From an optimization exercise on the open Yosys and OpenROAD flow, aimed at small area, a short achievable clock period and few clock cycles; shortcuts taken in it are not production practice. At most, simulation tests tie the RTL to the original design; equivalence was not proved. The series may have gaps, and a smaller design here may also do less where the tests do not look. No functional check of the RTL was part of run 1. With no activity given, the tool overestimates toggling in this design, so its power and IR-drop figures are unreliable.

**Run 1: sequential cells grouped by signal name**

Other sequential cells in the stronger gray, the rest of the logic in the fainter gray.
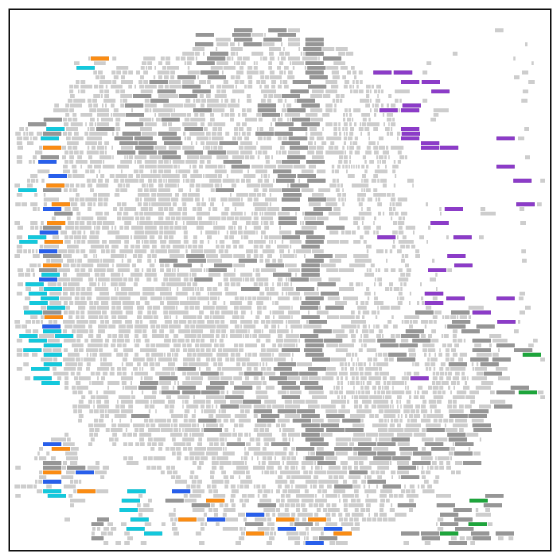
**Run 1: placement density heat map**

31 x 31 tiles, from dark blue (low) to red (high), 0 to 100% covered.
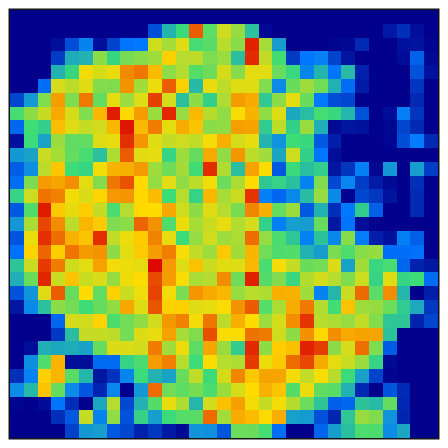
**Run 1: final layout**

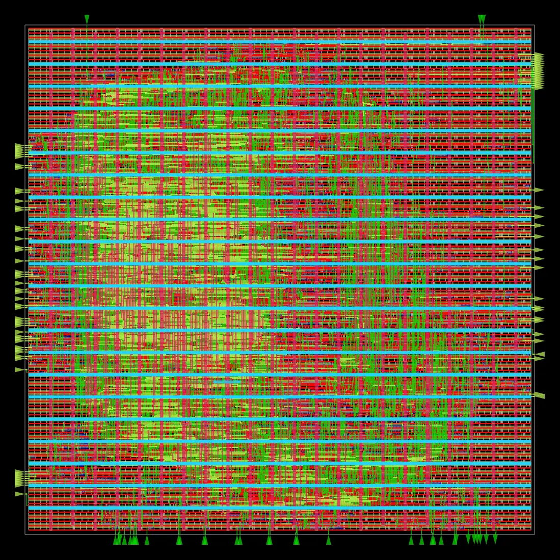
**Run 1: metal 2**

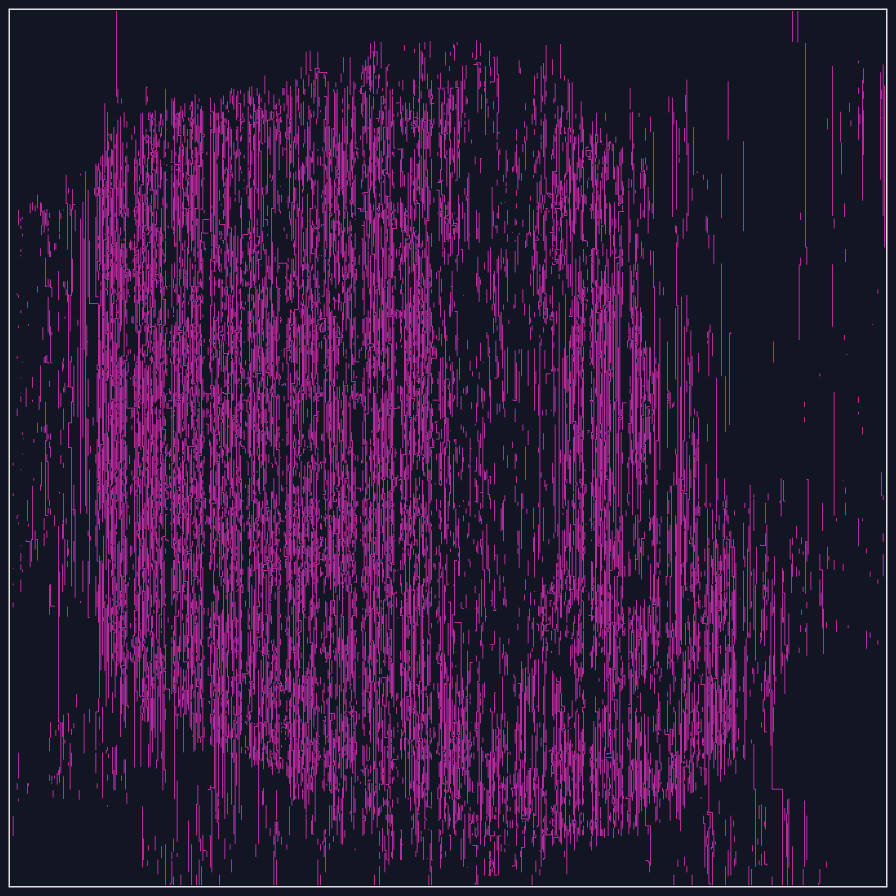
==> flow/design.v, too long to show whole: its modules and the start of the top module <==
// module mul: 3055 lines
module mul (
    input wire clk,
    input wire rst_n,
    input wire [32-1:0] multiplicand_i,
    input wire [32-1:0] multiplier_i,
    input wire                       valid_in,
    input wire                       ctrl_ready_i,
    input wire [                3:0] op_i,
    input wire [ 5-1:0] reg_waddr_i,
    input wire [3-1:0] commit_id_i,
    output reg [32-1:0] result_o,
    output reg                       valid_o,
    output reg [ 5-1:0] reg_waddr_o,
    output reg [3-1:0] commit_id_o
);
  // ...
==> flow/flow/run.sh <==
#!/bin/bash
set -o pipefail
bash standard.sh SETUP_SLACK_MARGIN=6.6 finish > standard_flow.log 2>&1
==> flow/standard.sh <==
#!/bin/bash
# synth_recipe.tcl (not shown) runs the flow's synth.tcl, then flattens the netlist and writes it again
# the make line also repeats each setting of config.mk as NAME=value (left out here)
make -C /OpenROAD-flow-scripts/flow DESIGN_CONFIG=/design/flow/config.mk WORK_HOME=/design/flow/orfs CLKGATE_MAP_FILE= SYNTH_SCRIPT=/design/flow/synth_recipe.tcl "${@:-finish}"
==> flow/config.mk <==
export PLATFORM = sky130hd
export DESIGN_NAME = mul
export DESIGN_NICKNAME = mul
export VERILOG_FILES = /design/flow/design.v
export SDC_FILE = /design/flow/constraint.sdc
export NUM_CORES = 4
export LEC_CHECK = 0
export ABC_CLOCK_PERIOD_IN_PS = 1500
export CAP_MARGIN = 20
export CORE_MARGIN = 2
export CORE_UTILIZATION = 40
export PLACE_DENSITY = 0.65
export SETUP_SLACK_MARGIN = 5
export SLEW_MARGIN = 20
export TNS_END_PERCENT = 100
==> flow/constraint.sdc <==
create_clock -name core_clock -period 10.0 [get_ports {clk}]
set_input_delay 2.0000 -clock core_clock [delete_from_list [all_inputs] [get_ports {clk}]]
set_output_delay 2.0000 -clock core_clock [all_outputs]
set_load 0.01 [all_outputs]
==> summary.txt, run 1 <==
Logic synthesis
  • Post-synth EDFFs: 384
  • Synth Net Count: roughly 4,100
  • Post-synth ARST share: 0
  • Seq/Total Area, Yosys: 0.305
  • Mapped Area: between 0.03 and 0.04 sq mm
  • YS warnings: 1
  • Primary FF master, synth: edfxtp_1
  • Mean Syn Cell Area: between 10 and 15 sq um
  • Yosys reg bits: around 390
  • Yosys cell types: 74
  • Mapped Cells: roughly 3,400

Critical path
  • WP data arrival: roughly 4.5 ns
  • Worst path required time: a little over 10 ns
  • Critical path type: reg2reg
  • Critical path capture point type: flip-flop
  • R2R depth: 11
  • Critical Path Source Type: flip-flop
  • R2r setup slk: 5.86 ns
  • Critical-path maximum fanout: 7

Floorplanning
  • Starting Density: 0.402
  • Ports: between 100 and 150
  • Core ar.: about 0.095 sq mm
  • Full die area: ~0.1 sq mm

Clocking
  • TritonCTS clock tree: built
  • CTS Sinks: a little under 400
  • Number of CTS-inserted buffers: 49
  • H-Tree Depth: 2
  • Maximum root-to-sink buffer count: 3
  • CTS clk-pin slew, worst paths: approximately 0.07 ns
  • Root Driver: clkbuf_16
  • Clk Latency, worst-skew pair: roughly 0.66 ns

Flow run
  • Max-cap check violation count: 0

Timing
  • Post-Route Setup TNS: 0 ns
  • RSZ-0062 raised after global routing: true
  • Relative slew slack: 0.438
  • Min Tclk post-route: between 4 and 5 ns
  • Final Hold Viols: 0
  • Final Max Tran Viols: 0
  • Fmax: roughly 240 MHz
  • Final setup fails: 0
  • Period Utilization, post-route: 0.414
  • Clk_skew: 0.0409 ns
  • Worst-Margin Slew: ~0.84 ns

Hold path
  • Worst Hold Depth: 0
  • Min-Delay Path Class: reg2reg

Layout
  • Max reg flops: 33
  • Final #Nets: 4,175
  • Number of diodes: 0
  • Post-route cell area: between 0.04 and 0.05 sq mm
  • Share of cells above drive strength 1: 0.174
  • Area delta synth->final: 21.4%

Routing
  • Pre-antenna DRT Iters: 8
  • Vias: roughly 30,000
  • DR iter-0 viols: ~4,200
  • Post-DRT Antenna Nets: 0
  • Vias per cell: 6.08
  • DRC errors left: 0
  • Drt wl/cell: just under 30 um

Place
  • Routability cong.: between 0.9 and 1
  • Port Buffer Count: 120
  • Placed inst area: slightly above 0.04 sq mm
  • Dpl hpwl: slightly below 80,000 um

Global routing
  • Gr ovfl total: 0
  • Vias in the first global route: just over 30,000
  • First-pass GRT wire length: about 200,000 um
  • Largest net degree at the start of global routing: ~100
  • Initial antenna violation count: 2
  • GRT Overall Usage: 0.277

Run status
  • Status: finished clean
Notes on 'sequential cells grouped by signal name' above:
a: marked cyan, flops 33. neg_s1: marked orange, flops 17. two: marked blue, flops 16. reg_waddr_o: marked green, flops 5, where bottom right. result_o: marked purple, flops 32.

Notes on 'placement density heat map' above:
18% of the tiles are over 75% full. The emptiest ninth of the die: top right. 17% of the tiles are nearly empty. The fullest tile reaches 99%.

Notes on 'final layout' above:
Die W: 312 um
post-layout util: 0.488
final cell count without fillers: 4,800
# rows: 113
Routed WL: 140,000 um

Notes on 'metal 2' above:
3,480 nets have wire on it. The longest straight run is 126 um. The layer carries 58.6 mm of wire. The wires run mostly vertical.

==> run 1: kinds of logic after synthesis <==
group,Yosys count,share of synthesized area
adders and majority gates,599,0.290
other,1,0.0000987
buffers and inverters,691,0.0698
and+or+nand+nor,283,0.0360
AOI/OAI and AO/OA,801,0.149
DFF,387,0.305
xor gates and xnor gates,639,0.147
muxes,10,0.00277
==> run 1: area by class of cell <==
class,instances,area (sq um)
Multi-Input combinational cell,2333,25200
Fill cell,8364,48500
Clock buffer,54,1240
Timing Repair Buffer,391,4850
Sequential cell,387,11600
Tap cell,1265,1580
Inverter,334,1250
Clock inverter,36,389
==> run 1: synthesized netlist by cell type, types with 4 or more instances <==
library cell  count  area share
a211oi_1          6      0.0012
a21boi_0          4     0.00079
a21o_1           31      0.0061
a21oi_1          95       0.013
a221oi_1          4     0.00092
a22oi_1         514        0.10
a31oi_1           8      0.0013
and3_1            4     0.00066
and3_2            4     0.00079
buf_1            32      0.0032
clkbuf_1        316       0.031
clkbuf_8          4      0.0014
edfxtp_1        384        0.30
fa_1            469        0.25
ha_1            130       0.043
inv_1           334       0.033
mux2_2            4      0.0012
mux2i_1           6      0.0016
nand2_1         109       0.011
nand2b_1         17      0.0028
nand3_1          10      0.0013
nand3b_1         14      0.0028
nand4_1          18      0.0030
nor2_1           55      0.0054
nor2b_1          26      0.0043
nor3_1            8      0.0011
o21ai_0          74      0.0097
o21ai_1           4     0.00053
o21bai_1         15      0.0030
o31ai_1           5     0.00099
or3_1             7      0.0012
xnor2_1         256       0.059
xor2_1          383       0.088
==> run 1: per-layer routing <==
metal / GRT usage / part of all wire / up-vias
li1: - / - / 11821
met2: 0.400 / 0.42 / 2316
met5: 0 / 0.00010 / -
met1: 0.355 / 0.37 / 14447
met3: 0.107 / 0.15 / 584
met4: 0.158 / 0.067 / 2
==> run 1: critical path, cell delays in order (launching register included) <==
cell and delay (ns):
edfxtp_1 0.42, fa_1 0.60, fa_1 0.52, ha_2 0.45, and2_2 0.22, nand3_1 0.11, o41a_4 0.56, o41ai_4 0.39
a211oi_2 0.16, a21oi_2 0.19, xnor2_1 0.13, a21oi_1 0.09
==> run 1: placed cells by master (no fill, tap or decap), types with 9 or more instances in the layout <==
cell and n:
xor2_1 370, a22oi_1 463, o21ai_0 57, edfxtp_1 384, a21oi_1 73, a22oi_2 52
nand4_1 18, fa_2 27, nor2_1 51, nand2b_1 17, a21o_1 31, fa_1 442
clkdlybuf4s50_1 78, inv_1 327, xnor2_1 249, ha_1 93, nand2_1 98, clkbuf_16 60
nand3b_1 14, o21ai_2 11, buf_6 28, ha_4 26, buf_12 53, bufbuf_16 24
dlygate4sd2_1 24, xor2_2 13, o21bai_1 14, a21oi_2 16, ha_2 11, nor2b_1 25
buf_4 144, buf_8 9
==> run 1: metrics by stage <==
step | worst slack [ns] | hold WS, ns | util | cells
floorplan | 6.24 | 0.400 | - | 3411
global placement | 5.69 | 0.401 | 0.428 | 4527
detailed placement | 5.70 | 0.405 | 0.428 | 4527
CTS | 5.89 | 0.418 | 0.473 | 4721
global route | 5.76 | 0.423 | 0.488 | 4800
finish | 5.86 | 0.416 | 0.488 | 4800
==> run 1: timing repair <==
item                       in CTS  in global routing
resized for setup             358                135
setup endpoints to repair     113                138
pin swaps                      78                100
cloned                         25                 11
setup buffers                  79                 68
hold buffers                    0                  0
--- run 2: outline of the changes from run 1 ---
flow/design.v: 3055 -> 3393 lines; modules unchanged: 0
  mul: edited, 3055 -> 3393 lines
==> flow/run.sh (new file) <==
#!/bin/bash
# synth_recipe.tcl (not shown) runs the flow's synth.tcl, then flattens the netlist and writes it again
# the make line also repeats each setting of config.mk as NAME=value (left out here)
make -C /OpenROAD-flow-scripts/flow DESIGN_CONFIG=/design/flow/config.mk WORK_HOME=/design/flow/orfs CLKGATE_MAP_FILE= SYNTH_SCRIPT=/design/flow/synth_recipe.tcl finish
--- a/flow/config.mk
+++ b/flow/config.mk
@@ -6,5 +6,4 @@
 export NUM_CORES = 4
 export LEC_CHECK = 0
-export ABC_CLOCK_PERIOD_IN_PS = 1500
 export CAP_MARGIN = 20
 export CORE_MARGIN = 2
removed: flow/flow/run.sh
removed: flow/standard.sh
**Run 2: final layout**

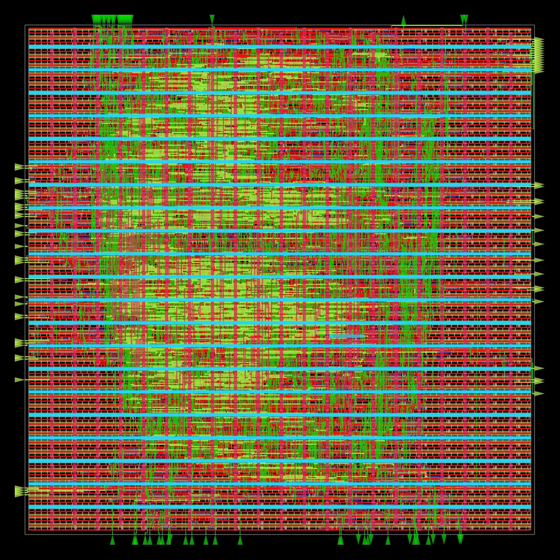
die span in y: 301 um
post-layout util: 0.441
full die area: 0.0907 sq mm
final cell count without fillers: 4,286
# rows: 109

**Run 2: IR drop over the die**

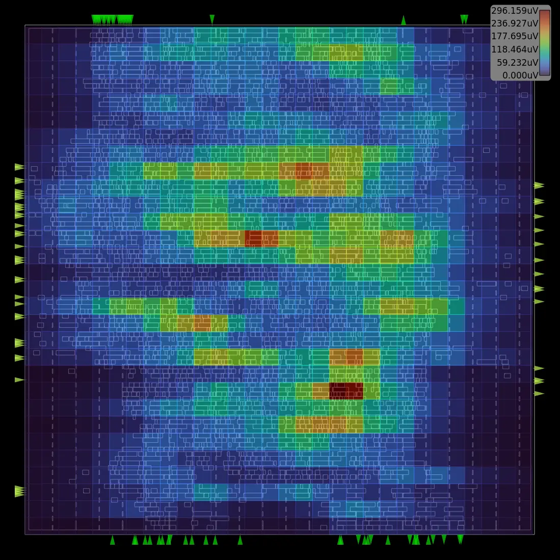

**Run 2: sequential cells grouped by signal name**

Other sequential cells in the stronger gray, the rest of the logic in the fainter gray.
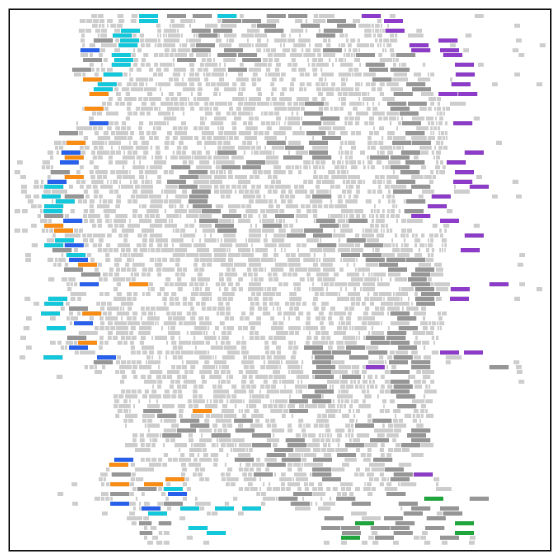
two: marked blue, flops 16. result_o: marked purple, flops 32. reg_waddr_o: marked green, flops 5, where bottom right. a: marked cyan, flops 33. neg_s1: marked orange, flops 17.

**Run 2: met3 routing**

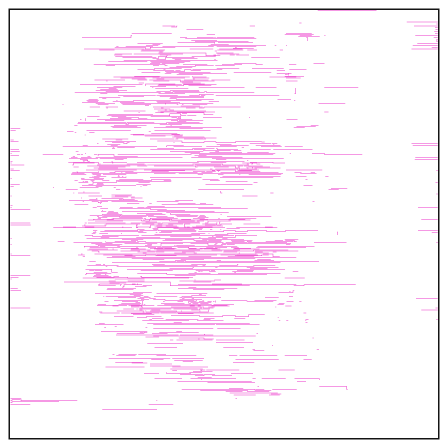
The layer holds 14% of the routed length. The longest straight run is 133 um. 318 nets have wire on it.

==> summary.txt, run 2 <==
Run status
  • Status: finished clean (unchanged)

Routing
  • Vias: 25,535 (was 29,170)
  • DRC errors left: 0 (unchanged)
  • Pre-antenna DRT Iters: 9 (was 8)
  • Vias per cell: 5.96 (was 6.08)
  • DR iter-0 viols: 3,503 (was 4,177)
  • Routed WL: 116,000 um (was 140,000 um)
  • Post-DRT Antenna Nets: 0 (unchanged)
  • Drt wl/cell: 27.0 um (was 29.1 um)

Clocking
  • Post-CTS setup buffer count: 0 (was 79)
  • CTS Hold Bufs: 0 (unchanged)
  • CTS clk-pin slew, worst paths: 0.06 ns (was 0.07 ns)
  • CTS Sinks: 332 (was 387)
  • Post-cts sizing count: 0 (was 358)
  • Number of CTS-inserted buffers: 41 (was 49)
  • Clk Latency, worst-skew pair: 0.60 ns (was 0.66 ns)
  • H-Tree Depth: 2 (unchanged)
  • Maximum root-to-sink buffer count: 3 (unchanged)
  • Root Driver: clkbuf_16 (unchanged)
  • TritonCTS clock tree: built (unchanged)

Logic synthesis
  • Dominant cell type by area after synthesis: edfxtp_1 (unchanged)
  • YS warnings: 1 (unchanged)
  • Yosys reg bits: 332 (was 387)
  • Mapped Cells: 3,175 (was 3,411)
  • Post-synth EDFFs: 329 (was 384)
  • Mean Syn Cell Area: 11.1 sq um (about the same)
  • Mapped Area: 0.0353 sq mm (was 0.0380 sq mm)
  • Yosys cell types: 70 (was 74)
  • Synth top area share: 0.280 (was 0.303)
  • Post-synth top cells: 513 x a22oi_1, 474 x fa_1, 358 x xor2_1 (was 514 x a22oi_1, 469 x fa_1, 384 x edfxtp_1)
  • Primary FF master, synth: edfxtp_1 (unchanged)
  • Synth top area cells: edfxtp_1 28%, fa_1 27%, a22oi_1 11%, xor2_1 8.9%, xnor2_1 6.3% (was edfxtp_1 30%, fa_1 25%, a22oi_1 10%, xor2_1 8.8%, xnor2_1 5.9%)
  • Post-synth ARST share: 0 (unchanged)
  • Count leader, synth: a22oi_1 (unchanged)
  • Seq/Total Area, Yosys: 0.281 (was 0.305)
  • Synth Net Count: 3,859 (was 4,090)

Layout
  • Number of diodes: 0 (unchanged)
  • Most common cell after layout, fill and taps aside: a22oi_1 (unchanged)
  • Share of cells above drive strength 1: 0.0541 (was 0.174)
  • Most frequent cells in the layout: 513 x a22oi_1, 474 x fa_1, 358 x xor2_1, 354 x inv_1, 329 x edfxtp_1 (was 463 x a22oi_1, 442 x fa_1, 384 x edfxtp_1, 370 x xor2_1, 327 x inv_1)
  • Area delta synth->final: 9.88% (was 21.4%)
  • Final #Nets: 3,774 (was 4,175)
  • Max reg flops: 33 (unchanged)

Global routing
  • Initial antenna violation count: 2 (unchanged)
  • Largest net degree at the start of global routing: 142 (was 98)
  • GRT Overall Usage: 0.257 (was 0.277)
  • First-pass GRT wire length: 175,000 um (was 200,000 um)
  • Gr ovfl total: 0 (unchanged)
  • Vias in the first global route: 27,014 (was 30,204)

Critical path
  • Critical path type: reg2reg (unchanged)
  • Cell family with most CP delay: adder cells (unchanged)
  • Critical path capture point type: flip-flop (unchanged)
  • Most common cell on crit path: fa_1 (unchanged)
  • Critical Path Source Type: flip-flop (unchanged)
  • R2R depth: 8 (was 11)
  • Crit path buf inv count: 2 (was 0)
  • R2r setup slk: 5.47 ns (was 5.86 ns)
  • Number of cells on the critical path: 8 (was 11)
  • Crit path cell chain: inv_2 -> xnor2_1 -> fa_1 -> fa_1 -> fa_1 -> inv_1 -> fa_1 -> fa_1 (was fa_1 -> fa_1 -> ha_2 -> and2_2 -> nand3_1 -> o41a_4 -> o41ai_4 -> a211oi_2 -> a21oi_2 -> xnor2_1 -> a21oi_1)
  • Worst path required time: 10.31 ns (was 10.35 ns)
  • Worst stage delay on the critical path: 0.80 ns (was 0.60 ns)
  • WP data arrival: 4.84 ns (was 4.49 ns)
  • Critical-path maximum fanout: 25 (was 7)
  • CP max stage cell: inv_2 (was fa_1)

Timing
  • Relative slew slack: 0.290 (was 0.438)
  • Fmax: 221 MHz (was 242 MHz)
  • Final Max Tran Viols: 0 (unchanged)
  • Period Utilization, post-route: 0.453 (was 0.414)
  • Final setup fails: 0 (unchanged)
  • RSZ-0062 raised after global routing: false (was true)
  • Min Tclk post-route: 4.53 ns (was 4.14 ns)
  • Final Hold Viols: 0 (unchanged)
  • Worst setup margin: 5.47 ns (was 5.86 ns)
  • Clk_skew: 0.0258 ns (was 0.0409 ns)
  • Post-Route Setup TNS: 0 ns (unchanged)
  • Worst-Margin Slew: 1.05 ns (was 0.843 ns)

Hold path
  • Min-Delay Path Class: reg2reg (unchanged)
  • Worst Hold Depth: 0 (unchanged)

Place
  • Dpl hpwl: 71,300 um (was 77,800 um)
  • Placed cells: 4,212 (was 4,527)
  • Place WS: 5.53 ns (was 5.70 ns)
  • Routability cong.: 0.919 (was 0.974)
  • Port Buffer Count: 120 (unchanged)

Floorplanning
  • Starting Density: 0.402 (about the same)
  • Core ar.: 0.0880 sq mm (was 0.0946 sq mm)
  • Ports: 121 (unchanged)
  • Die W: 301 um (was 312 um)

Flow run
  • Max-cap check violation count: 0 (unchanged)
Testbench counts for the RTL of run 2, summed over its fixed seeds: cycles 8,824.
## run 2: cell count changes after synthesis, sizes merged, moves of 13 or more
| cell | previous run | this run |
|---|---|---|
| nand4 | 18 | 3 |
| a21oi | 96 | 33 |
| xor2 | 383 | 358 |
| nor2 | 55 | 28 |
| clkbuf | 322 | 301 |
| edfxtp | 384 | 329 |
| inv | 334 | 356 |
| a21o | 33 | 17 |
| o21ai | 78 | 65 |
| nand2 | 110 | 77 |
## run 2: worst reg2reg max path: cells and delay by family (launching register included)
| kind | cells | cell delay (ns) |
|---|---|---|
| adders and majority gates | 5 | 2.49 |
| xor gates and xnor gates | 1 | 0.24 |
| buffers and inverters | 2 | 0.86 |
| DFF | 1 | 0.66 |
## run 2: kinds of logic after synthesis
group / Yosys count / synth area share
buffers and inverters: 694 / 0.0737
AOI/OAI and AO/OA: 691 / 0.142
xor gates and xnor gates: 612 / 0.152
adders and majority gates: 604 / 0.315
DFF: 332 / 0.281
and+or+nand+nor: 233 / 0.0341
muxes: 8 / 0.00237
other: 1 / 0.000106
## run 2: metal layers
metal / routed length, um / GRT usage / vias to the layer above
li1: - / - / 10558
met1: 44300 / 0.343 / 12619
met2: 49300 / 0.381 / 1956
met3: 16300 / 0.0855 / 400
met4: 5970 / 0.114 / 2
met5: 18 / 0 / -
## run 2: layout make-up
cell class | instances | area [sq um]
clock buffers | 49 | 1080
fillers | 8105 | 49100
clock inverters | 25 | 339
well taps | 1165 | 1460
multi-input cells | 2149 | 22800
inverters | 358 | 1340
flip-flops and latches | 332 | 9940
repair buffers | 208 | 1880
## run 2: stage by stage
step                utilization  cell area (sq um)  hold WS (ns)
CTS                       0.441              38800         0.421
global route              0.441              38800         0.430
global placement          0.425              37400         0.401
detailed placement        0.425              37400         0.406
floorplan                     -              35300         0.400
finish                    0.441              38800         0.420
==> run 3, diff against run 2 <==
==> flow/flow/run.sh (new file) <==
#!/bin/bash
set -o pipefail
bash standard.sh SETUP_SLACK_MARGIN=6.5 finish > standard_flow.log 2>&1
==> flow/standard.sh (new file) <==
#!/bin/bash
# synth_recipe.tcl (not shown) runs the flow's synth.tcl, then flattens the netlist and writes it again
# the make line also repeats each setting of config.mk as NAME=value (left out here)
make -C /OpenROAD-flow-scripts/flow DESIGN_CONFIG=/design/flow/config.mk WORK_HOME=/design/flow/orfs CLKGATE_MAP_FILE= SYNTH_SCRIPT=/design/flow/synth_recipe.tcl "${@:-finish}"
removed: flow/run.sh
**Run 3: placement density heat map**

30 x 30 tiles, from dark blue (low) to red (high), 0 to 100% covered.
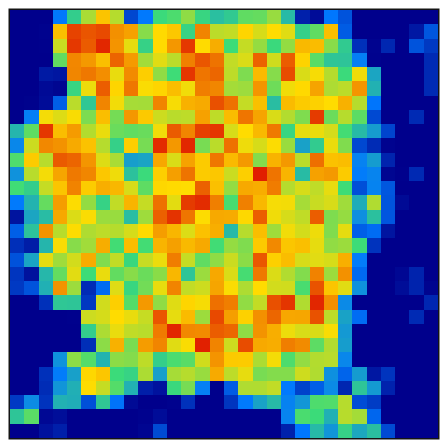
22% of the tiles are nearly empty. 26% of the tiles are over 75% full. The mean over all tiles is 47%. The fullest tile reaches 97%. The emptiest ninth of the die: bottom right.

**Run 3: met3 routing**

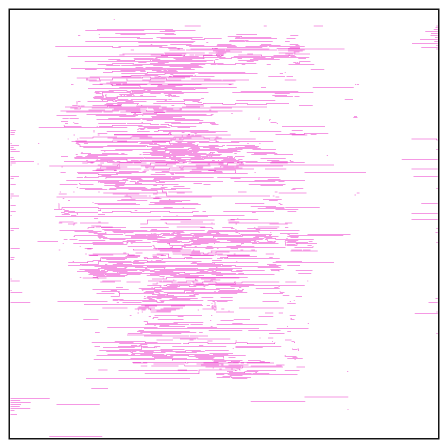
481 nets have wire on it. The wires run mostly horizontal. The longest straight run is 98.0 um. The layer holds 15% of the routed length. The layer carries 19,700 um of wire.

**Run 3: metal 2**

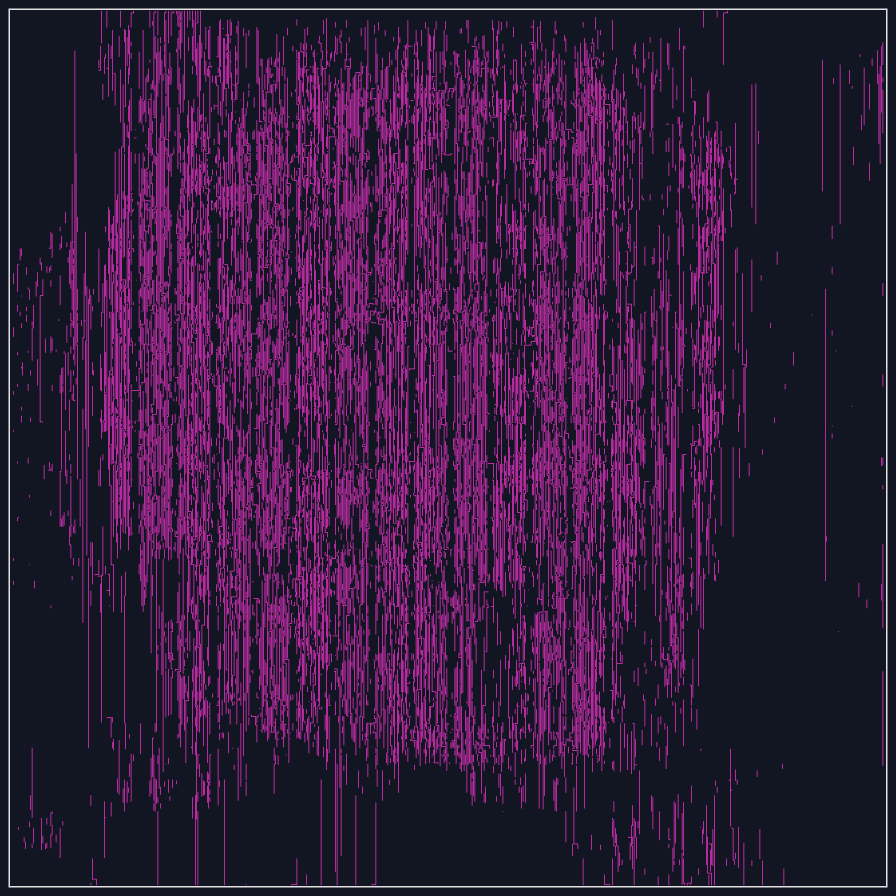
The layer carries 55.4 mm of wire. The layer holds 42% of the routed length.

**Run 3: sequential cells grouped by signal name**

Other sequential cells in the stronger gray, the rest of the logic in the fainter gray.
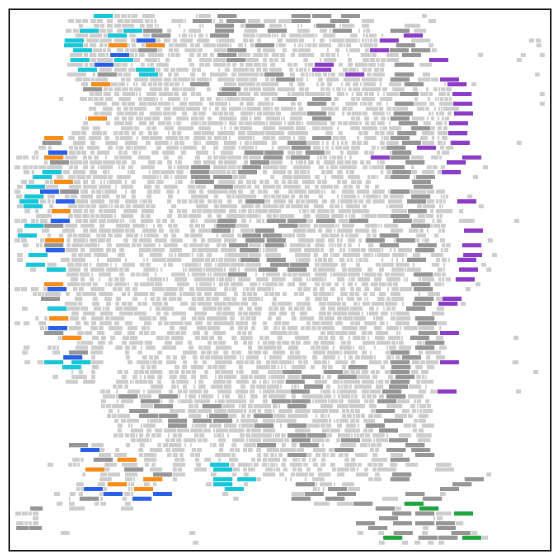
result_o: marked purple, flops 32. a: marked cyan, flops 33. neg_s1: marked orange, flops 17. two: marked blue, flops 16. reg_waddr_o: marked green, flops 5, where bottom right.
Another 229 sequential cells are not colored.

==> summary.txt, run 3 <==
Run status
  • Status: finished clean (unchanged)

Place
  • Placed inst area: 0.0377 sq mm (was 0.0374 sq mm)
  • Routability cong.: 0.944 (was 0.919)
  • Placed cells: 4,216 (was 4,212)
  • Port Buffer Count: 120 (unchanged)

Floorplanning
  • Die W: 301 um (unchanged)
  • Starting Density: 0.402 (unchanged)
  • Ports: 121 (unchanged)
  • # rows: 109 (unchanged)

Layout
  • Area delta synth->final: 25.3% (was 9.88%)
  • Share of cells above drive strength 1: 0.228 (was 0.0541)
  • Max reg flops: 33 (unchanged)
  • Most frequent cells in the layout: 374 x fa_1, 364 x a22oi_1, 339 x xor2_1, 339 x inv_1, 329 x edfxtp_1 (was 513 x a22oi_1, 474 x fa_1, 358 x xor2_1, 354 x inv_1, 329 x edfxtp_1)
  • Final cell count without fillers: 4,469 (was 4,286)
  • Most common cell after layout, fill and taps aside: fa_1 (was a22oi_1)
  • Final #Nets: 3,953 (was 3,774)
  • FILL cells: 7,510 (was 8,105)
  • Post-route cell area: 0.0443 sq mm (was 0.0388 sq mm)
  • Area of the multi-input gates: 0.0250 sq mm (was 0.0228 sq mm)

Critical path
  • Worst stage delay on the critical path: 0.51 ns (was 0.80 ns)
  • R2r setup slk: 6.27 ns (was 5.47 ns)
  • Critical-path maximum fanout: 9 (was 25)
  • R2R depth: 11 (was 8)
  • Critical path type: reg2reg (unchanged)
  • Critical Path Source Type: flip-flop (unchanged)
  • Most common cell on crit path: fa_2 (was fa_1)
  • Crit path cell chain: buf_12 -> buf_6 -> a22oi_2 -> xnor2_1 -> fa_1 -> inv_1 -> fa_2 -> fa_1 -> inv_2 -> fa_2 -> fa_2 (was inv_2 -> xnor2_1 -> fa_1 -> fa_1 -> fa_1 -> inv_1 -> fa_1 -> fa_1)
  • CP max stage cell: fa_1 (was inv_2)
  • Worst path required time: 10.36 ns (was 10.31 ns)
  • WP data arrival: 4.09 ns (was 4.84 ns)

Logic synthesis
  • Mux contribution to synthesized area: 0.00237 (unchanged)
  • Largest family of logic cells by synthesized area: adder cells (unchanged)
  • Synth top area cells: edfxtp_1 28%, fa_1 27%, a22oi_1 11%, xor2_1 8.9%, xnor2_1 6.3% (unchanged)
  • Simple-Gate Fraction of Synth Area: 0.0341 (unchanged)
  • Synth top area share: 0.280 (unchanged)
  • Yosys cell types: 70 (unchanged)
  • Mapped Area: 0.0353 sq mm (unchanged)
  • Seq/Total Area, Yosys: 0.281 (unchanged)
  • Dominant cell type by area after synthesis: edfxtp_1 (unchanged)
  • YS warnings: 1 (unchanged)
  • XOR/XNOR Fraction of Synth Area: 0.152 (unchanged)
  • Mean Syn Cell Area: 11.1 sq um (unchanged)
  • Post-synth EDFFs: 329 (unchanged)

Timing
  • Fmax: 268 MHz (was 221 MHz)
  • Final Max Tran Viols: 0 (unchanged)
  • Post-Route Setup TNS: 0 ns (unchanged)
  • Final setup fails: 0 (unchanged)
  • Period Utilization, post-route: 0.373 (was 0.453)
  • Final Hold Viols: 0 (unchanged)
  • Min Tclk post-route: 3.73 ns (was 4.53 ns)
  • Relative slew slack: 0.373 (was 0.290)
  • Hold slack: 0.418 ns (was 0.420 ns)
  • RSZ-0062 raised after global routing: true (was false)

Global routing
  • First-pass GRT wire length: 190,000 um (was 175,000 um)
  • Largest net degree at the start of global routing: 86 (was 142)
  • Vias in the first global route: 28,195 (was 27,014)
  • Gr ovfl total: 0 (unchanged)
  • Initial antenna violation count: 5 (was 2)

Clocking
  • Maximum root-to-sink buffer count: 3 (unchanged)
  • TritonCTS clock tree: built (unchanged)
  • H-Tree Depth: 2 (unchanged)
  • CTS Sinks: 332 (unchanged)
  • Clk Latency, worst-skew pair: 0.62 ns (was 0.60 ns)
  • Root Driver: clkbuf_16 (unchanged)
  • CTS clk-pin slew, worst paths: 0.06 ns (about the same)
  • Number of CTS-inserted buffers: 42 (was 41)

Routing
  • Vias: 27,456 (was 25,535)
  • Vias per cell: 6.14 (was 5.96)
  • Post-DRT Antenna Nets: 0 (unchanged)

Flow run
  • Max-cap check violation count: 0 (unchanged)
-- run 3: cell counts after synthesis --
No cell type changed its count.
-- run 3: layout make-up --
cell class | count | area share
Inverter | 358 | 0.0308
Clock inverter | 27 | 0.00800
Antenna cell | 3 | 0.000170
Sequential cell | 332 | 0.225
Multi-Input combinational cell | 2149 | 0.564
Tap cell | 1165 | 0.0329
Timing Repair Buffer | 386 | 0.114
Clock buffer | 49 | 0.0248
-- run 3: worst max-delay path, delay by kind of cell (launching register included) --
kind	cells	cell delay, ns
xor+xnor	1	0.16
fa+ha+maj	5	2.19
compound gates	1	0.16
flops	1	0.44
buf+inv	4	0.50
-- run 3: cell families (layout without fill, tap and decap cells) --
family / Yosys count / in the layout
other cells: 1 / 4
buf+inv: 694 / 820
flops: 332 / 332
xor+xnor: 612 / 612
fa+ha+maj: 604 / 604
compound gates: 691 / 691
simple gates: 233 / 233
mux: 8 / 8
-- run 3: metal layers --
layer	track usage	wire length, um	up-vias
met2	0.413	55400	2338
met5	0	115	-
li1	-	-	10936
met1	0.368	47800	13625
met3	0.114	19700	549
met4	0.158	8880	8
-- run 3: stage by stage --
step	setup WS (ns)
after detailed placement	5.56
after global placement	5.61
final	6.27
after CTS	6.31
after floorplan	6.46
after global routing	6.18
-- run 3: repair_timing --
item	in CTS	in global routing
setup buffers	96	42
resized for setup	426	259
pin swaps	124	129
endpoints found under the setup margin	216	176
cloned	33	3
hold endpoints to repair	0	0
==> run 4, diff against run 3 <==
==> flow/flow/run.sh (replaced) <==
#!/bin/bash
set -o pipefail
bash standard.sh SETUP_SLACK_MARGIN=5.8 finish > standard_flow.log 2>&1
**Run 4: IR drop over the die**

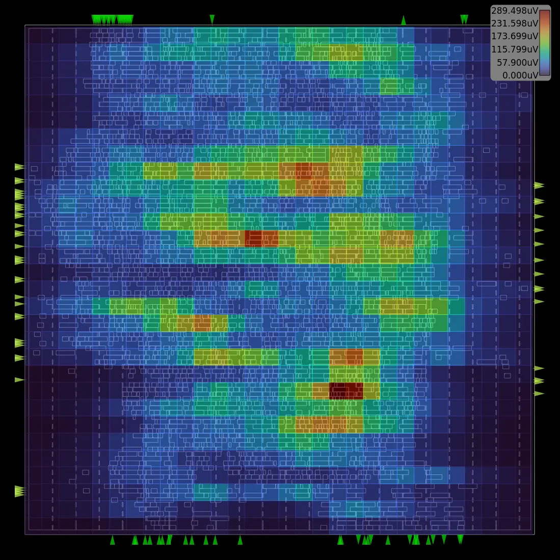

**Run 4: sequential cells grouped by signal name**

Other sequential cells in the stronger gray, the rest of the logic in the fainter gray.
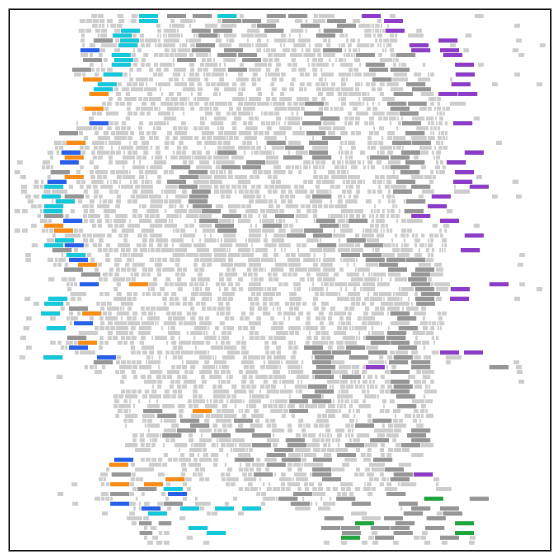
result_o: marked purple, flops 32. neg_s1: marked orange, flops 17. a: marked cyan, flops 33. reg_waddr_o: marked green, flops 5, where bottom right. two: marked blue, flops 16.
Another 229 sequential cells are not colored.

**Run 4: placement density heat map**

30 x 30 tiles, from dark blue (low) to red (high), 0 to 100% covered.
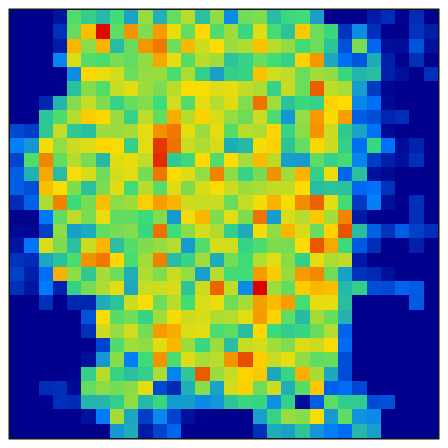
11% of the tiles are over 75% full. 21% of the tiles are nearly empty. The fullest tile reaches 100%. The mean over all tiles is 41%.

**Run 4: metal 2**

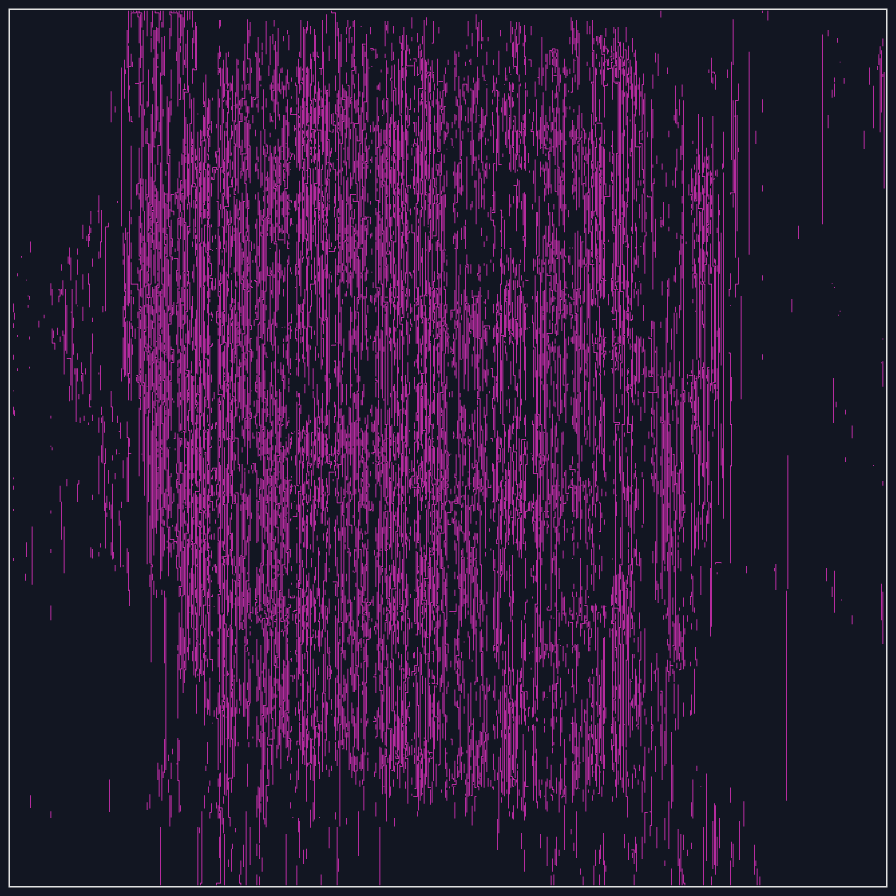
The wires run mostly vertical. The layer holds 43% of the routed length. 3,015 nets have wire on it. The longest straight run is 119 um. The layer carries 49.5 mm of wire.

==> summary.txt, run 4 <==
Run status
  • Status: finished clean (unchanged)

Logic synthesis
  • Synth top area cells: edfxtp_1 28%, fa_1 27%, a22oi_1 11%, xor2_1 8.9%, xnor2_1 6.3% (unchanged)
  • Yosys reg bits: 332 (unchanged)
  • Synth Net Count: 3,859 (unchanged)
  • Count leader, synth: a22oi_1 (unchanged)
  • Post-synth ARST share: 0 (unchanged)
  • Mapped Cells: 3,175 (unchanged)
  • Post-synth top cells: 513 x a22oi_1, 474 x fa_1, 358 x xor2_1 (unchanged)
  • Seq/Total Area, Yosys: 0.281 (unchanged)
  • Synth top area share: 0.280 (unchanged)
  • Mean Syn Cell Area: 11.1 sq um (unchanged)
  • Dominant cell type by area after synthesis: edfxtp_1 (unchanged)
  • Yosys cell types: 70 (unchanged)

Critical path
  • Critical Path Source Type: flip-flop (unchanged)
  • Worst path required time: 10.32 ns (was 10.36 ns)
  • R2R depth: 10 (was 11)
  • WP data arrival: 4.46 ns (was 4.09 ns)
  • R2r setup slk: 5.86 ns (was 6.27 ns)
  • Critical-path maximum fanout: 33 (was 9)

Routing
  • Vias per cell: 5.96 (was 6.14)
  • Drt wl/cell: 27.0 um (was 29.5 um)
  • DRC errors left: 0 (unchanged)
  • DR iter-0 viols: 3,489 (was 3,926)
  • Vias: 25,574 (was 27,456)
  • Post-DRT Antenna Nets: 0 (unchanged)
  • Pre-antenna DRT Iters: 7 (was 9)
  • Routed WL: 116,000 um (was 132,000 um)

Place
  • Routability cong.: 0.919 (was 0.944)
  • Port Buffer Count: 120 (unchanged)
  • Place WS: 5.53 ns (was 5.56 ns)
  • Dpl hpwl: 71,300 um (was 71,600 um)

Floorplanning
  • Die span in y: 301 um (unchanged)
  • Die W: 301 um (unchanged)
  • Starting Density: 0.402 (unchanged)
  • Ports: 121 (unchanged)
  • # rows: 109 (unchanged)
  • Core ar.: 0.0880 sq mm (unchanged)

Flow run
  • Max-cap check violation count: 0 (unchanged)

Clocking
  • CTS Sinks: 332 (unchanged)
  • Number of CTS-inserted buffers: 41 (was 42)
  • H-Tree Depth: 2 (unchanged)
  • TritonCTS clock tree: built (unchanged)
  • Maximum root-to-sink buffer count: 3 (unchanged)
  • Root Driver: clkbuf_16 (unchanged)
  • Clk Latency, worst-skew pair: 0.60 ns (was 0.62 ns)
  • CTS clk-pin slew, worst paths: 0.06 ns (about the same)

Timing
  • Period Utilization, post-route: 0.414 (was 0.373)
  • Final setup fails: 0 (unchanged)
  • Worst-Margin Slew: 1.04 ns (was 0.940 ns)
  • Final Max Tran Viols: 0 (unchanged)
  • Clk_skew: 0.0294 ns (was 0.0324 ns)
  • Relative slew slack: 0.297 (was 0.373)

Global routing
  • Met2 Use GR: 0.382 (was 0.413)
  • Largest net degree at the start of global routing: 142 (was 86)
  • Grt peak-use layer: met2 (unchanged)
  • GRT Overall Usage: 0.257 (was 0.287)
  • Met3 global-route usage: 0.0854 (was 0.114)
  • Vias in the first global route: 26,994 (was 28,195)
  • Global routing met1 resource utilization: 0.343 (was 0.368)

Layout
  • Area of the multi-input gates: 0.0228 sq mm (was 0.0250 sq mm)
  • Most frequent cells in the layout: 513 x a22oi_1, 474 x fa_1, 358 x xor2_1, 354 x inv_1, 329 x edfxtp_1 (was 374 x fa_1, 364 x a22oi_1, 339 x xor2_1, 339 x inv_1, 329 x edfxtp_1)
  • Share of cells above drive strength 1: 0.0551 (was 0.228)
  • Final #Nets: 3,777 (was 3,953)
  • Max reg flops: 33 (unchanged)
  • Most common cell after layout, fill and taps aside: a22oi_1 (was fa_1)

Hold path
  • Min-Delay Path Class: reg2reg (unchanged)
## run 4: changes by cell type in the layout (fill, tap and decap cells not counted), sizes merged
cell	before	now
bufbuf	18	0
clkdlybuf4s15	1	0
inv	358	359
clkinv	12	16
buf	246	91
dlymetal6s2s	3	0
dlygate4sd2	31	0
clkdlybuf4s50	84	119
diode	3	1
clkinvlp	8	1
clkbuf	52	50
## run 4: cell families after synthesis
family / synth area share
AO/OA/AOI/OAI: 0.142
XOR/XNOR: 0.152
adder cells (fa/ha/maj): 0.315
buffers and inverters: 0.0737
flip-flops: 0.281
multiplexers: 0.00237
other: 0.000106
AND/OR/NAND/NOR: 0.0341
## run 4: layer usage
metal / vias up / routed length [um] / share of wire
met1: 12677 / 44400 / 0.38
li1: 10573 / - / -
met3: 383 / 16000 / 0.14
met5: - / 18 / 0.00016
met4: 2 / 5990 / 0.052
met2: 1939 / 49500 / 0.43
## run 4: stage by stage
stage | utilization | std cells | cell area, sq um
2_1_floorplan | - | 3175 | 35300
3_3_place_gp | 0.425 | 4212 | 37400
3_5_place_dp | 0.425 | 4212 | 37400
4_1_cts | 0.442 | 4287 | 38800
5_1_grt | 0.442 | 4289 | 38900
6_report | 0.442 | 4290 | 38900
## run 4: worst max-delay path, stage by stage, from the launching register on
cell	delay, ns
edfxtp_1	0.32
buf_4	0.49
a22oi_1	0.21
xnor2_1	0.44
ha_1	0.33
inv_1	0.11
fa_1	0.46
fa_1	0.54
inv_1	0.05
fa_1	0.41
fa_1	0.47
## run 4: final cells by class
class	instances	area share
inverter	358	0.0346
antenna	1	0.0000644
clock inverter	25	0.00872
timing repair buffer	211	0.0494
multi-input combinational	2149	0.586
sequential	332	0.256
tap	1165	0.0375
clock buffer	49	0.0277
## run 4: timing repair
item	4_1_cts	5_1_grt
resized for setup	2	5
endpoints found under the setup margin	24	3
hold buffers	0	0
buffers inserted	1	2
==> run 5, diff against run 4 <==
==> flow/flow/run.sh (replaced) <==
#!/bin/bash
set -o pipefail
bash standard.sh SETUP_SLACK_MARGIN=6.2 finish > standard_flow.log 2>&1
**Run 5: final layout**

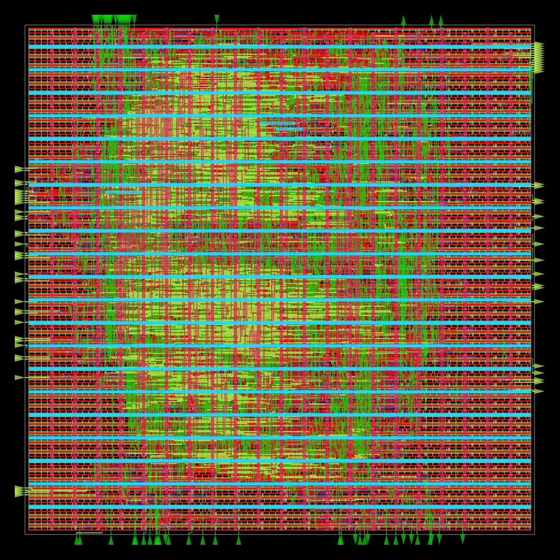
Die W: 301 um
post-route cell area: 0.0415 sq mm

**Run 5: IR drop over the die**

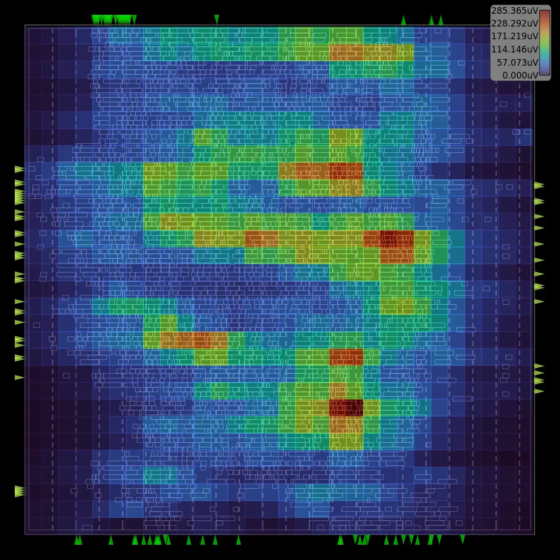

**Run 5: sequential cells grouped by signal name**

Other sequential cells in the stronger gray, the rest of the logic in the fainter gray.
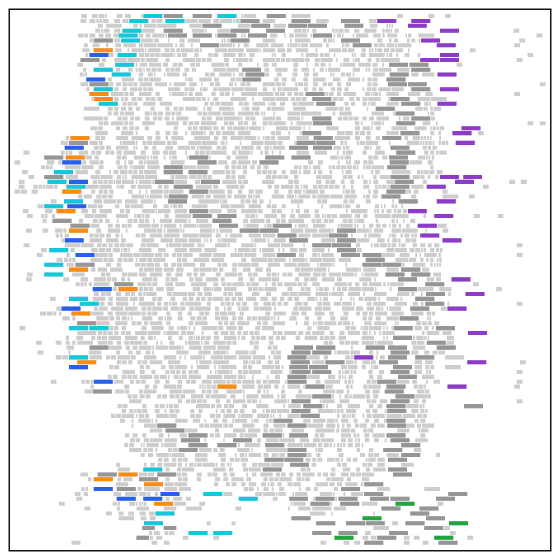
two: marked blue, flops 16. result_o: marked purple, flops 32. a: marked cyan, flops 33. neg_s1: marked orange, flops 17. reg_waddr_o: marked green, flops 5, where bottom right.

**Run 5: met3 routing**

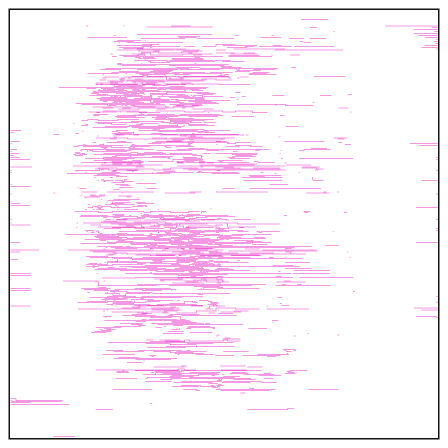
The layer holds 14% of the routed length. 409 nets have wire on it. The longest straight run is 129 um. The wires run mostly horizontal. The layer carries 17,800 um of wire.

==> summary.txt, run 5 <==
Run status
  • Status: finished clean (unchanged)

Timing
  • Hold slack: 0.420 ns (was 0.419 ns)
  • Relative slew slack: 0.166 (was 0.297)
  • Post-Route Setup TNS: 0 ns (unchanged)
  • Final Max Tran Viols: 0 (unchanged)
  • Clk_skew: 0.0226 ns (was 0.0294 ns)
  • Final setup fails: 0 (unchanged)
  • Fmax: 260 MHz (was 242 MHz)
  • Worst-Margin Slew: 1.24 ns (was 1.04 ns)
  • Final Hold Viols: 0 (unchanged)
  • Min Tclk post-route: 3.85 ns (was 4.14 ns)
  • RSZ-0062 raised after global routing: true (unchanged)
  • Period Utilization, post-route: 0.385 (was 0.414)

Logic synthesis
  • Post-synth ARST share: 0 (unchanged)
  • Dominant cell type by area after synthesis: edfxtp_1 (unchanged)
  • Mux contribution to synthesized area: 0.00237 (unchanged)
  • Post-synth EDFFs: 329 (unchanged)
  • Compound-cell area share of the yosys netlist: 0.142 (unchanged)
  • Yosys reg bits: 332 (unchanged)
  • Simple-Gate Fraction of Synth Area: 0.0341 (unchanged)
  • XOR/XNOR Fraction of Synth Area: 0.152 (unchanged)
  • Primary FF master, synth: edfxtp_1 (unchanged)
  • Mapped Area: 0.0353 sq mm (unchanged)
  • Synth top area share: 0.280 (unchanged)
  • Post-synth top cells: 513 x a22oi_1, 474 x fa_1, 358 x xor2_1 (unchanged)
  • Area share of fa/ha/maj cells after synthesis: 0.315 (unchanged)
  • Largest family of logic cells by synthesized area: adder cells (unchanged)
  • YS warnings: 1 (unchanged)
  • Synth Net Count: 3,859 (unchanged)
  • Yosys cell types: 70 (unchanged)
  • Seq/Total Area, Yosys: 0.281 (unchanged)
  • Mapped Cells: 3,175 (unchanged)
  • Mean Syn Cell Area: 11.1 sq um (unchanged)
  • Count leader, synth: a22oi_1 (unchanged)
  • Synth top area cells: edfxtp_1 28%, fa_1 27%, a22oi_1 11%, xor2_1 8.9%, xnor2_1 6.3% (unchanged)

Clocking
  • CTS Sinks: 332 (unchanged)
  • TritonCTS clock tree: built (unchanged)
  • Number of CTS-inserted buffers: 40 (was 41)
  • CTS Hold Bufs: 0 (unchanged)
  • Root Driver: clkbuf_16 (unchanged)
  • Clk Latency, worst-skew pair: 0.59 ns (was 0.60 ns)
  • CTS clk-pin slew, worst paths: 0.06 ns (about the same)
  • Maximum root-to-sink buffer count: 3 (unchanged)
  • H-Tree Depth: 2 (unchanged)

Layout
  • Max reg flops: 33 (unchanged)
  • Area delta synth->final: 17.5% (was 10.0%)
  • Most frequent cells in the layout: 462 x a22oi_1, 462 x fa_1, 353 x inv_1, 349 x xor2_1, 329 x edfxtp_1 (was 513 x a22oi_1, 474 x fa_1, 358 x xor2_1, 354 x inv_1, 329 x edfxtp_1)
  • Share of cells above drive strength 1: 0.121 (was 0.0551)
  • Final #Nets: 3,872 (was 3,777)
  • FILL cells: 7,774 (was 8,104)
  • Post-layout util: 0.472 (was 0.442)

Floorplanning
  • Ports: 121 (unchanged)
  • Core ar.: 0.0880 sq mm (unchanged)
  • Starting Density: 0.402 (unchanged)
  • Full die area: 0.0907 sq mm (unchanged)
  • # rows: 109 (unchanged)

Place
  • Dpl hpwl: 71,400 um (was 71,300 um)
  • Port Buffer Count: 120 (unchanged)
  • Routability cong.: 0.926 (was 0.919)

Critical path
  • Critical-path maximum fanout: 33 (unchanged)
  • Critical path type: reg2reg (unchanged)
  • WP data arrival: 4.17 ns (was 4.46 ns)
  • Critical path capture point type: flip-flop (unchanged)
  • R2R depth: 9 (was 10)
  • Worst path required time: 10.32 ns (about the same)
  • R2r setup slk: 6.15 ns (was 5.86 ns)
  • Critical Path Source Type: flip-flop (unchanged)

Routing
  • Pre-antenna DRT Iters: 7 (unchanged)
  • Post-DRT Antenna Nets: 0 (unchanged)
  • DR iter-0 viols: 3,932 (was 3,489)
  • Drt wl/cell: 28.1 um (was 27.0 um)
  • Vias per cell: 5.99 (was 5.96)
  • Vias: 26,287 (was 25,574)
  • Routed WL: 123,000 um (was 116,000 um)
  • DRC errors left: 0 (unchanged)

Hold path
  • Min-Delay Path Class: reg2reg (unchanged)
  • Worst Hold Depth: 0 (unchanged)

Global routing
  • First-pass GRT wire length: 173,000 um (was 175,000 um)
  • Gr ovfl total: 0 (unchanged)
  • GRT Overall Usage: 0.256 (was 0.257)
  • Vias in the first global route: 27,179 (was 26,994)
  • Initial antenna violation count: 4 (was 2)
  • Largest net degree at the start of global routing: 97 (was 142)

Flow run
  • Max-cap check violation count: 0 (unchanged)
## run 5: worst max-delay path: stages, from the launching register on
cell,delay [ns]
edfxtp_1,0.35
buf_8,0.29
a22oi_2,0.14
xnor2_1,0.17
fa_1,0.48
fa_1,0.56
fa_1,0.57
inv_1,0.06
fa_1,0.43
fa_1,0.48
## run 5: final cells by class
| cell class | count | area, sq um | area share |
|---|---|---|---|
| diodes | 2 | 5.00 | 0.000121 |
| clock buffers | 43 | 1050 | 0.0254 |
| clock inverters | 29 | 387 | 0.00931 |
| inverters | 358 | 1380 | 0.0331 |
| multi-input cells | 2149 | 23400 | 0.565 |
| flip-flops and latches | 332 | 9940 | 0.239 |
| well taps | 1165 | 1460 | 0.0351 |
| repair buffers | 306 | 3850 | 0.0927 |
| repair inverters | 1 | 8.76 | 0.000211 |
## run 5: timing repair
action                                  CTS  global route
setup buffers                            16            55
endpoints found under the setup margin  142            64
resized for setup                       126           220
cloned                                    3            25
pin swaps                                12            49
## run 5: cell families after synthesis
| group | Yosys count |
|---|---|
| multiplexers | 8 |
| AND/OR/NAND/NOR | 233 |
| other | 1 |
| buffers and inverters | 694 |
| adder cells (fa/ha/maj) | 604 |
| flip-flops | 332 |
| AO/OA/AOI/OAI | 691 |
| XOR/XNOR | 612 |
## run 5: through the flow
step / instances / cell area, sq um / setup WS [ns]
floorplan: 3175 / 35400 / 6.16
global placement: 4210 / 37400 / 5.50
detailed placement: 4212 / 37400 / 5.46
CTS: 4303 / 39600 / 6.15
global route: 4383 / 41500 / 6.09
finish: 4385 / 41500 / 6.15
## run 5: routing by layer
metal,vias to the layer above,global-route usage,wire length (um)
met1,12862,0.332,44800
li1,10773,-,-
met2,2133,0.379,51800
met4,6,0.120,8800
met5,-,0,51
met3,513,0.0969,17800
==> run 6, diff against run 5 <==
--- a/flow/config.mk
+++ b/flow/config.mk
@@ -9,4 +9,4 @@
 export CORE_MARGIN = 2
-export CORE_UTILIZATION = 40
-export PLACE_DENSITY = 0.65
+export CORE_UTILIZATION = 55
+export PLACE_DENSITY = 0.75
 export SETUP_SLACK_MARGIN = 5
**Run 6: IR drop over the die**

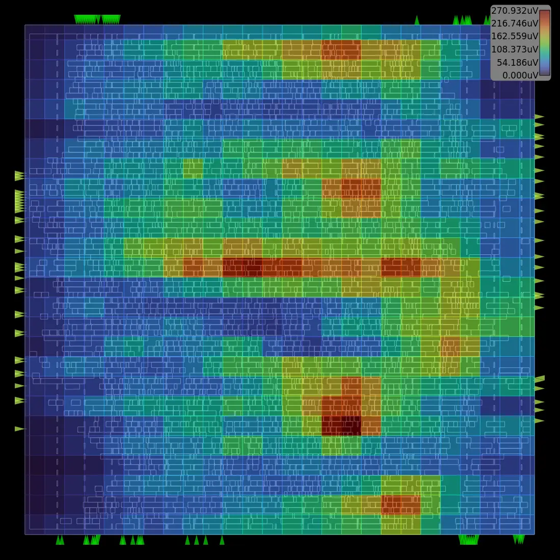

**Run 6: placement density heat map**

26 x 26 tiles, from dark blue (low) to red (high), 0 to 100% covered.
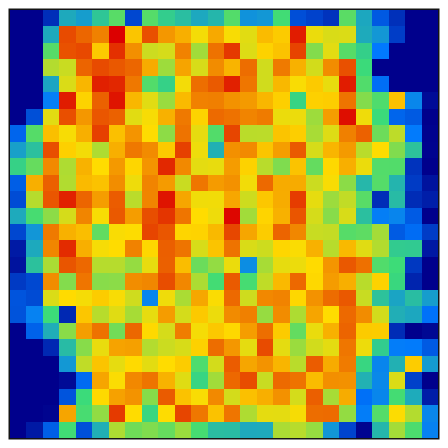
41% of the tiles are over 75% full. The mean over all tiles is 61%. The fullest tile reaches 100%. 8.0% of the tiles are nearly empty.

**Run 6: final layout**

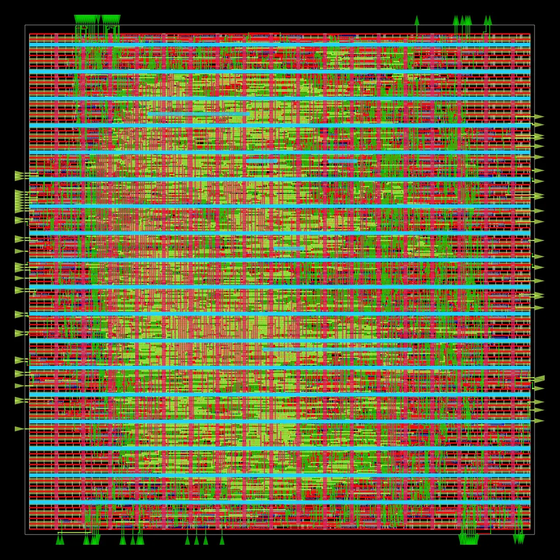
post-layout util: 0.652
post-route cell area: 0.0413 sq mm
Die W: 257 um

**Run 6: met3 routing**

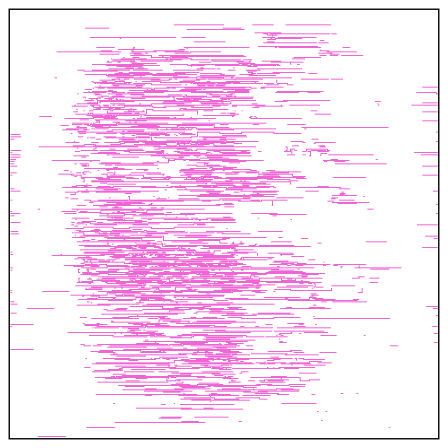
512 nets have wire on it. The layer carries 19,900 um of wire. The longest straight run is 95.2 um. The wires run mostly horizontal. The layer holds 16% of the routed length.

==> summary.txt, run 6 <==
Logic synthesis
  • Synth Net Count: 3,859 (unchanged)
  • Post-synth EDFFs: 329 (unchanged)
  • Post-synth ARST share: 0 (unchanged)
  • Mean Syn Cell Area: 11.1 sq um (unchanged)
  • Yosys reg bits: 332 (unchanged)
  • Mapped Area: 0.0353 sq mm (unchanged)
  • Synth top area share: 0.280 (unchanged)
  • Primary FF master, synth: edfxtp_1 (unchanged)
  • Seq/Total Area, Yosys: 0.281 (unchanged)
  • Synth top area cells: edfxtp_1 28%, fa_1 27%, a22oi_1 11%, xor2_1 8.9%, xnor2_1 6.3% (unchanged)
  • Post-synth top cells: 513 x a22oi_1, 474 x fa_1, 358 x xor2_1 (unchanged)
  • Yosys cell types: 70 (unchanged)
  • Dominant cell type by area after synthesis: edfxtp_1 (unchanged)
  • Count leader, synth: a22oi_1 (unchanged)
  • YS warnings: 1 (unchanged)
  • Mapped Cells: 3,175 (unchanged)

Place
  • Placed cells: 3,893 (was 4,212)
  • Routability cong.: 0.924 (was 0.926)
  • Port Buffer Count: 120 (unchanged)
  • Dpl hpwl: 70,800 um (was 71,400 um)

Global routing
  • Initial antenna violation count: 8 (was 4)
  • GRT Overall Usage: 0.364 (was 0.256)
  • Vias in the first global route: 29,222 (was 27,179)
  • Gr ovfl total: 0 (unchanged)
  • Largest net degree at the start of global routing: 113 (was 97)
  • First-pass GRT wire length: 180,000 um (was 173,000 um)

Timing
  • Post-Route Setup TNS: 0 ns (unchanged)
  • Final setup fails: 0 (unchanged)
  • Final Hold Viols: 0 (unchanged)
  • Worst-Margin Slew: 1.14 ns (was 1.24 ns)
  • Clk_skew: 0.0281 ns (was 0.0226 ns)
  • Period Utilization, post-route: 0.382 (was 0.385)
  • Final Max Tran Viols: 0 (unchanged)
  • Fmax: 262 MHz (was 260 MHz)
  • Min Tclk post-route: 3.82 ns (was 3.85 ns)
  • RSZ-0062 raised after global routing: true (unchanged)
  • Relative slew slack: 0.237 (was 0.166)

Critical path
  • WP data arrival: 4.14 ns (was 4.17 ns)
  • Critical Path Source Type: flip-flop (unchanged)
  • Critical path capture point type: flip-flop (unchanged)
  • Critical-path maximum fanout: 10 (was 33)
  • R2R depth: 12 (was 9)
  • CP max stage cell: fa_1 (unchanged)
  • R2r setup slk: 6.18 ns (was 6.15 ns)
  • Critical path type: reg2reg (unchanged)
  • Worst stage delay on the critical path: 0.48 ns (was 0.57 ns)
  • Worst path required time: 10.32 ns (about the same)
  • Crit path cell chain: buf_6 -> buf_4 -> buf_4 -> clkbuf_16 -> buf_4 -> a22oi_1 -> xor2_1 -> fa_1 -> fa_1 -> inv_1 -> fa_1 -> fa_1 (was buf_8 -> a22oi_2 -> xnor2_1 -> fa_1 -> fa_1 -> fa_1 -> inv_1 -> fa_1 -> fa_1)
  • Most common cell on crit path: fa_1 (unchanged)

Routing
  • Post-DRT Antenna Nets: 0 (unchanged)
  • Vias: 27,684 (was 26,287)
  • Routed WL: 123,000 um (about the same)
  • Pre-antenna DRT Iters: 9 (was 7)
  • Vias per cell: 6.80 (was 5.99)
  • Drt wl/cell: 30.1 um (was 28.1 um)
  • DR iter-0 viols: 4,422 (was 3,932)
  • DRC errors left: 0 (unchanged)

Floorplanning
  • Full die area: 0.0663 sq mm (was 0.0907 sq mm)
  • Core ar.: 0.0633 sq mm (was 0.0880 sq mm)
  • Starting Density: 0.558 (was 0.402)
  • Ports: 121 (unchanged)
  • # rows: 92 (was 109)

Layout
  • Final #Nets: 3,874 (was 3,872)
  • Final cell count without fillers: 4,073 (was 4,385)
  • Most frequent cells in the layout: 446 x a22oi_1, 444 x fa_1, 354 x inv_1, 350 x xor2_1, 329 x edfxtp_1 (was 462 x a22oi_1, 462 x fa_1, 353 x inv_1, 349 x xor2_1, 329 x edfxtp_1)
  • Most common cell after layout, fill and taps aside: a22oi_1
  • Max reg flops: 33 (unchanged)
  • Share of cells above drive strength 1: 0.132 (was 0.121)
  • Area delta synth->final: 16.9% (was 17.5%)

Hold path
  • Min-Delay Path Class: reg2reg (unchanged)
  • Worst Hold Depth: 0 (unchanged)

Clocking
  • CTS clk-pin slew, worst paths: 0.06 ns (about the same)
  • CTS Hold Bufs: 0 (unchanged)
  • Root Driver: clkbuf_16 (unchanged)
  • CTS Sinks: 332 (unchanged)
  • TritonCTS clock tree: built (unchanged)
  • Clk Latency, worst-skew pair: 0.60 ns (was 0.59 ns)
  • Maximum root-to-sink buffer count: 3 (unchanged)
  • Number of CTS-inserted buffers: 42 (was 40)
  • H-Tree Depth: 2 (unchanged)

Run status
  • Status: finished clean (unchanged)

Flow run
  • Max-cap check violation count: 0 (unchanged)
[run 6: critical path: cells and delay by family (launching register included)]
| family | cells | cell delay, ns |
|---|---|---|
| adders and majority gates | 4 | 1.82 |
| DFF | 1 | 0.41 |
| buffers and inverters | 6 | 0.88 |
| xor gates and xnor gates | 1 | 0.21 |
| AOI/OAI and AO/OA | 1 | 0.22 |
[run 6: metal layers]
layer  GRT usage  up-vias  share of wire
li1            -    10776              -
met1       0.446    13433           0.33
met2       0.531     2697           0.42
met3       0.153      768           0.16
met4       0.229       10          0.085
met5     0.00950        -         0.0013
[run 6: metrics by stage]
stage / setup slack (ns) / hold WS (ns) / area (sq um)
after floorplan: 6.16 / 0.400 / 35400
after global placement: 5.65 / 0.402 / 37000
after detailed placement: 5.60 / 0.405 / 37000
after CTS: 6.17 / 0.418 / 40000
after global routing: 6.12 / 0.421 / 41300
final: 6.18 / 0.417 / 41300
[run 6: cell type report]
| class | instances | area [sq um] |
|---|---|---|
| multi-input cells | 2149 | 23600 |
| fillers | 4615 | 22000 |
| flip-flops and latches | 332 | 9940 |
| repair buffers | 307 | 3830 |
| inverters | 358 | 1350 |
| clock buffers | 45 | 1060 |
| well taps | 846 | 1060 |
| clock inverters | 31 | 422 |
| diodes | 5 | 12.5 |
[run 6: cells by family after synthesis]
family	Yosys count	synth area share
AOI/OAI and AO/OA	691	0.142
xor gates and xnor gates	612	0.152
adders and majority gates	604	0.315
buffers and inverters	694	0.0737
DFF	332	0.281
muxes	8	0.00237
other	1	0.000106
and+or+nand+nor	233	0.0341
[run 6: timing repair]
| item | in CTS | in global routing |
|---|---|---|
| endpoints found under the setup margin | 87 | 61 |
| gates cloned | 17 | 8 |
| buffers inserted | 43 | 31 |
| pin swaps | 16 | 77 |
| gates resized for setup | 154 | 208 |
==> run 7, diff against run 6 <==
==> flow/flow/run.sh (replaced) <==
#!/bin/bash
set -o pipefail
bash standard.sh SETUP_SLACK_MARGIN=6.0 finish > standard_flow.log 2>&1
--- a/flow/config.mk
+++ b/flow/config.mk
@@ -7,6 +7,7 @@
 export LEC_CHECK = 0
+export ABC_AREA = 1
 export CAP_MARGIN = 20
 export CORE_MARGIN = 2
-export CORE_UTILIZATION = 55
-export PLACE_DENSITY = 0.75
+export CORE_UTILIZATION = 40
+export PLACE_DENSITY = 0.65
 export SETUP_SLACK_MARGIN = 5
**Run 7: placement density heat map**

30 x 30 tiles, from dark blue (low) to red (high), 0 to 100% covered.
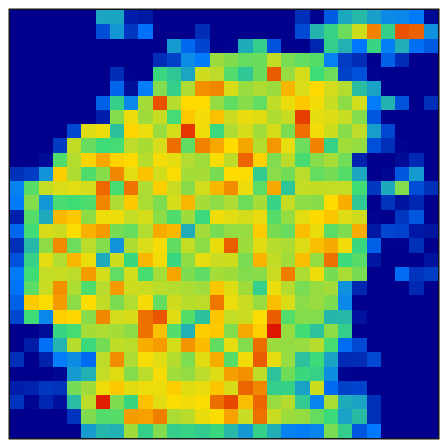
The mean over all tiles is 43%. 13% of the tiles are over 75% full. The fullest tile reaches 98%. 23% of the tiles are nearly empty.

**Run 7: IR drop over the die**

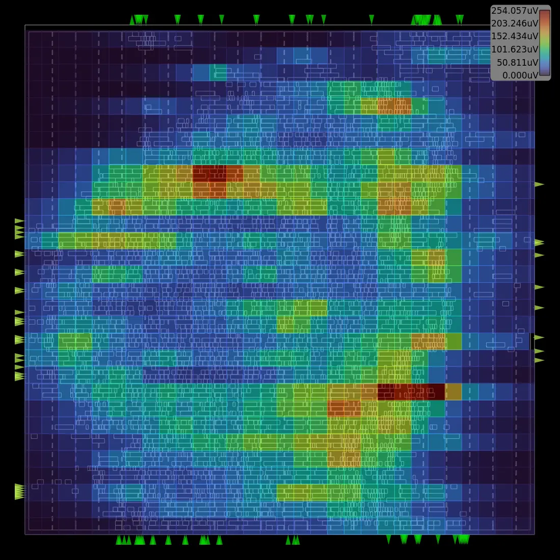

**Run 7: final layout**

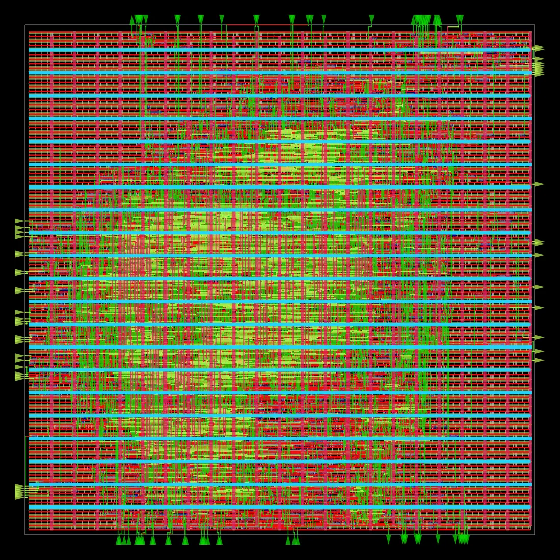
Routed WL: 119,000 um
Die W: 303 um
post-layout util: 0.458

**Run 7: metal 2**

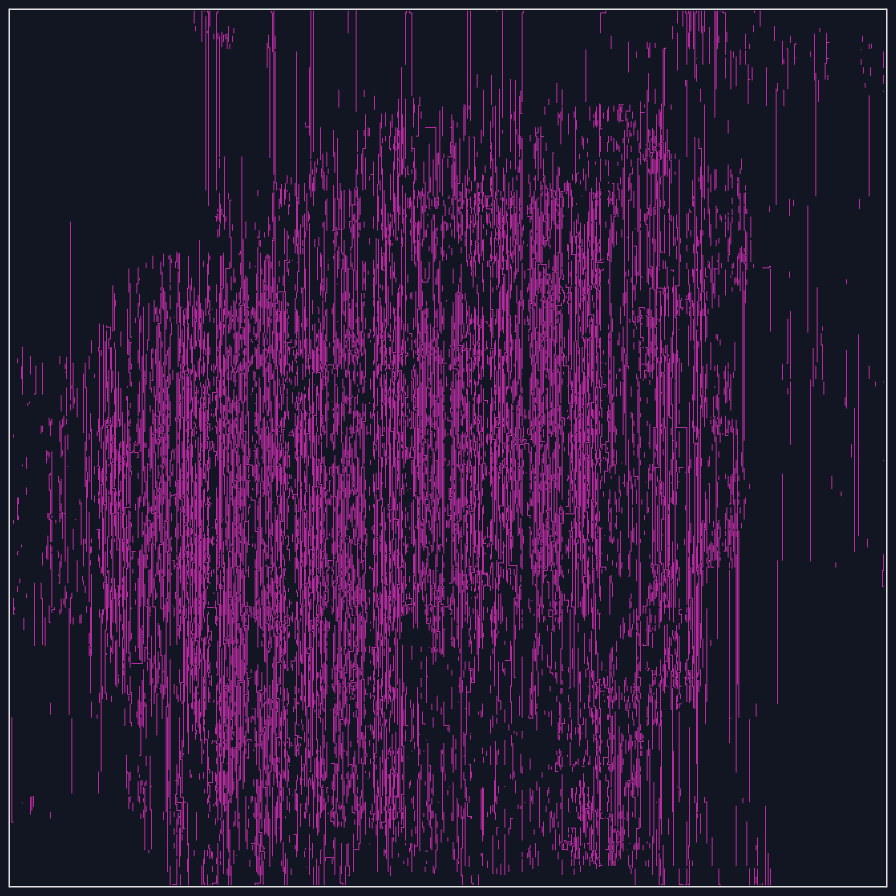
The layer holds 43% of the routed length. The wires run mostly vertical.

==> summary.txt, run 7 <==
Global routing
  • GRT Overall Usage: 0.256 (was 0.364)
  • Global routing met1 resource utilization: 0.332 (was 0.446)
  • Met2 Use GR: 0.377 (was 0.531)
  • Grt peak-use layer: met2 (unchanged)
  • Gr ovfl total: 0 (unchanged)
  • Met3 global-route usage: 0.0940 (was 0.153)
  • First-pass GRT wire length: 175,000 um (was 180,000 um)
  • Largest net degree at the start of global routing: 153 (was 113)

Clocking
  • TritonCTS clock tree: built (unchanged)
  • CTS Sinks: 332 (unchanged)
  • Root Driver: clkbuf_16 (unchanged)
  • H-Tree Depth: 2 (unchanged)
  • Number of CTS-inserted buffers: 44 (was 42)
  • Clk Latency, worst-skew pair: 0.62 ns (was 0.60 ns)
  • CTS clk-pin slew, worst paths: 0.06 ns (about the same)

Layout
  • Most common cell after layout, fill and taps aside: xor2_1 (was a22oi_1)
  • Area delta synth->final: 13.3% (was 16.9%)
  • Final cell count without fillers: 4,803 (was 4,073)
  • Area of the multi-input gates: 0.0228 sq mm (was 0.0236 sq mm)
  • Final #Nets: 4,288 (was 3,874)
  • Number of diodes: 0 (was 5)
  • FILL cells: 8,094 (was 4,615)
  • Seq. cell area: 0.00994 sq mm (unchanged)

Logic synthesis
  • Post-synth top cells: 581 x xor2_1, 542 x inv_1, 513 x o22ai_1 (was 513 x a22oi_1, 474 x fa_1, 358 x xor2_1)
  • Yosys cell types: 41 (was 70)
  • Post-synth ARST share: 0 (unchanged)
  • Mapped Area: 0.0358 sq mm (was 0.0353 sq mm)
  • Synth top area share: 0.276 (was 0.280)
  • Mapped Cells: 3,578 (was 3,175)
  • YS warnings: 1 (unchanged)
  • Area share of fa/ha/maj cells after synthesis: 0.310 (was 0.315)
  • Largest family of logic cells by synthesized area: adder cells (unchanged)
  • Post-synth EDFFs: 329 (unchanged)

Critical path
  • R2r setup slk: 5.99 ns (was 6.18 ns)
  • Critical path type: reg2reg (unchanged)
  • Worst path required time: 10.34 ns (was 10.32 ns)
  • WP data arrival: 4.35 ns (was 4.14 ns)
  • Critical-path maximum fanout: 32 (was 10)

Timing
  • Period Utilization, post-route: 0.401 (was 0.382)
  • Post-Route Setup TNS: 0 ns (unchanged)
  • RSZ-0062 raised after global routing: true (unchanged)
  • Final Max Tran Viols: 0 (unchanged)
  • Worst setup margin: 5.99 ns (was 6.18 ns)
  • Final setup fails: 0 (unchanged)
  • Clk_skew: 0.0280 ns (was 0.0281 ns)

Place
  • Routability cong.: 0.940 (was 0.924)
  • Dpl hpwl: 81,200 um (was 70,800 um)
  • Placed cells: 4,685 (was 3,893)

Hold path
  • Min-Delay Path Class: reg2reg (unchanged)
  • Worst Hold Depth: 0 (unchanged)

Routing
  • DRC errors left: 0 (unchanged)
  • Post-DRT Antenna Nets: 0 (unchanged)
  • Vias per cell: 5.78 (was 6.80)
  • Pre-antenna DRT Iters: 7 (was 9)

Floorplanning
  • Core ar.: 0.0885 sq mm (was 0.0633 sq mm)
  • # rows: 109 (was 92)
  • Starting Density: 0.405 (was 0.558)
  • Ports: 121 (unchanged)

Run status
  • Status: finished clean (unchanged)

Flow run
  • Max-cap check violation count: 0 (unchanged)
-- run 7: final cells by class --
class | instances | share of cell area
Multi-Input combinational cell | 2420 | 0.562
Sequential cell | 332 | 0.245
Timing Repair Buffer | 244 | 0.0671
Inverter | 561 | 0.0543
Tap cell | 1165 | 0.0359
Clock buffer | 51 | 0.0283
Clock inverter | 29 | 0.00703
Timing Repair inverter | 1 | 0.000185
-- run 7: metal layers --
layer	vias up	routed length (um)
li1	11842	-
met1	13374	44400
met2	2075	50500
met3	455	16800
met4	0	7120
met5	-	0
-- run 7: cell families after synthesis --
group | count (synthesis)
DFF | 332
AOI/OAI and AO/OA | 629
adders and majority gates | 604
xor gates and xnor gates | 586
buffers and inverters | 826
and+or+nand+nor | 600
other | 1
-- run 7: worst max-delay path: stages (launching register included) --
cell and delay [ns]:
edfxtp_1 0.47, inv_1 0.11, buf_6 0.30, o22ai_1 0.17, xor2_1 0.19, fa_1 0.47
fa_1 0.53, fa_1 0.52, inv_1 0.06, fa_1 0.44, fa_1 0.48
-- run 7: per-stage QoR --
stage | utilization | area, sq um
after CTS | 0.451 | 40000
after global placement | 0.430 | 38100
final | 0.458 | 40600
after detailed placement | 0.430 | 38100
after global routing | 0.458 | 40600
after floorplan | - | 35800
-- run 7: timing repair --
item	CTS	global route
gates resized for setup	70	128
gates cloned	1	5
setup buffers	24	8
setup endpoints to repair	60	34
pin swaps	3	19
==> run 8, diff against run 7 <==
--- a/flow/config.mk
+++ b/flow/config.mk
@@ -7,3 +7,2 @@
 export LEC_CHECK = 0
-export ABC_AREA = 1
 export CAP_MARGIN = 20
**Run 8: final layout**

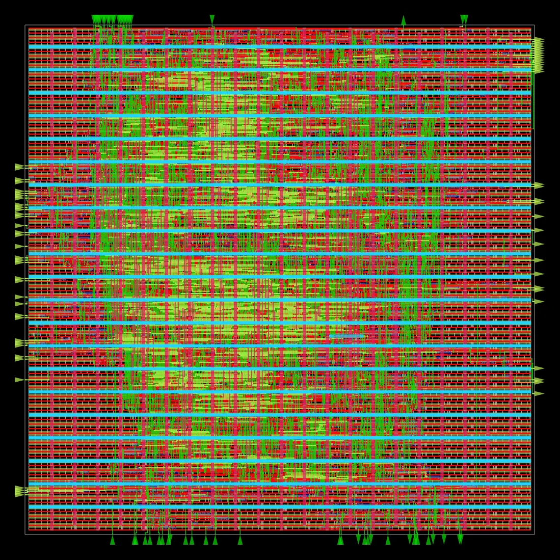
post-route cell area: 0.0394 sq mm
Routed WL: 116,000 um

**Run 8: IR drop over the die**

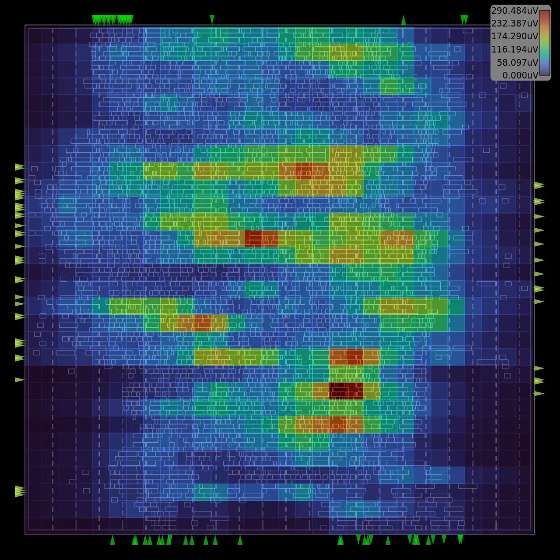

**Run 8: metal 2**

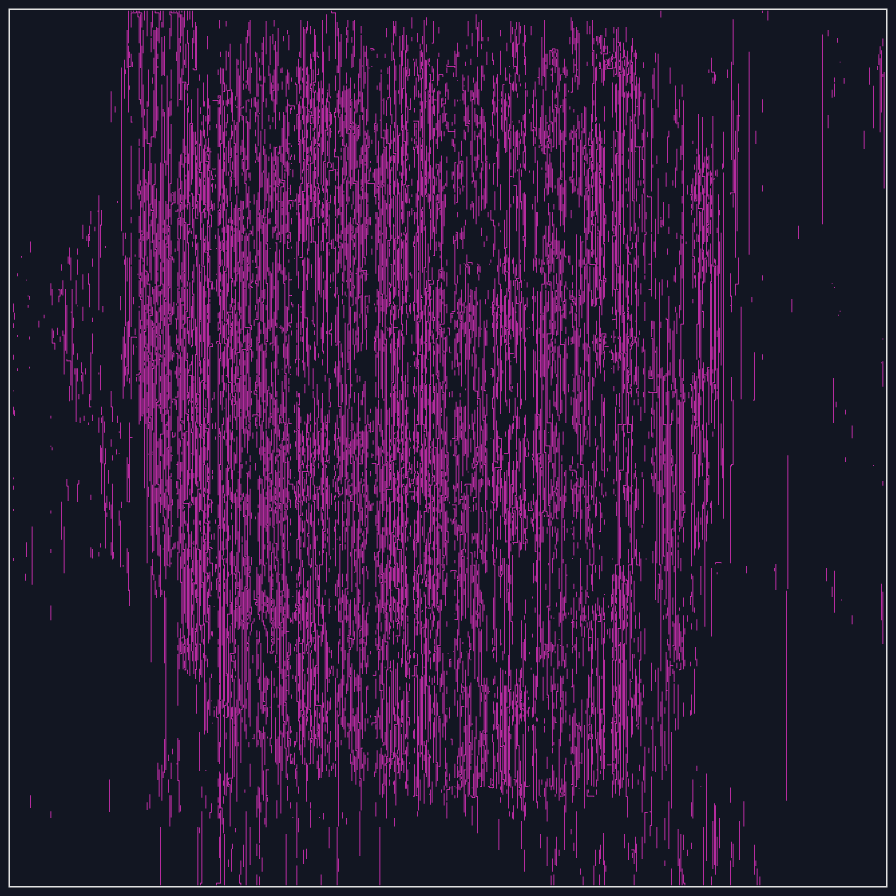
3,018 nets have wire on it. The layer carries 49.6 mm of wire. The longest straight run is 119 um. The layer holds 43% of the routed length. The wires run mostly vertical.

**Run 8: met3 routing**

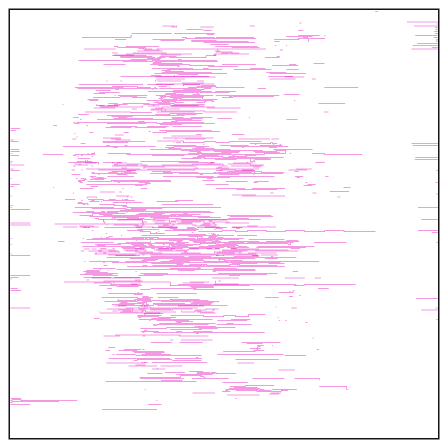
The wires run mostly horizontal. The layer carries 15,700 um of wire. The longest straight run is 133 um. The layer holds 14% of the routed length.

==> summary.txt, run 8 <==
Clocking
  • Root Driver: clkbuf_16 (unchanged)
  • Number of CTS-inserted buffers: 41 (was 44)
  • TritonCTS clock tree: built (unchanged)
  • CTS Sinks: 332 (unchanged)
  • CTS clk-pin slew, worst paths: 0.06 ns (about the same)
  • H-Tree Depth: 2 (unchanged)

Critical path
  • Critical path type: reg2reg (unchanged)
  • Critical path capture point type: flip-flop (unchanged)
  • Worst stage delay on the critical path: 0.61 ns (was 0.53 ns)
  • Number of cells on the critical path: 11 (was 10)
  • WP data arrival: 4.24 ns (was 4.35 ns)
  • Worst path required time: 10.30 ns (was 10.34 ns)
  • Cell family with most CP delay: compound AO/OA/AOI/OAI gates (was adder cells)
  • Critical-path maximum fanout: 3 (was 32)
  • Critical Path Source Type: flip-flop (unchanged)
  • R2R depth: 11 (was 10)
  • Crit path cell chain: fa_1 -> ha_1 -> a21oi_1 -> o211ai_1 -> a21boi_1 -> o21ai_1 -> a21oi_1 -> o21ai_1 -> xnor2_1 -> nor2_1 -> or4_1 (was inv_1 -> buf_6 -> o22ai_1 -> xor2_1 -> fa_1 -> fa_1 -> fa_1 -> inv_1 -> fa_1 -> fa_1)

Routing
  • Drt wl/cell: 27.0 um (was 24.8 um)
  • Post-DRT Antenna Nets: 0 (unchanged)
  • DR iter-0 viols: 3,451 (was 3,567)
  • Vias per cell: 5.94 (was 5.78)
  • Pre-antenna DRT Iters: 7 (unchanged)
  • DRC errors left: 0 (unchanged)

Logic synthesis
  • Mapped Area: 0.0353 sq mm (was 0.0358 sq mm)
  • Yosys reg bits: 332 (unchanged)
  • Post-synth top cells: 513 x a22oi_1, 474 x fa_1, 358 x xor2_1 (was 581 x xor2_1, 542 x inv_1, 513 x o22ai_1)
  • Seq/Total Area, Yosys: 0.281 (was 0.277)
  • Yosys cell types: 70 (was 41)
  • Synth top area cells: edfxtp_1 28%, fa_1 27%, a22oi_1 11%, xor2_1 8.9%, xnor2_1 6.3% (was edfxtp_1 28%, fa_1 26%, xor2_1 14%, o22ai_1 9.0%, inv_1 5.7%)
  • Post-synth ARST share: 0 (unchanged)
  • Mapped Cells: 3,175 (was 3,578)
  • YS warnings: 1 (unchanged)
  • Count leader, synth: a22oi_1 (was xor2_1)
  • Primary FF master, synth: edfxtp_1 (unchanged)
  • Post-synth EDFFs: 329 (unchanged)
  • Dominant cell type by area after synthesis: edfxtp_1 (unchanged)
  • Mean Syn Cell Area: 11.1 sq um (was 10.0 sq um)
  • Synth top area share: 0.280 (was 0.276)
  • Synth Net Count: 3,859 (was 4,262)

Run status
  • Status: finished clean (unchanged)

Global routing
  • Vias in the first global route: 27,011 (was 27,854)
  • GRT Overall Usage: 0.257 (was 0.256)
  • Initial antenna violation count: 2 (was 0)
  • Gr ovfl total: 0 (unchanged)
  • Largest net degree at the start of global routing: 142 (was 153)
  • First-pass GRT wire length: 175,000 um (about the same)

Layout
  • Number of diodes: 0 (unchanged)
  • Final #Nets: 3,782 (was 4,288)
  • FILL cells: 8,047 (was 8,094)
  • Final cell count without fillers: 4,294 (was 4,803)
  • Most common cell after layout, fill and taps aside: a22oi_1 (was xor2_1)
  • Area delta synth->final: 11.4% (was 13.3%)
  • Max reg flops: 33 (unchanged)
  • Share of cells above drive strength 1: 0.0594 (was 0.0830)

Timing
  • Period Utilization, post-route: 0.394 (was 0.401)
  • Final Max Tran Viols: 0 (unchanged)
  • Min Tclk post-route: 3.94 ns (was 4.01 ns)
  • Worst setup margin: 6.06 ns (was 5.99 ns)
  • Hold slack: 0.419 ns (was 0.416 ns)
  • Fmax: 254 MHz (was 249 MHz)
  • Post-Route Setup TNS: 0 ns (unchanged)
  • Clk_skew: 0.0267 ns (was 0.0280 ns)
  • RSZ-0062 raised after global routing: true (unchanged)
  • Worst-Margin Slew: 1.00 ns (was 0.975 ns)

Floorplanning
  • Full die area: 0.0907 sq mm (was 0.0920 sq mm)
  • Die W: 301 um (was 303 um)
  • Die span in y: 301 um (was 303 um)
  • Starting Density: 0.402 (was 0.405)
  • Ports: 121 (unchanged)
  • Core ar.: 0.0880 sq mm (was 0.0885 sq mm)
  • # rows: 109 (unchanged)

Hold path
  • Min-Delay Path Class: reg2reg (unchanged)
  • Worst Hold Depth: 0 (unchanged)

Place
  • Routability cong.: 0.919 (was 0.940)
  • Dpl hpwl: 71,300 um (was 81,200 um)
  • Port Buffer Count: 120 (unchanged)
  • Placed cells: 4,212 (was 4,685)
  • Place WS: 5.53 ns (was 5.45 ns)

Flow run
  • Max-cap check violation count: 0 (unchanged)
[run 8: cell types whose count changed after synthesis, sizes merged, moves of 22 or more]
cell,previous run,this run
nand2,367,77
clkbuf,212,301
xor2,581,358
o22ai,513,2
nor2,111,28
nand3,93,21
a21oi,67,33
o21ai,32,65
inv,560,356
xnor2,5,254
a22oi,0,514
nor2b,0,22
[run 8: final cells by class]
| class | count | area (sq um) | share of cell area |
|---|---|---|---|
| clock buffers | 49 | 1080 | 0.0274 |
| clock inverters | 25 | 339 | 0.00861 |
| inverters | 358 | 1350 | 0.0343 |
| multi-input cells | 2149 | 22900 | 0.581 |
| flip-flops and latches | 332 | 9940 | 0.252 |
| well taps | 1165 | 1460 | 0.0370 |
| repair buffers | 216 | 2340 | 0.0595 |
[run 8: what timing repair did]
action	4_1_cts	5_1_grt
setup endpoints to repair	46	54
cloned	0	2
gates resized for setup	5	126
pin swaps	0	2
setup buffers	1	5
hold buffers	0	0
[run 8: kinds of logic (layout without fill, tap and decap cells)]
logic type	count (synthesis)	after routing	share of synthesized area
compound gates	691	691	0.142
xor+xnor	612	612	0.152
fa+ha+maj	604	604	0.315
buf+inv	694	648	0.0737
flops	332	332	0.281
mux	8	8	0.00237
other cells	1	1	0.000106
simple gates	233	233	0.0341
[run 8: layer usage]
metal / vias to the layer above / GRT usage / wire length (um)
met2: 1871 / 0.381 / 49600
li1: 10582 / - / -
met5: - / 0 / 18
met4: 2 / 0.114 / 5860
met1: 12680 / 0.343 / 44800
met3: 392 / 0.0854 / 15700
[run 8: per-stage QoR]
| stage | instance area [sq um] | util |
|---|---|---|
| 2_1_floorplan | 35300 | - |
| 3_3_place_gp | 37400 | 0.425 |
| 3_5_place_dp | 37400 | 0.425 |
| 4_1_cts | 38900 | 0.442 |
| 5_1_grt | 39400 | 0.448 |
| 6_report | 39400 | 0.448 |
==> run 9, diff against run 8 <==
==> flow/flow/run.sh (replaced) <==
#!/bin/bash
set -o pipefail
bash standard.sh SETUP_SLACK_MARGIN=6.0 "BUFFER_PORTS_ARGS=-buffer_cell sky130_fd_sc_hd__buf_2" finish > standard_flow.log 2>&1
--- a/flow/config.mk
+++ b/flow/config.mk
@@ -10,3 +10,5 @@
 export CORE_UTILIZATION = 40
-export PLACE_DENSITY = 0.65
+export CTS_BUF_LIST = sky130_fd_sc_hd__clkbuf_4 sky130_fd_sc_hd__clkbuf_8
+export CTS_CLUSTER_SIZE = 30
+export PLACE_DENSITY = 0.8
 export SETUP_SLACK_MARGIN = 5
**Run 9: sequential cells grouped by signal name**

Other sequential cells in the stronger gray, the rest of the logic in the fainter gray.
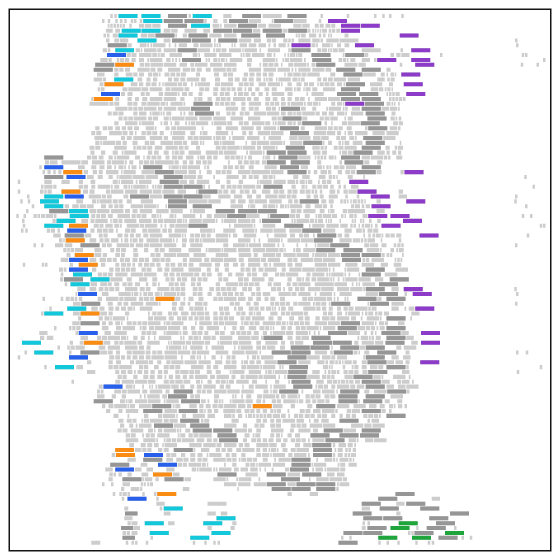
reg_waddr_o: marked green, flops 5, where bottom right. neg_s1: marked orange, flops 17. two: marked blue, flops 16. a: marked cyan, flops 33. result_o: marked purple, flops 32.
Another 229 sequential cells are not colored.

**Run 9: final layout**

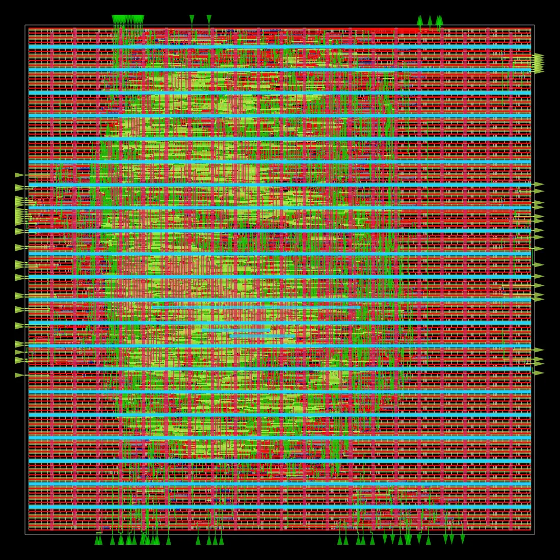
Ports: 121
Die W: 301 um
post-route cell area: 0.0386 sq mm
final cell count without fillers: 4,327

**Run 9: placement density heat map**

30 x 30 tiles, from dark blue (low) to red (high), 0 to 100% covered.
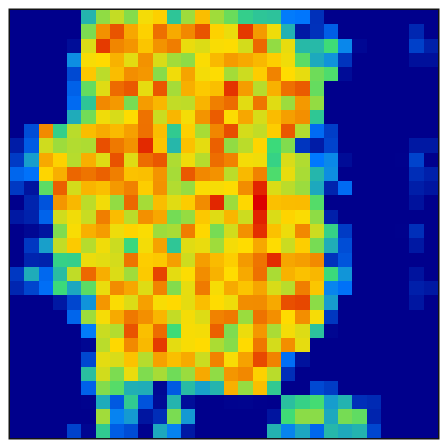
The fullest tile reaches 100%. 25% of the tiles are over 75% full. 33% of the tiles are nearly empty.

**Run 9: met3 routing**

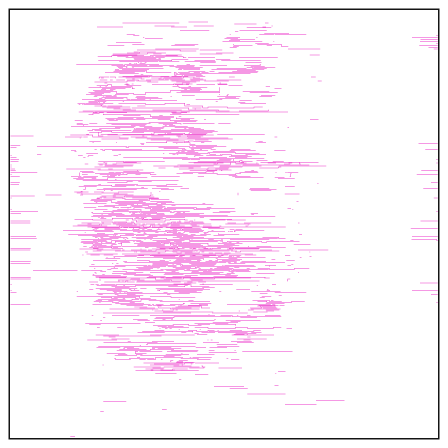
The layer carries 17,300 um of wire. 378 nets have wire on it. The wires run mostly horizontal. The longest straight run is 112 um. The layer holds 16% of the routed length.

==> summary.txt, run 9 <==
Global routing
  • Largest net degree at the start of global routing: 153 (was 142)
  • GRT Overall Usage: 0.246 (was 0.257)
  • Gr ovfl total: 0 (unchanged)
  • Vias in the first global route: 28,064 (was 27,011)
  • First-pass GRT wire length: 169,000 um (was 175,000 um)
  • Initial antenna violation count: 3 (was 2)

Clocking
  • Number of CTS-inserted buffers: 60 (was 41)
  • TritonCTS clock tree: built (unchanged)
  • Maximum root-to-sink buffer count: 3 (unchanged)
  • CTS clk-pin slew, worst paths: 0.07 ns (was 0.06 ns)
  • Clk Latency, worst-skew pair: 0.76 ns (was 0.59 ns)
  • Root Driver: clkbuf_8 (was clkbuf_16)
  • CTS Sinks: 332 (unchanged)
  • H-Tree Depth: 2 (unchanged)

Logic synthesis
  • Post-synth ARST share: 0 (unchanged)
  • Mapped Area: 0.0353 sq mm (unchanged)
  • Yosys reg bits: 332 (unchanged)
  • Synth top area share: 0.280 (unchanged)
  • Yosys cell types: 70 (unchanged)
  • Count leader, synth: a22oi_1 (unchanged)
  • Post-synth top cells: 513 x a22oi_1, 474 x fa_1, 358 x xor2_1 (unchanged)
  • Seq/Total Area, Yosys: 0.281 (unchanged)
  • Mapped Cells: 3,175 (unchanged)
  • Synth top area cells: edfxtp_1 28%, fa_1 27%, a22oi_1 11%, xor2_1 8.9%, xnor2_1 6.3% (unchanged)
  • YS warnings: 1 (unchanged)
  • Synth Net Count: 3,859 (unchanged)
  • Mean Syn Cell Area: 11.1 sq um (unchanged)
  • Dominant cell type by area after synthesis: edfxtp_1 (unchanged)
  • Primary FF master, synth: edfxtp_1 (unchanged)
  • Post-synth EDFFs: 329 (unchanged)

Timing
  • Fmax: 244 MHz (was 254 MHz)
  • Clk_skew: 0.0619 ns (was 0.0267 ns)
  • Worst-Margin Slew: 1.16 ns (was 1.00 ns)
  • Relative slew slack: 0.220 (was 0.326)
  • Final Max Tran Viols: 0 (unchanged)
  • Post-Route Setup TNS: 0 ns (unchanged)
  • Min Tclk post-route: 4.09 ns (was 3.94 ns)
  • Final Hold Viols: 0 (unchanged)
  • Worst setup margin: 5.91 ns (was 6.06 ns)
  • RSZ-0062 raised after global routing: true (unchanged)
  • Final setup fails: 0 (unchanged)
  • Period Utilization, post-route: 0.409 (was 0.394)

Hold path
  • Min-Delay Path Class: reg2reg (unchanged)
  • Worst Hold Depth: 0 (unchanged)

Critical path
  • R2R depth: 10 (was 11)
  • Critical path capture point type: flip-flop (unchanged)
  • WP data arrival: 4.63 ns (was 4.24 ns)
  • R2r setup slk: 5.91 ns (was 6.06 ns)
  • Worst path required time: 10.54 ns (was 10.30 ns)
  • Critical path type: reg2reg (unchanged)
  • Critical Path Source Type: flip-flop (unchanged)
  • Critical-path maximum fanout: 5 (was 3)

Routing
  • Pre-antenna DRT Iters: 12 (was 7)
  • DR iter-0 viols: 3,656 (was 3,451)
  • Post-DRT Antenna Nets: 0 (unchanged)
  • Drt wl/cell: 25.8 um (was 27.0 um)
  • Routed WL: 112,000 um (was 116,000 um)
  • DRC errors left: 0 (unchanged)
  • Vias: 26,270 (was 25,527)
  • Vias per cell: 6.07 (was 5.94)

Layout
  • Area delta synth->final: 9.23% (was 11.4%)
  • Share of cells above drive strength 1: 0.108 (was 0.0594)
  • Final #Nets: 3,794 (was 3,782)
  • Most common cell after layout, fill and taps aside: a22oi_1 (unchanged)
  • Most frequent cells in the layout: 511 x a22oi_1, 474 x fa_1, 357 x xor2_1, 354 x inv_1, 329 x edfxtp_1 (was 510 x a22oi_1, 473 x fa_1, 358 x xor2_1, 354 x inv_1, 329 x edfxtp_1)
  • Max reg flops: 33 (unchanged)

Flow run
  • Max-cap check violation count: 0 (unchanged)

Place
  • Dpl hpwl: 69,700 um (was 71,300 um)
  • Routability cong.: 0.942 (was 0.919)
  • Placed cells: 4,210 (was 4,212)
  • Place WS: 5.63 ns (was 5.53 ns)
  • Port Buffer Count: 120 (unchanged)

Floorplanning
  • Full die area: 0.0907 sq mm (unchanged)
  • Starting Density: 0.402 (unchanged)
  • # rows: 109 (unchanged)
  • Core ar.: 0.0880 sq mm (unchanged)

Run status
  • Status: finished clean (unchanged)
[run 9: area by class of cell]
type                    instances  area [sq um]
multi-input cells            2149         22900
well taps                    1165          1460
diodes                          2          5.00
repair buffers                209          1530
fillers                      7970         49400
clock inverters                43           553
inverters                     358          1350
flip-flops and latches        332          9940
clock buffers                  69           893
[run 9: worst max-delay path, cell delays in order (launching register included)]
cell and delay [ns]:
edfxtp_1 0.40, fa_1 0.49, ha_1 0.38, a21oi_1 0.27
nand2_1 0.10, a221oi_2 0.42, a21oi_1 0.16, o21a_1 0.25
o21a_1 0.21, o21ai_0 0.91, a21boi_1 0.31
[run 9: per-stage QoR]
step | area, sq um | utilization | hold slack [ns]
after floorplan | 35300 | - | 0.400
after global placement | 36800 | 0.418 | 0.400
after detailed placement | 36800 | 0.418 | 0.405
after CTS | 38300 | 0.435 | 0.413
after global routing | 38600 | 0.439 | 0.420
final | 38600 | 0.439 | 0.413
[run 9: cells by family after synthesis]
group           synth area share
compound gates             0.142
xor+xnor                   0.152
fa+ha+maj                  0.315
buf+inv                   0.0737
flops                      0.281
mux                      0.00237
other cells             0.000106
simple gates              0.0341
[run 9: per-layer routing]
layer  wire (um)  vias to the layer above  GRT usage
li1            -                    10615          -
met1       38800                    12629      0.303
met2       46400                     2378      0.356
met3       17300                      642     0.0996
met4        8750                        6      0.158
met5         196                        -    0.00952
[run 9: timing repair]
action,in CTS,in global routing
endpoints found under the setup margin,36,38
hold buffers,0,0
buffers inserted,1,2
gates cloned,0,0
resized for setup,4,76
==> run 10, diff against run 9 <==
--- a/flow/config.mk
+++ b/flow/config.mk
@@ -12,3 +12,3 @@
 export CTS_CLUSTER_SIZE = 30
-export PLACE_DENSITY = 0.8
+export PLACE_DENSITY = 0.65
 export SETUP_SLACK_MARGIN = 5
**Run 10: met3 routing**

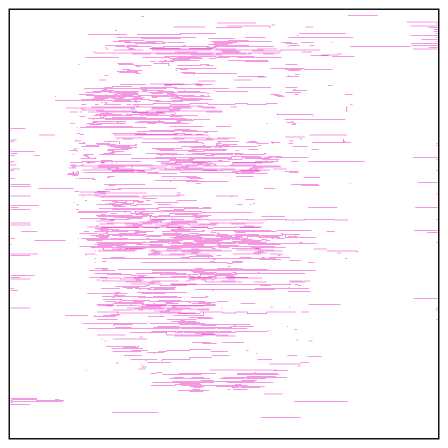
The layer carries 16,100 um of wire. The wires run mostly horizontal. The longest straight run is 122 um.

**Run 10: final layout**

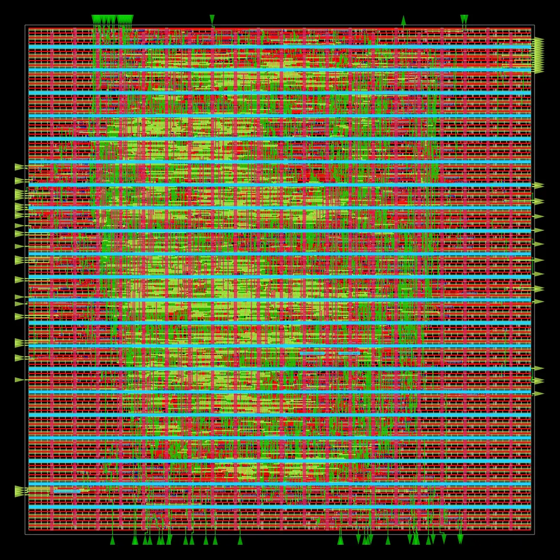
post-layout util: 0.437
Routed WL: 116,000 um
post-route cell area: 0.0385 sq mm

**Run 10: IR drop over the die**

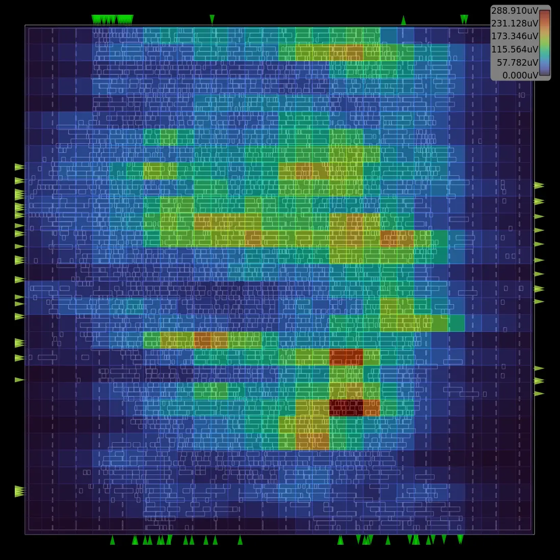

**Run 10: metal 2**

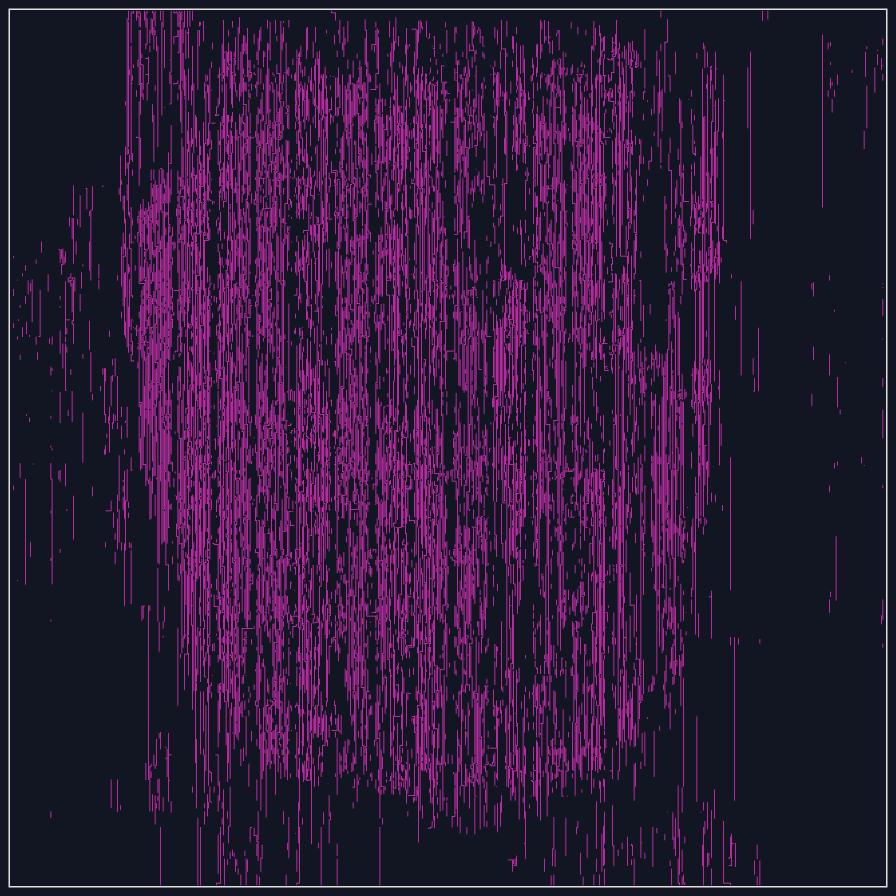
The layer holds 42% of the routed length. The longest straight run is 116 um. The layer carries 48.8 mm of wire. The wires run mostly vertical.

==> summary.txt, run 10 <==
Run status
  • Status: finished clean (unchanged)

Place
  • Routability cong.: 0.916 (was 0.942)
  • Port Buffer Count: 120 (unchanged)
  • Placed cells: 4,213 (was 4,210)

Logic synthesis
  • Post-synth ARST share: 0 (unchanged)
  • Yosys reg bits: 332 (unchanged)
  • Yosys cell types: 70 (unchanged)
  • Primary FF master, synth: edfxtp_1 (unchanged)
  • Post-synth top cells: 513 x a22oi_1, 474 x fa_1, 358 x xor2_1 (unchanged)
  • Synth Net Count: 3,859 (unchanged)
  • Mapped Area: 0.0353 sq mm (unchanged)
  • Synth top area cells: edfxtp_1 28%, fa_1 27%, a22oi_1 11%, xor2_1 8.9%, xnor2_1 6.3% (unchanged)
  • Post-synth EDFFs: 329 (unchanged)
  • Mapped Cells: 3,175 (unchanged)
  • Count leader, synth: a22oi_1 (unchanged)
  • Seq/Total Area, Yosys: 0.281 (unchanged)
  • Dominant cell type by area after synthesis: edfxtp_1 (unchanged)

Clocking
  • CTS clk-pin slew, worst paths: 0.07 ns (about the same)
  • Number of CTS-inserted buffers: 61 (was 60)
  • Root Driver: clkbuf_8 (unchanged)
  • CTS Sinks: 332 (unchanged)
  • CTS Hold Bufs: 0 (unchanged)
  • H-Tree Depth: 2 (unchanged)
  • Maximum root-to-sink buffer count: 3 (unchanged)
  • Clk Latency, worst-skew pair: 0.73 ns (was 0.76 ns)

Floorplanning
  • # rows: 109 (unchanged)
  • Die span in y: 301 um (unchanged)
  • Full die area: 0.0907 sq mm (unchanged)
  • Core ar.: 0.0880 sq mm (unchanged)
  • Starting Density: 0.402 (unchanged)
  • Ports: 121 (unchanged)

Routing
  • DR iter-0 viols: 3,338 (was 3,656)
  • Vias per cell: 5.93 (was 6.07)
  • Vias: 25,670 (was 26,270)
  • Drt wl/cell: 26.8 um (was 25.8 um)
  • Post-DRT Antenna Nets: 0 (unchanged)
  • Pre-antenna DRT Iters: 7 (was 12)
  • DRC errors left: 0 (unchanged)

Timing
  • Period Utilization, post-route: 0.397 (was 0.409)
  • Final setup fails: 0 (unchanged)
  • RSZ-0062 raised after global routing: true (unchanged)
  • Min Tclk post-route: 3.97 ns (was 4.09 ns)
  • Final Max Tran Viols: 0 (unchanged)
  • Worst setup margin: 6.03 ns (was 5.91 ns)
  • Clk_skew: 0.0538 ns (was 0.0619 ns)
  • Fmax: 252 MHz (was 244 MHz)
  • Final Hold Viols: 0 (unchanged)
  • Post-Route Setup TNS: 0 ns (unchanged)

Layout
  • Share of cells above drive strength 1: 0.109 (was 0.108)
  • Max reg flops: 33 (unchanged)
  • Final cell count without fillers: 4,327 (unchanged)
  • Area of the multi-input gates: 0.0229 sq mm (about the same)
  • Final #Nets: 3,802 (was 3,794)
  • FILL cells: 8,233 (was 7,970)
  • Most frequent cells in the layout: 505 x a22oi_1, 474 x fa_1, 358 x xor2_1, 354 x inv_1, 329 x edfxtp_1 (was 511 x a22oi_1, 474 x fa_1, 357 x xor2_1, 354 x inv_1, 329 x edfxtp_1)

Critical path
  • Critical path capture point type: flip-flop (unchanged)
  • Worst path required time: 10.46 ns (was 10.54 ns)
  • Most common cell on crit path: fa_1
  • Critical-path maximum fanout: 23 (was 5)
  • R2r setup slk: 6.03 ns (was 5.91 ns)
  • Worst stage delay on the critical path: 0.93 ns (was 0.91 ns)
  • CP max stage cell: edfxtp_1 (was o21ai_0)
  • Number of cells on the critical path: 7 (was 10)
  • Critical Path Source Type: flip-flop (unchanged)
  • Cell family with most CP delay: adder cells (was compound AO/OA/AOI/OAI gates)
  • R2R depth: 7 (was 10)
  • Critical path type: reg2reg (unchanged)

Global routing
  • Gr ovfl total: 0 (unchanged)
  • First-pass GRT wire length: 173,000 um (was 169,000 um)
  • Vias in the first global route: 27,056 (was 28,064)
  • GRT Overall Usage: 0.257 (was 0.246)
  • Initial antenna violation count: 5 (was 3)
  • Largest net degree at the start of global routing: 91 (was 153)

Hold path
  • Worst Hold Depth: 0 (unchanged)
  • Min-Delay Path Class: reg2reg (unchanged)

Flow run
  • Max-cap check violation count: 0 (unchanged)
## run 10: cell counts after synthesis
Identical to the previous run, type by type.
## run 10: logic make-up after synthesis
logic type                 after synthesis  share of synthesized area
buffers and inverters                  694                     0.0737
and+or+nand+nor                        233                     0.0341
xor gates and xnor gates               612                      0.152
AOI/OAI and AO/OA                      691                      0.142
other                                    1                   0.000106
DFF                                    332                      0.281
muxes                                    8                    0.00237
adders and majority gates              604                      0.315
## run 10: worst reg2reg max path: stages (launching register included)
cell and delay (ns):
edfxtp_1 0.93, buf_4 0.58, xor2_1 0.28, fa_1 0.46
fa_1 0.48, inv_1 0.05, fa_1 0.46, fa_1 0.47
## run 10: area by class of cell
cell class                      instances  area share
Antenna cell                            2    0.000130
Clock buffer                           83      0.0266
Clock inverter                         22     0.00416
Inverter                              358      0.0351
Multi-Input combinational cell       2149       0.595
Sequential cell                       332       0.258
Tap cell                             1165      0.0379
Timing Repair Buffer                  216      0.0422
## run 10: routing by layer
metal / wire length [um] / up-vias / track usage
li1: - / 10628 / -
met1: 44200 / 12660 / 0.336
met2: 48800 / 1954 / 0.374
met3: 16100 / 422 / 0.0933
met4: 6760 / 6 / 0.132
met5: 37 / - / 0
## run 10: metrics by stage
step | util | instance area [sq um] | hold slack (ns)
6_report | 0.437 | 38500 | 0.416
5_1_grt | 0.437 | 38500 | 0.425
4_1_cts | 0.433 | 38100 | 0.419
3_5_place_dp | 0.418 | 36800 | 0.406
3_3_place_gp | 0.418 | 36800 | 0.400
2_1_floorplan | - | 35300 | 0.400
## run 10: repair_timing
action,4_1_cts,5_1_grt
gates resized for setup,11,97
buffers inserted,4,3
setup endpoints to repair,49,43
pin swaps,1,7
endpoints found under the hold margin,0,0
==> run 11, diff against run 10 <==
--- a/flow/config.mk
+++ b/flow/config.mk
@@ -15,2 +15,2 @@
 export SLEW_MARGIN = 20
-export TNS_END_PERCENT = 100
+export TNS_END_PERCENT = 10
**Run 11: met3 routing**

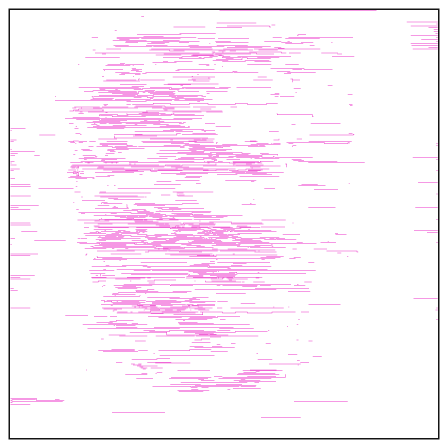
The wires run mostly horizontal. The layer holds 14% of the routed length.

**Run 11: IR drop over the die**

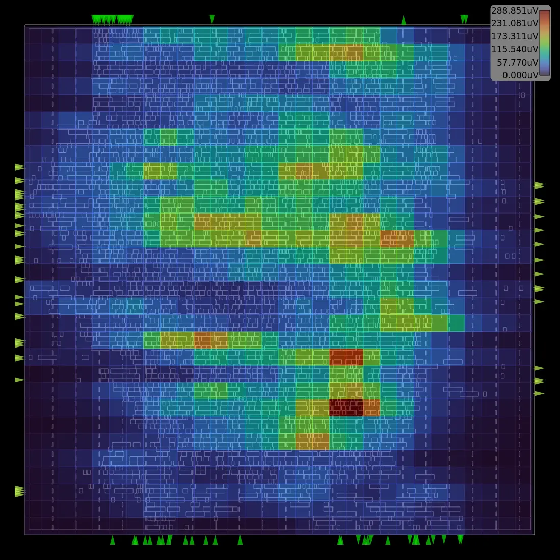

**Run 11: final layout**

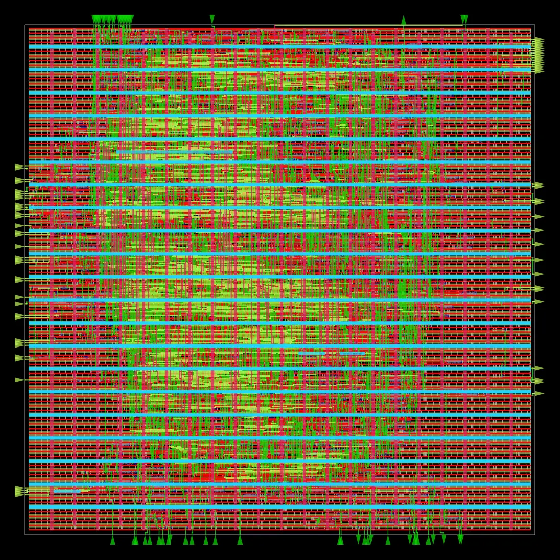
final cell count without fillers: 4,330
post-layout util: 0.435

**Run 11: metal 2**

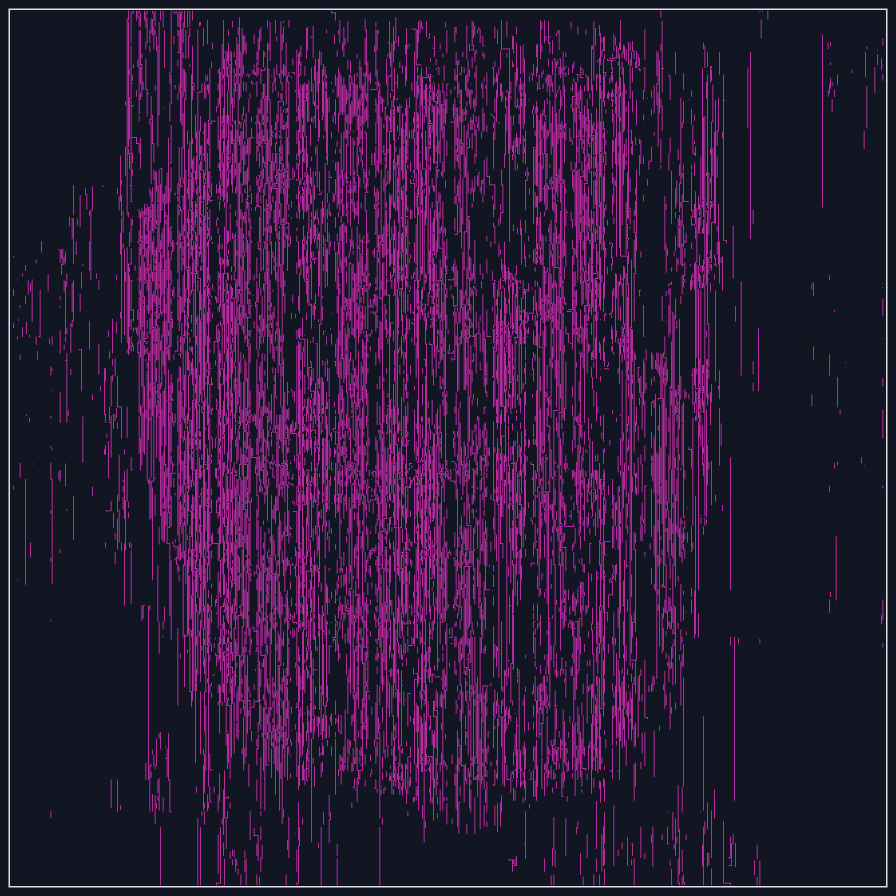
The layer carries 48.7 mm of wire. 3,091 nets have wire on it. The layer holds 42% of the routed length.

==> summary.txt, run 11 <==
Critical path
  • Number of cells on the critical path: 8 (was 7)
  • Most common cell on crit path: fa_1 (unchanged)
  • Critical-path maximum fanout: 29 (was 23)
  • Critical path capture point type: flip-flop (unchanged)
  • Critical Path Source Type: flip-flop (unchanged)
  • CP max stage cell: buf_4 (was edfxtp_1)
  • R2R depth: 8 (was 7)
  • Worst path required time: 10.41 ns (was 10.46 ns)
  • Crit path cell chain: buf_4 -> fa_1 -> inv_1 -> fa_1 -> fa_1 -> inv_1 -> fa_1 -> fa_1 (was buf_4 -> xor2_1 -> fa_1 -> fa_1 -> inv_1 -> fa_1 -> fa_1)
  • Cell family with most CP delay: adder cells (unchanged)
  • Crit path buf inv count: 3 (was 2)
  • Critical path type: reg2reg (unchanged)
  • WP data arrival: 4.48 ns (was 4.42 ns)
  • R2r setup slk: 5.93 ns (was 6.03 ns)
  • Worst stage delay on the critical path: 0.67 ns (was 0.93 ns)

Clocking
  • CTS Sinks: 332 (unchanged)
  • Clk Latency, worst-skew pair: 0.72 ns (was 0.73 ns)
  • TritonCTS clock tree: built (unchanged)
  • Maximum root-to-sink buffer count: 3 (unchanged)
  • H-Tree Depth: 2 (unchanged)
  • CTS clk-pin slew, worst paths: 0.05 ns (was 0.07 ns)
  • Number of CTS-inserted buffers: 61 (unchanged)
  • CTS Hold Bufs: 0 (unchanged)
  • Root Driver: clkbuf_8 (unchanged)

Timing
  • Final Max Tran Viols: 0 (unchanged)
  • RSZ-0062 raised after global routing: true (unchanged)
  • Relative slew slack: 0.292 (was 0.262)
  • Worst-Margin Slew: 1.05 ns (was 1.10 ns)
  • Min Tclk post-route: 4.07 ns (was 3.97 ns)
  • Period Utilization, post-route: 0.407 (was 0.397)
  • Clk_skew: 0.0465 ns (was 0.0538 ns)
  • Post-Route Setup TNS: 0 ns (unchanged)
  • Fmax: 246 MHz (was 252 MHz)
  • Final Hold Viols: 0 (unchanged)
  • Final setup fails: 0 (unchanged)

Place
  • Dpl hpwl: 71,600 um (unchanged)
  • Port Buffer Count: 120 (unchanged)
  • Placed inst area: 0.0368 sq mm (unchanged)
  • Routability cong.: 0.916 (unchanged)

Floorplanning
  • # rows: 109 (unchanged)
  • Full die area: 0.0907 sq mm (unchanged)
  • Core ar.: 0.0880 sq mm (unchanged)
  • Starting Density: 0.402 (unchanged)
  • Die span in y: 301 um (unchanged)
  • Ports: 121 (unchanged)
  • Die W: 301 um (unchanged)

Logic synthesis
  • Mapped Area: 0.0353 sq mm (unchanged)
  • Count leader, synth: a22oi_1 (unchanged)
  • Mapped Cells: 3,175 (unchanged)
  • Mean Syn Cell Area: 11.1 sq um (unchanged)
  • Post-synth ARST share: 0 (unchanged)
  • Synth top area cells: edfxtp_1 28%, fa_1 27%, a22oi_1 11%, xor2_1 8.9%, xnor2_1 6.3% (unchanged)
  • Synth Net Count: 3,859 (unchanged)
  • Seq/Total Area, Yosys: 0.281 (unchanged)
  • Yosys reg bits: 332 (unchanged)
  • Post-synth EDFFs: 329 (unchanged)
  • Synth top area share: 0.280 (unchanged)
  • Primary FF master, synth: edfxtp_1 (unchanged)
  • Yosys cell types: 70 (unchanged)
  • YS warnings: 1 (unchanged)
  • Post-synth top cells: 513 x a22oi_1, 474 x fa_1, 358 x xor2_1 (unchanged)
  • Dominant cell type by area after synthesis: edfxtp_1 (unchanged)

Layout
  • Final #Nets: 3,804 (was 3,802)
  • Area delta synth->final: 8.37% (was 8.86%)
  • Max reg flops: 33 (unchanged)
  • Most frequent cells in the layout: 510 x a22oi_1, 474 x fa_1, 358 x xor2_1, 354 x inv_1, 329 x edfxtp_1 (was 505 x a22oi_1, 474 x fa_1, 358 x xor2_1, 354 x inv_1, 329 x edfxtp_1)
  • Most common cell after layout, fill and taps aside: a22oi_1 (unchanged)
  • Share of cells above drive strength 1: 0.106 (was 0.109)
  • Post-route cell area: 0.0383 sq mm (was 0.0385 sq mm)
  • FILL cells: 8,238 (was 8,233)

Hold path
  • Worst Hold Depth: 0 (unchanged)
  • Min-Delay Path Class: reg2reg (unchanged)

Routing
  • DR iter-0 viols: 3,232 (was 3,338)
  • Vias per cell: 5.94 (was 5.93)
  • Post-DRT Antenna Nets: 0 (unchanged)
  • Routed WL: 116,000 um (about the same)
  • DRC errors left: 0 (unchanged)
  • Vias: 25,723 (was 25,670)
  • Pre-antenna DRT Iters: 7 (unchanged)
  • Drt wl/cell: 26.8 um (about the same)

Flow run
  • Max-cap check violation count: 0 (unchanged)

Global routing
  • Gr ovfl total: 0 (unchanged)
  • First-pass GRT wire length: 173,000 um (unchanged)
  • Vias in the first global route: 27,056 (unchanged)
  • Initial antenna violation count: 5 (unchanged)
  • Largest net degree at the start of global routing: 91 (unchanged)
  • GRT Overall Usage: 0.257 (unchanged)

Run status
  • Status: finished clean (unchanged)
run 11: cell types whose count changed in the layout (fill, tap and decap cells not counted), moves of 3 or more:
cell     change
buf_4       +25
buf_8        -4
buf_6       -18
ha_1         +3
a22oi_1      +5
a22oi_2      -5
ha_4         -3
run 11: timing repair:
action	CTS	global route
resized for setup	10	52
buffers inserted	4	5
endpoints found under the setup margin	49	44
pin swaps	0	3
run 11: stage by stage:
| step | setup WS, ns | std cells | hold WS [ns] | util |
|---|---|---|---|---|
| floorplan | 6.04 | 3175 | 0.400 | - |
| global placement | 5.55 | 4213 | 0.400 | 0.418 |
| detailed placement | 5.52 | 4213 | 0.406 | 0.418 |
| CTS | 5.97 | 4322 | 0.419 | 0.433 |
| global route | 5.88 | 4329 | 0.425 | 0.435 |
| finish | 5.93 | 4330 | 0.416 | 0.435 |
run 11: area by class of cell:
cell class | count | area (sq um) | area share
well taps | 1165 | 1460 | 0.0381
repair buffers | 218 | 1540 | 0.0401
inverters | 358 | 1350 | 0.0352
multi-input cells | 2149 | 22800 | 0.596
clock inverters | 22 | 160 | 0.00418
diodes | 3 | 7.51 | 0.000196
flip-flops and latches | 332 | 9940 | 0.260
clock buffers | 83 | 1020 | 0.0267
run 11: metal layers:
| layer | share of wire | GRT usage | vias up |
|---|---|---|---|
| met5 | 0.00092 | 0 | - |
| met1 | 0.38 | 0.336 | 12641 |
| met4 | 0.060 | 0.132 | 8 |
| li1 | - | - | 10628 |
| met3 | 0.14 | 0.0933 | 448 |
| met2 | 0.42 | 0.374 | 1998 |
run 11: cells by family (layout without fill, tap and decap cells):
kind of cell | count (synthesis) | in the layout | synth area share
xor+xnor | 612 | 612 | 0.152
buf+inv | 694 | 681 | 0.0737
flops | 332 | 332 | 0.281
fa+ha+maj | 604 | 604 | 0.315
compound gates | 691 | 691 | 0.142
simple gates | 233 | 233 | 0.0341
other cells | 1 | 4 | 0.000106
mux | 8 | 8 | 0.00237
run 11: worst register-to-register path: stages, from the launching register on:
cell	delay, ns
edfxtp_1	0.60
buf_4	0.67
fa_1	0.55
inv_1	0.09
fa_1	0.41
fa_1	0.52
inv_1	0.05
fa_1	0.42
fa_1	0.48

[separate check: timing with driven ports]
The flow's constraints put no driver on any port. The routed layouts listed below were extracted and timed again, unchanged, in two steps. Step 1 assumes that a clkbuf_16 drives the clock port and a buf_2 every other input. Step 2 times the ports against the registers' clock, not the clock port: input delays grow and output delays shrink by t, the midpoint of the rising clock arrivals with the driver on. Three values: ideal ports, drivers, drivers and shift; two values: the first two.
run	t, ns	setup slack, ns	latest minus earliest clock arrival (ns)	slew at the worst register clock pin (ns)	worst data-port slew with drivers (ns)
run 1	0.705	5.865 / 5.865 / 5.865	0.042 / 0.042	0.07 / 0.07	0.05
run 2	0.651	5.465 / 5.465 / 5.465	0.027 / 0.027	0.06 / 0.06	0.06
run 3	0.670	6.270 / 6.270 / 6.008	0.035 / 0.034	0.07 / 0.07	0.05
run 4	0.649	5.859 / 5.859 / 5.616	0.029 / 0.029	0.06 / 0.06	0.06
run 5	0.651	6.151 / 6.151 / 5.730	0.023 / 0.023	0.07 / 0.07	0.06
run 6	0.647	6.177 / 6.177 / 5.892	0.028 / 0.029	0.06 / 0.06	0.06
run 7	0.673	5.989 / 5.989 / 5.667	0.028 / 0.028	0.07 / 0.07	0.08
run 8	0.647	6.056 / 6.056 / 5.634	0.029 / 0.028	0.06 / 0.06	0.06
run 9	0.788	5.909 / 5.909 / 5.893	0.063 / 0.063	0.09 / 0.09	0.05
run 10	0.772	6.035 / 6.035 / 6.035	0.058 / 0.058	0.08 / 0.08	0.06
run 11	0.758	5.930 / 5.930 / 5.930	0.051 / 0.050	0.07 / 0.07	0.06
After both steps setup and hold are still met in every run listed. The setup slack of run 8, which loses most, moves by 0.000 ns with the drivers and by -0.422 ns with both steps.
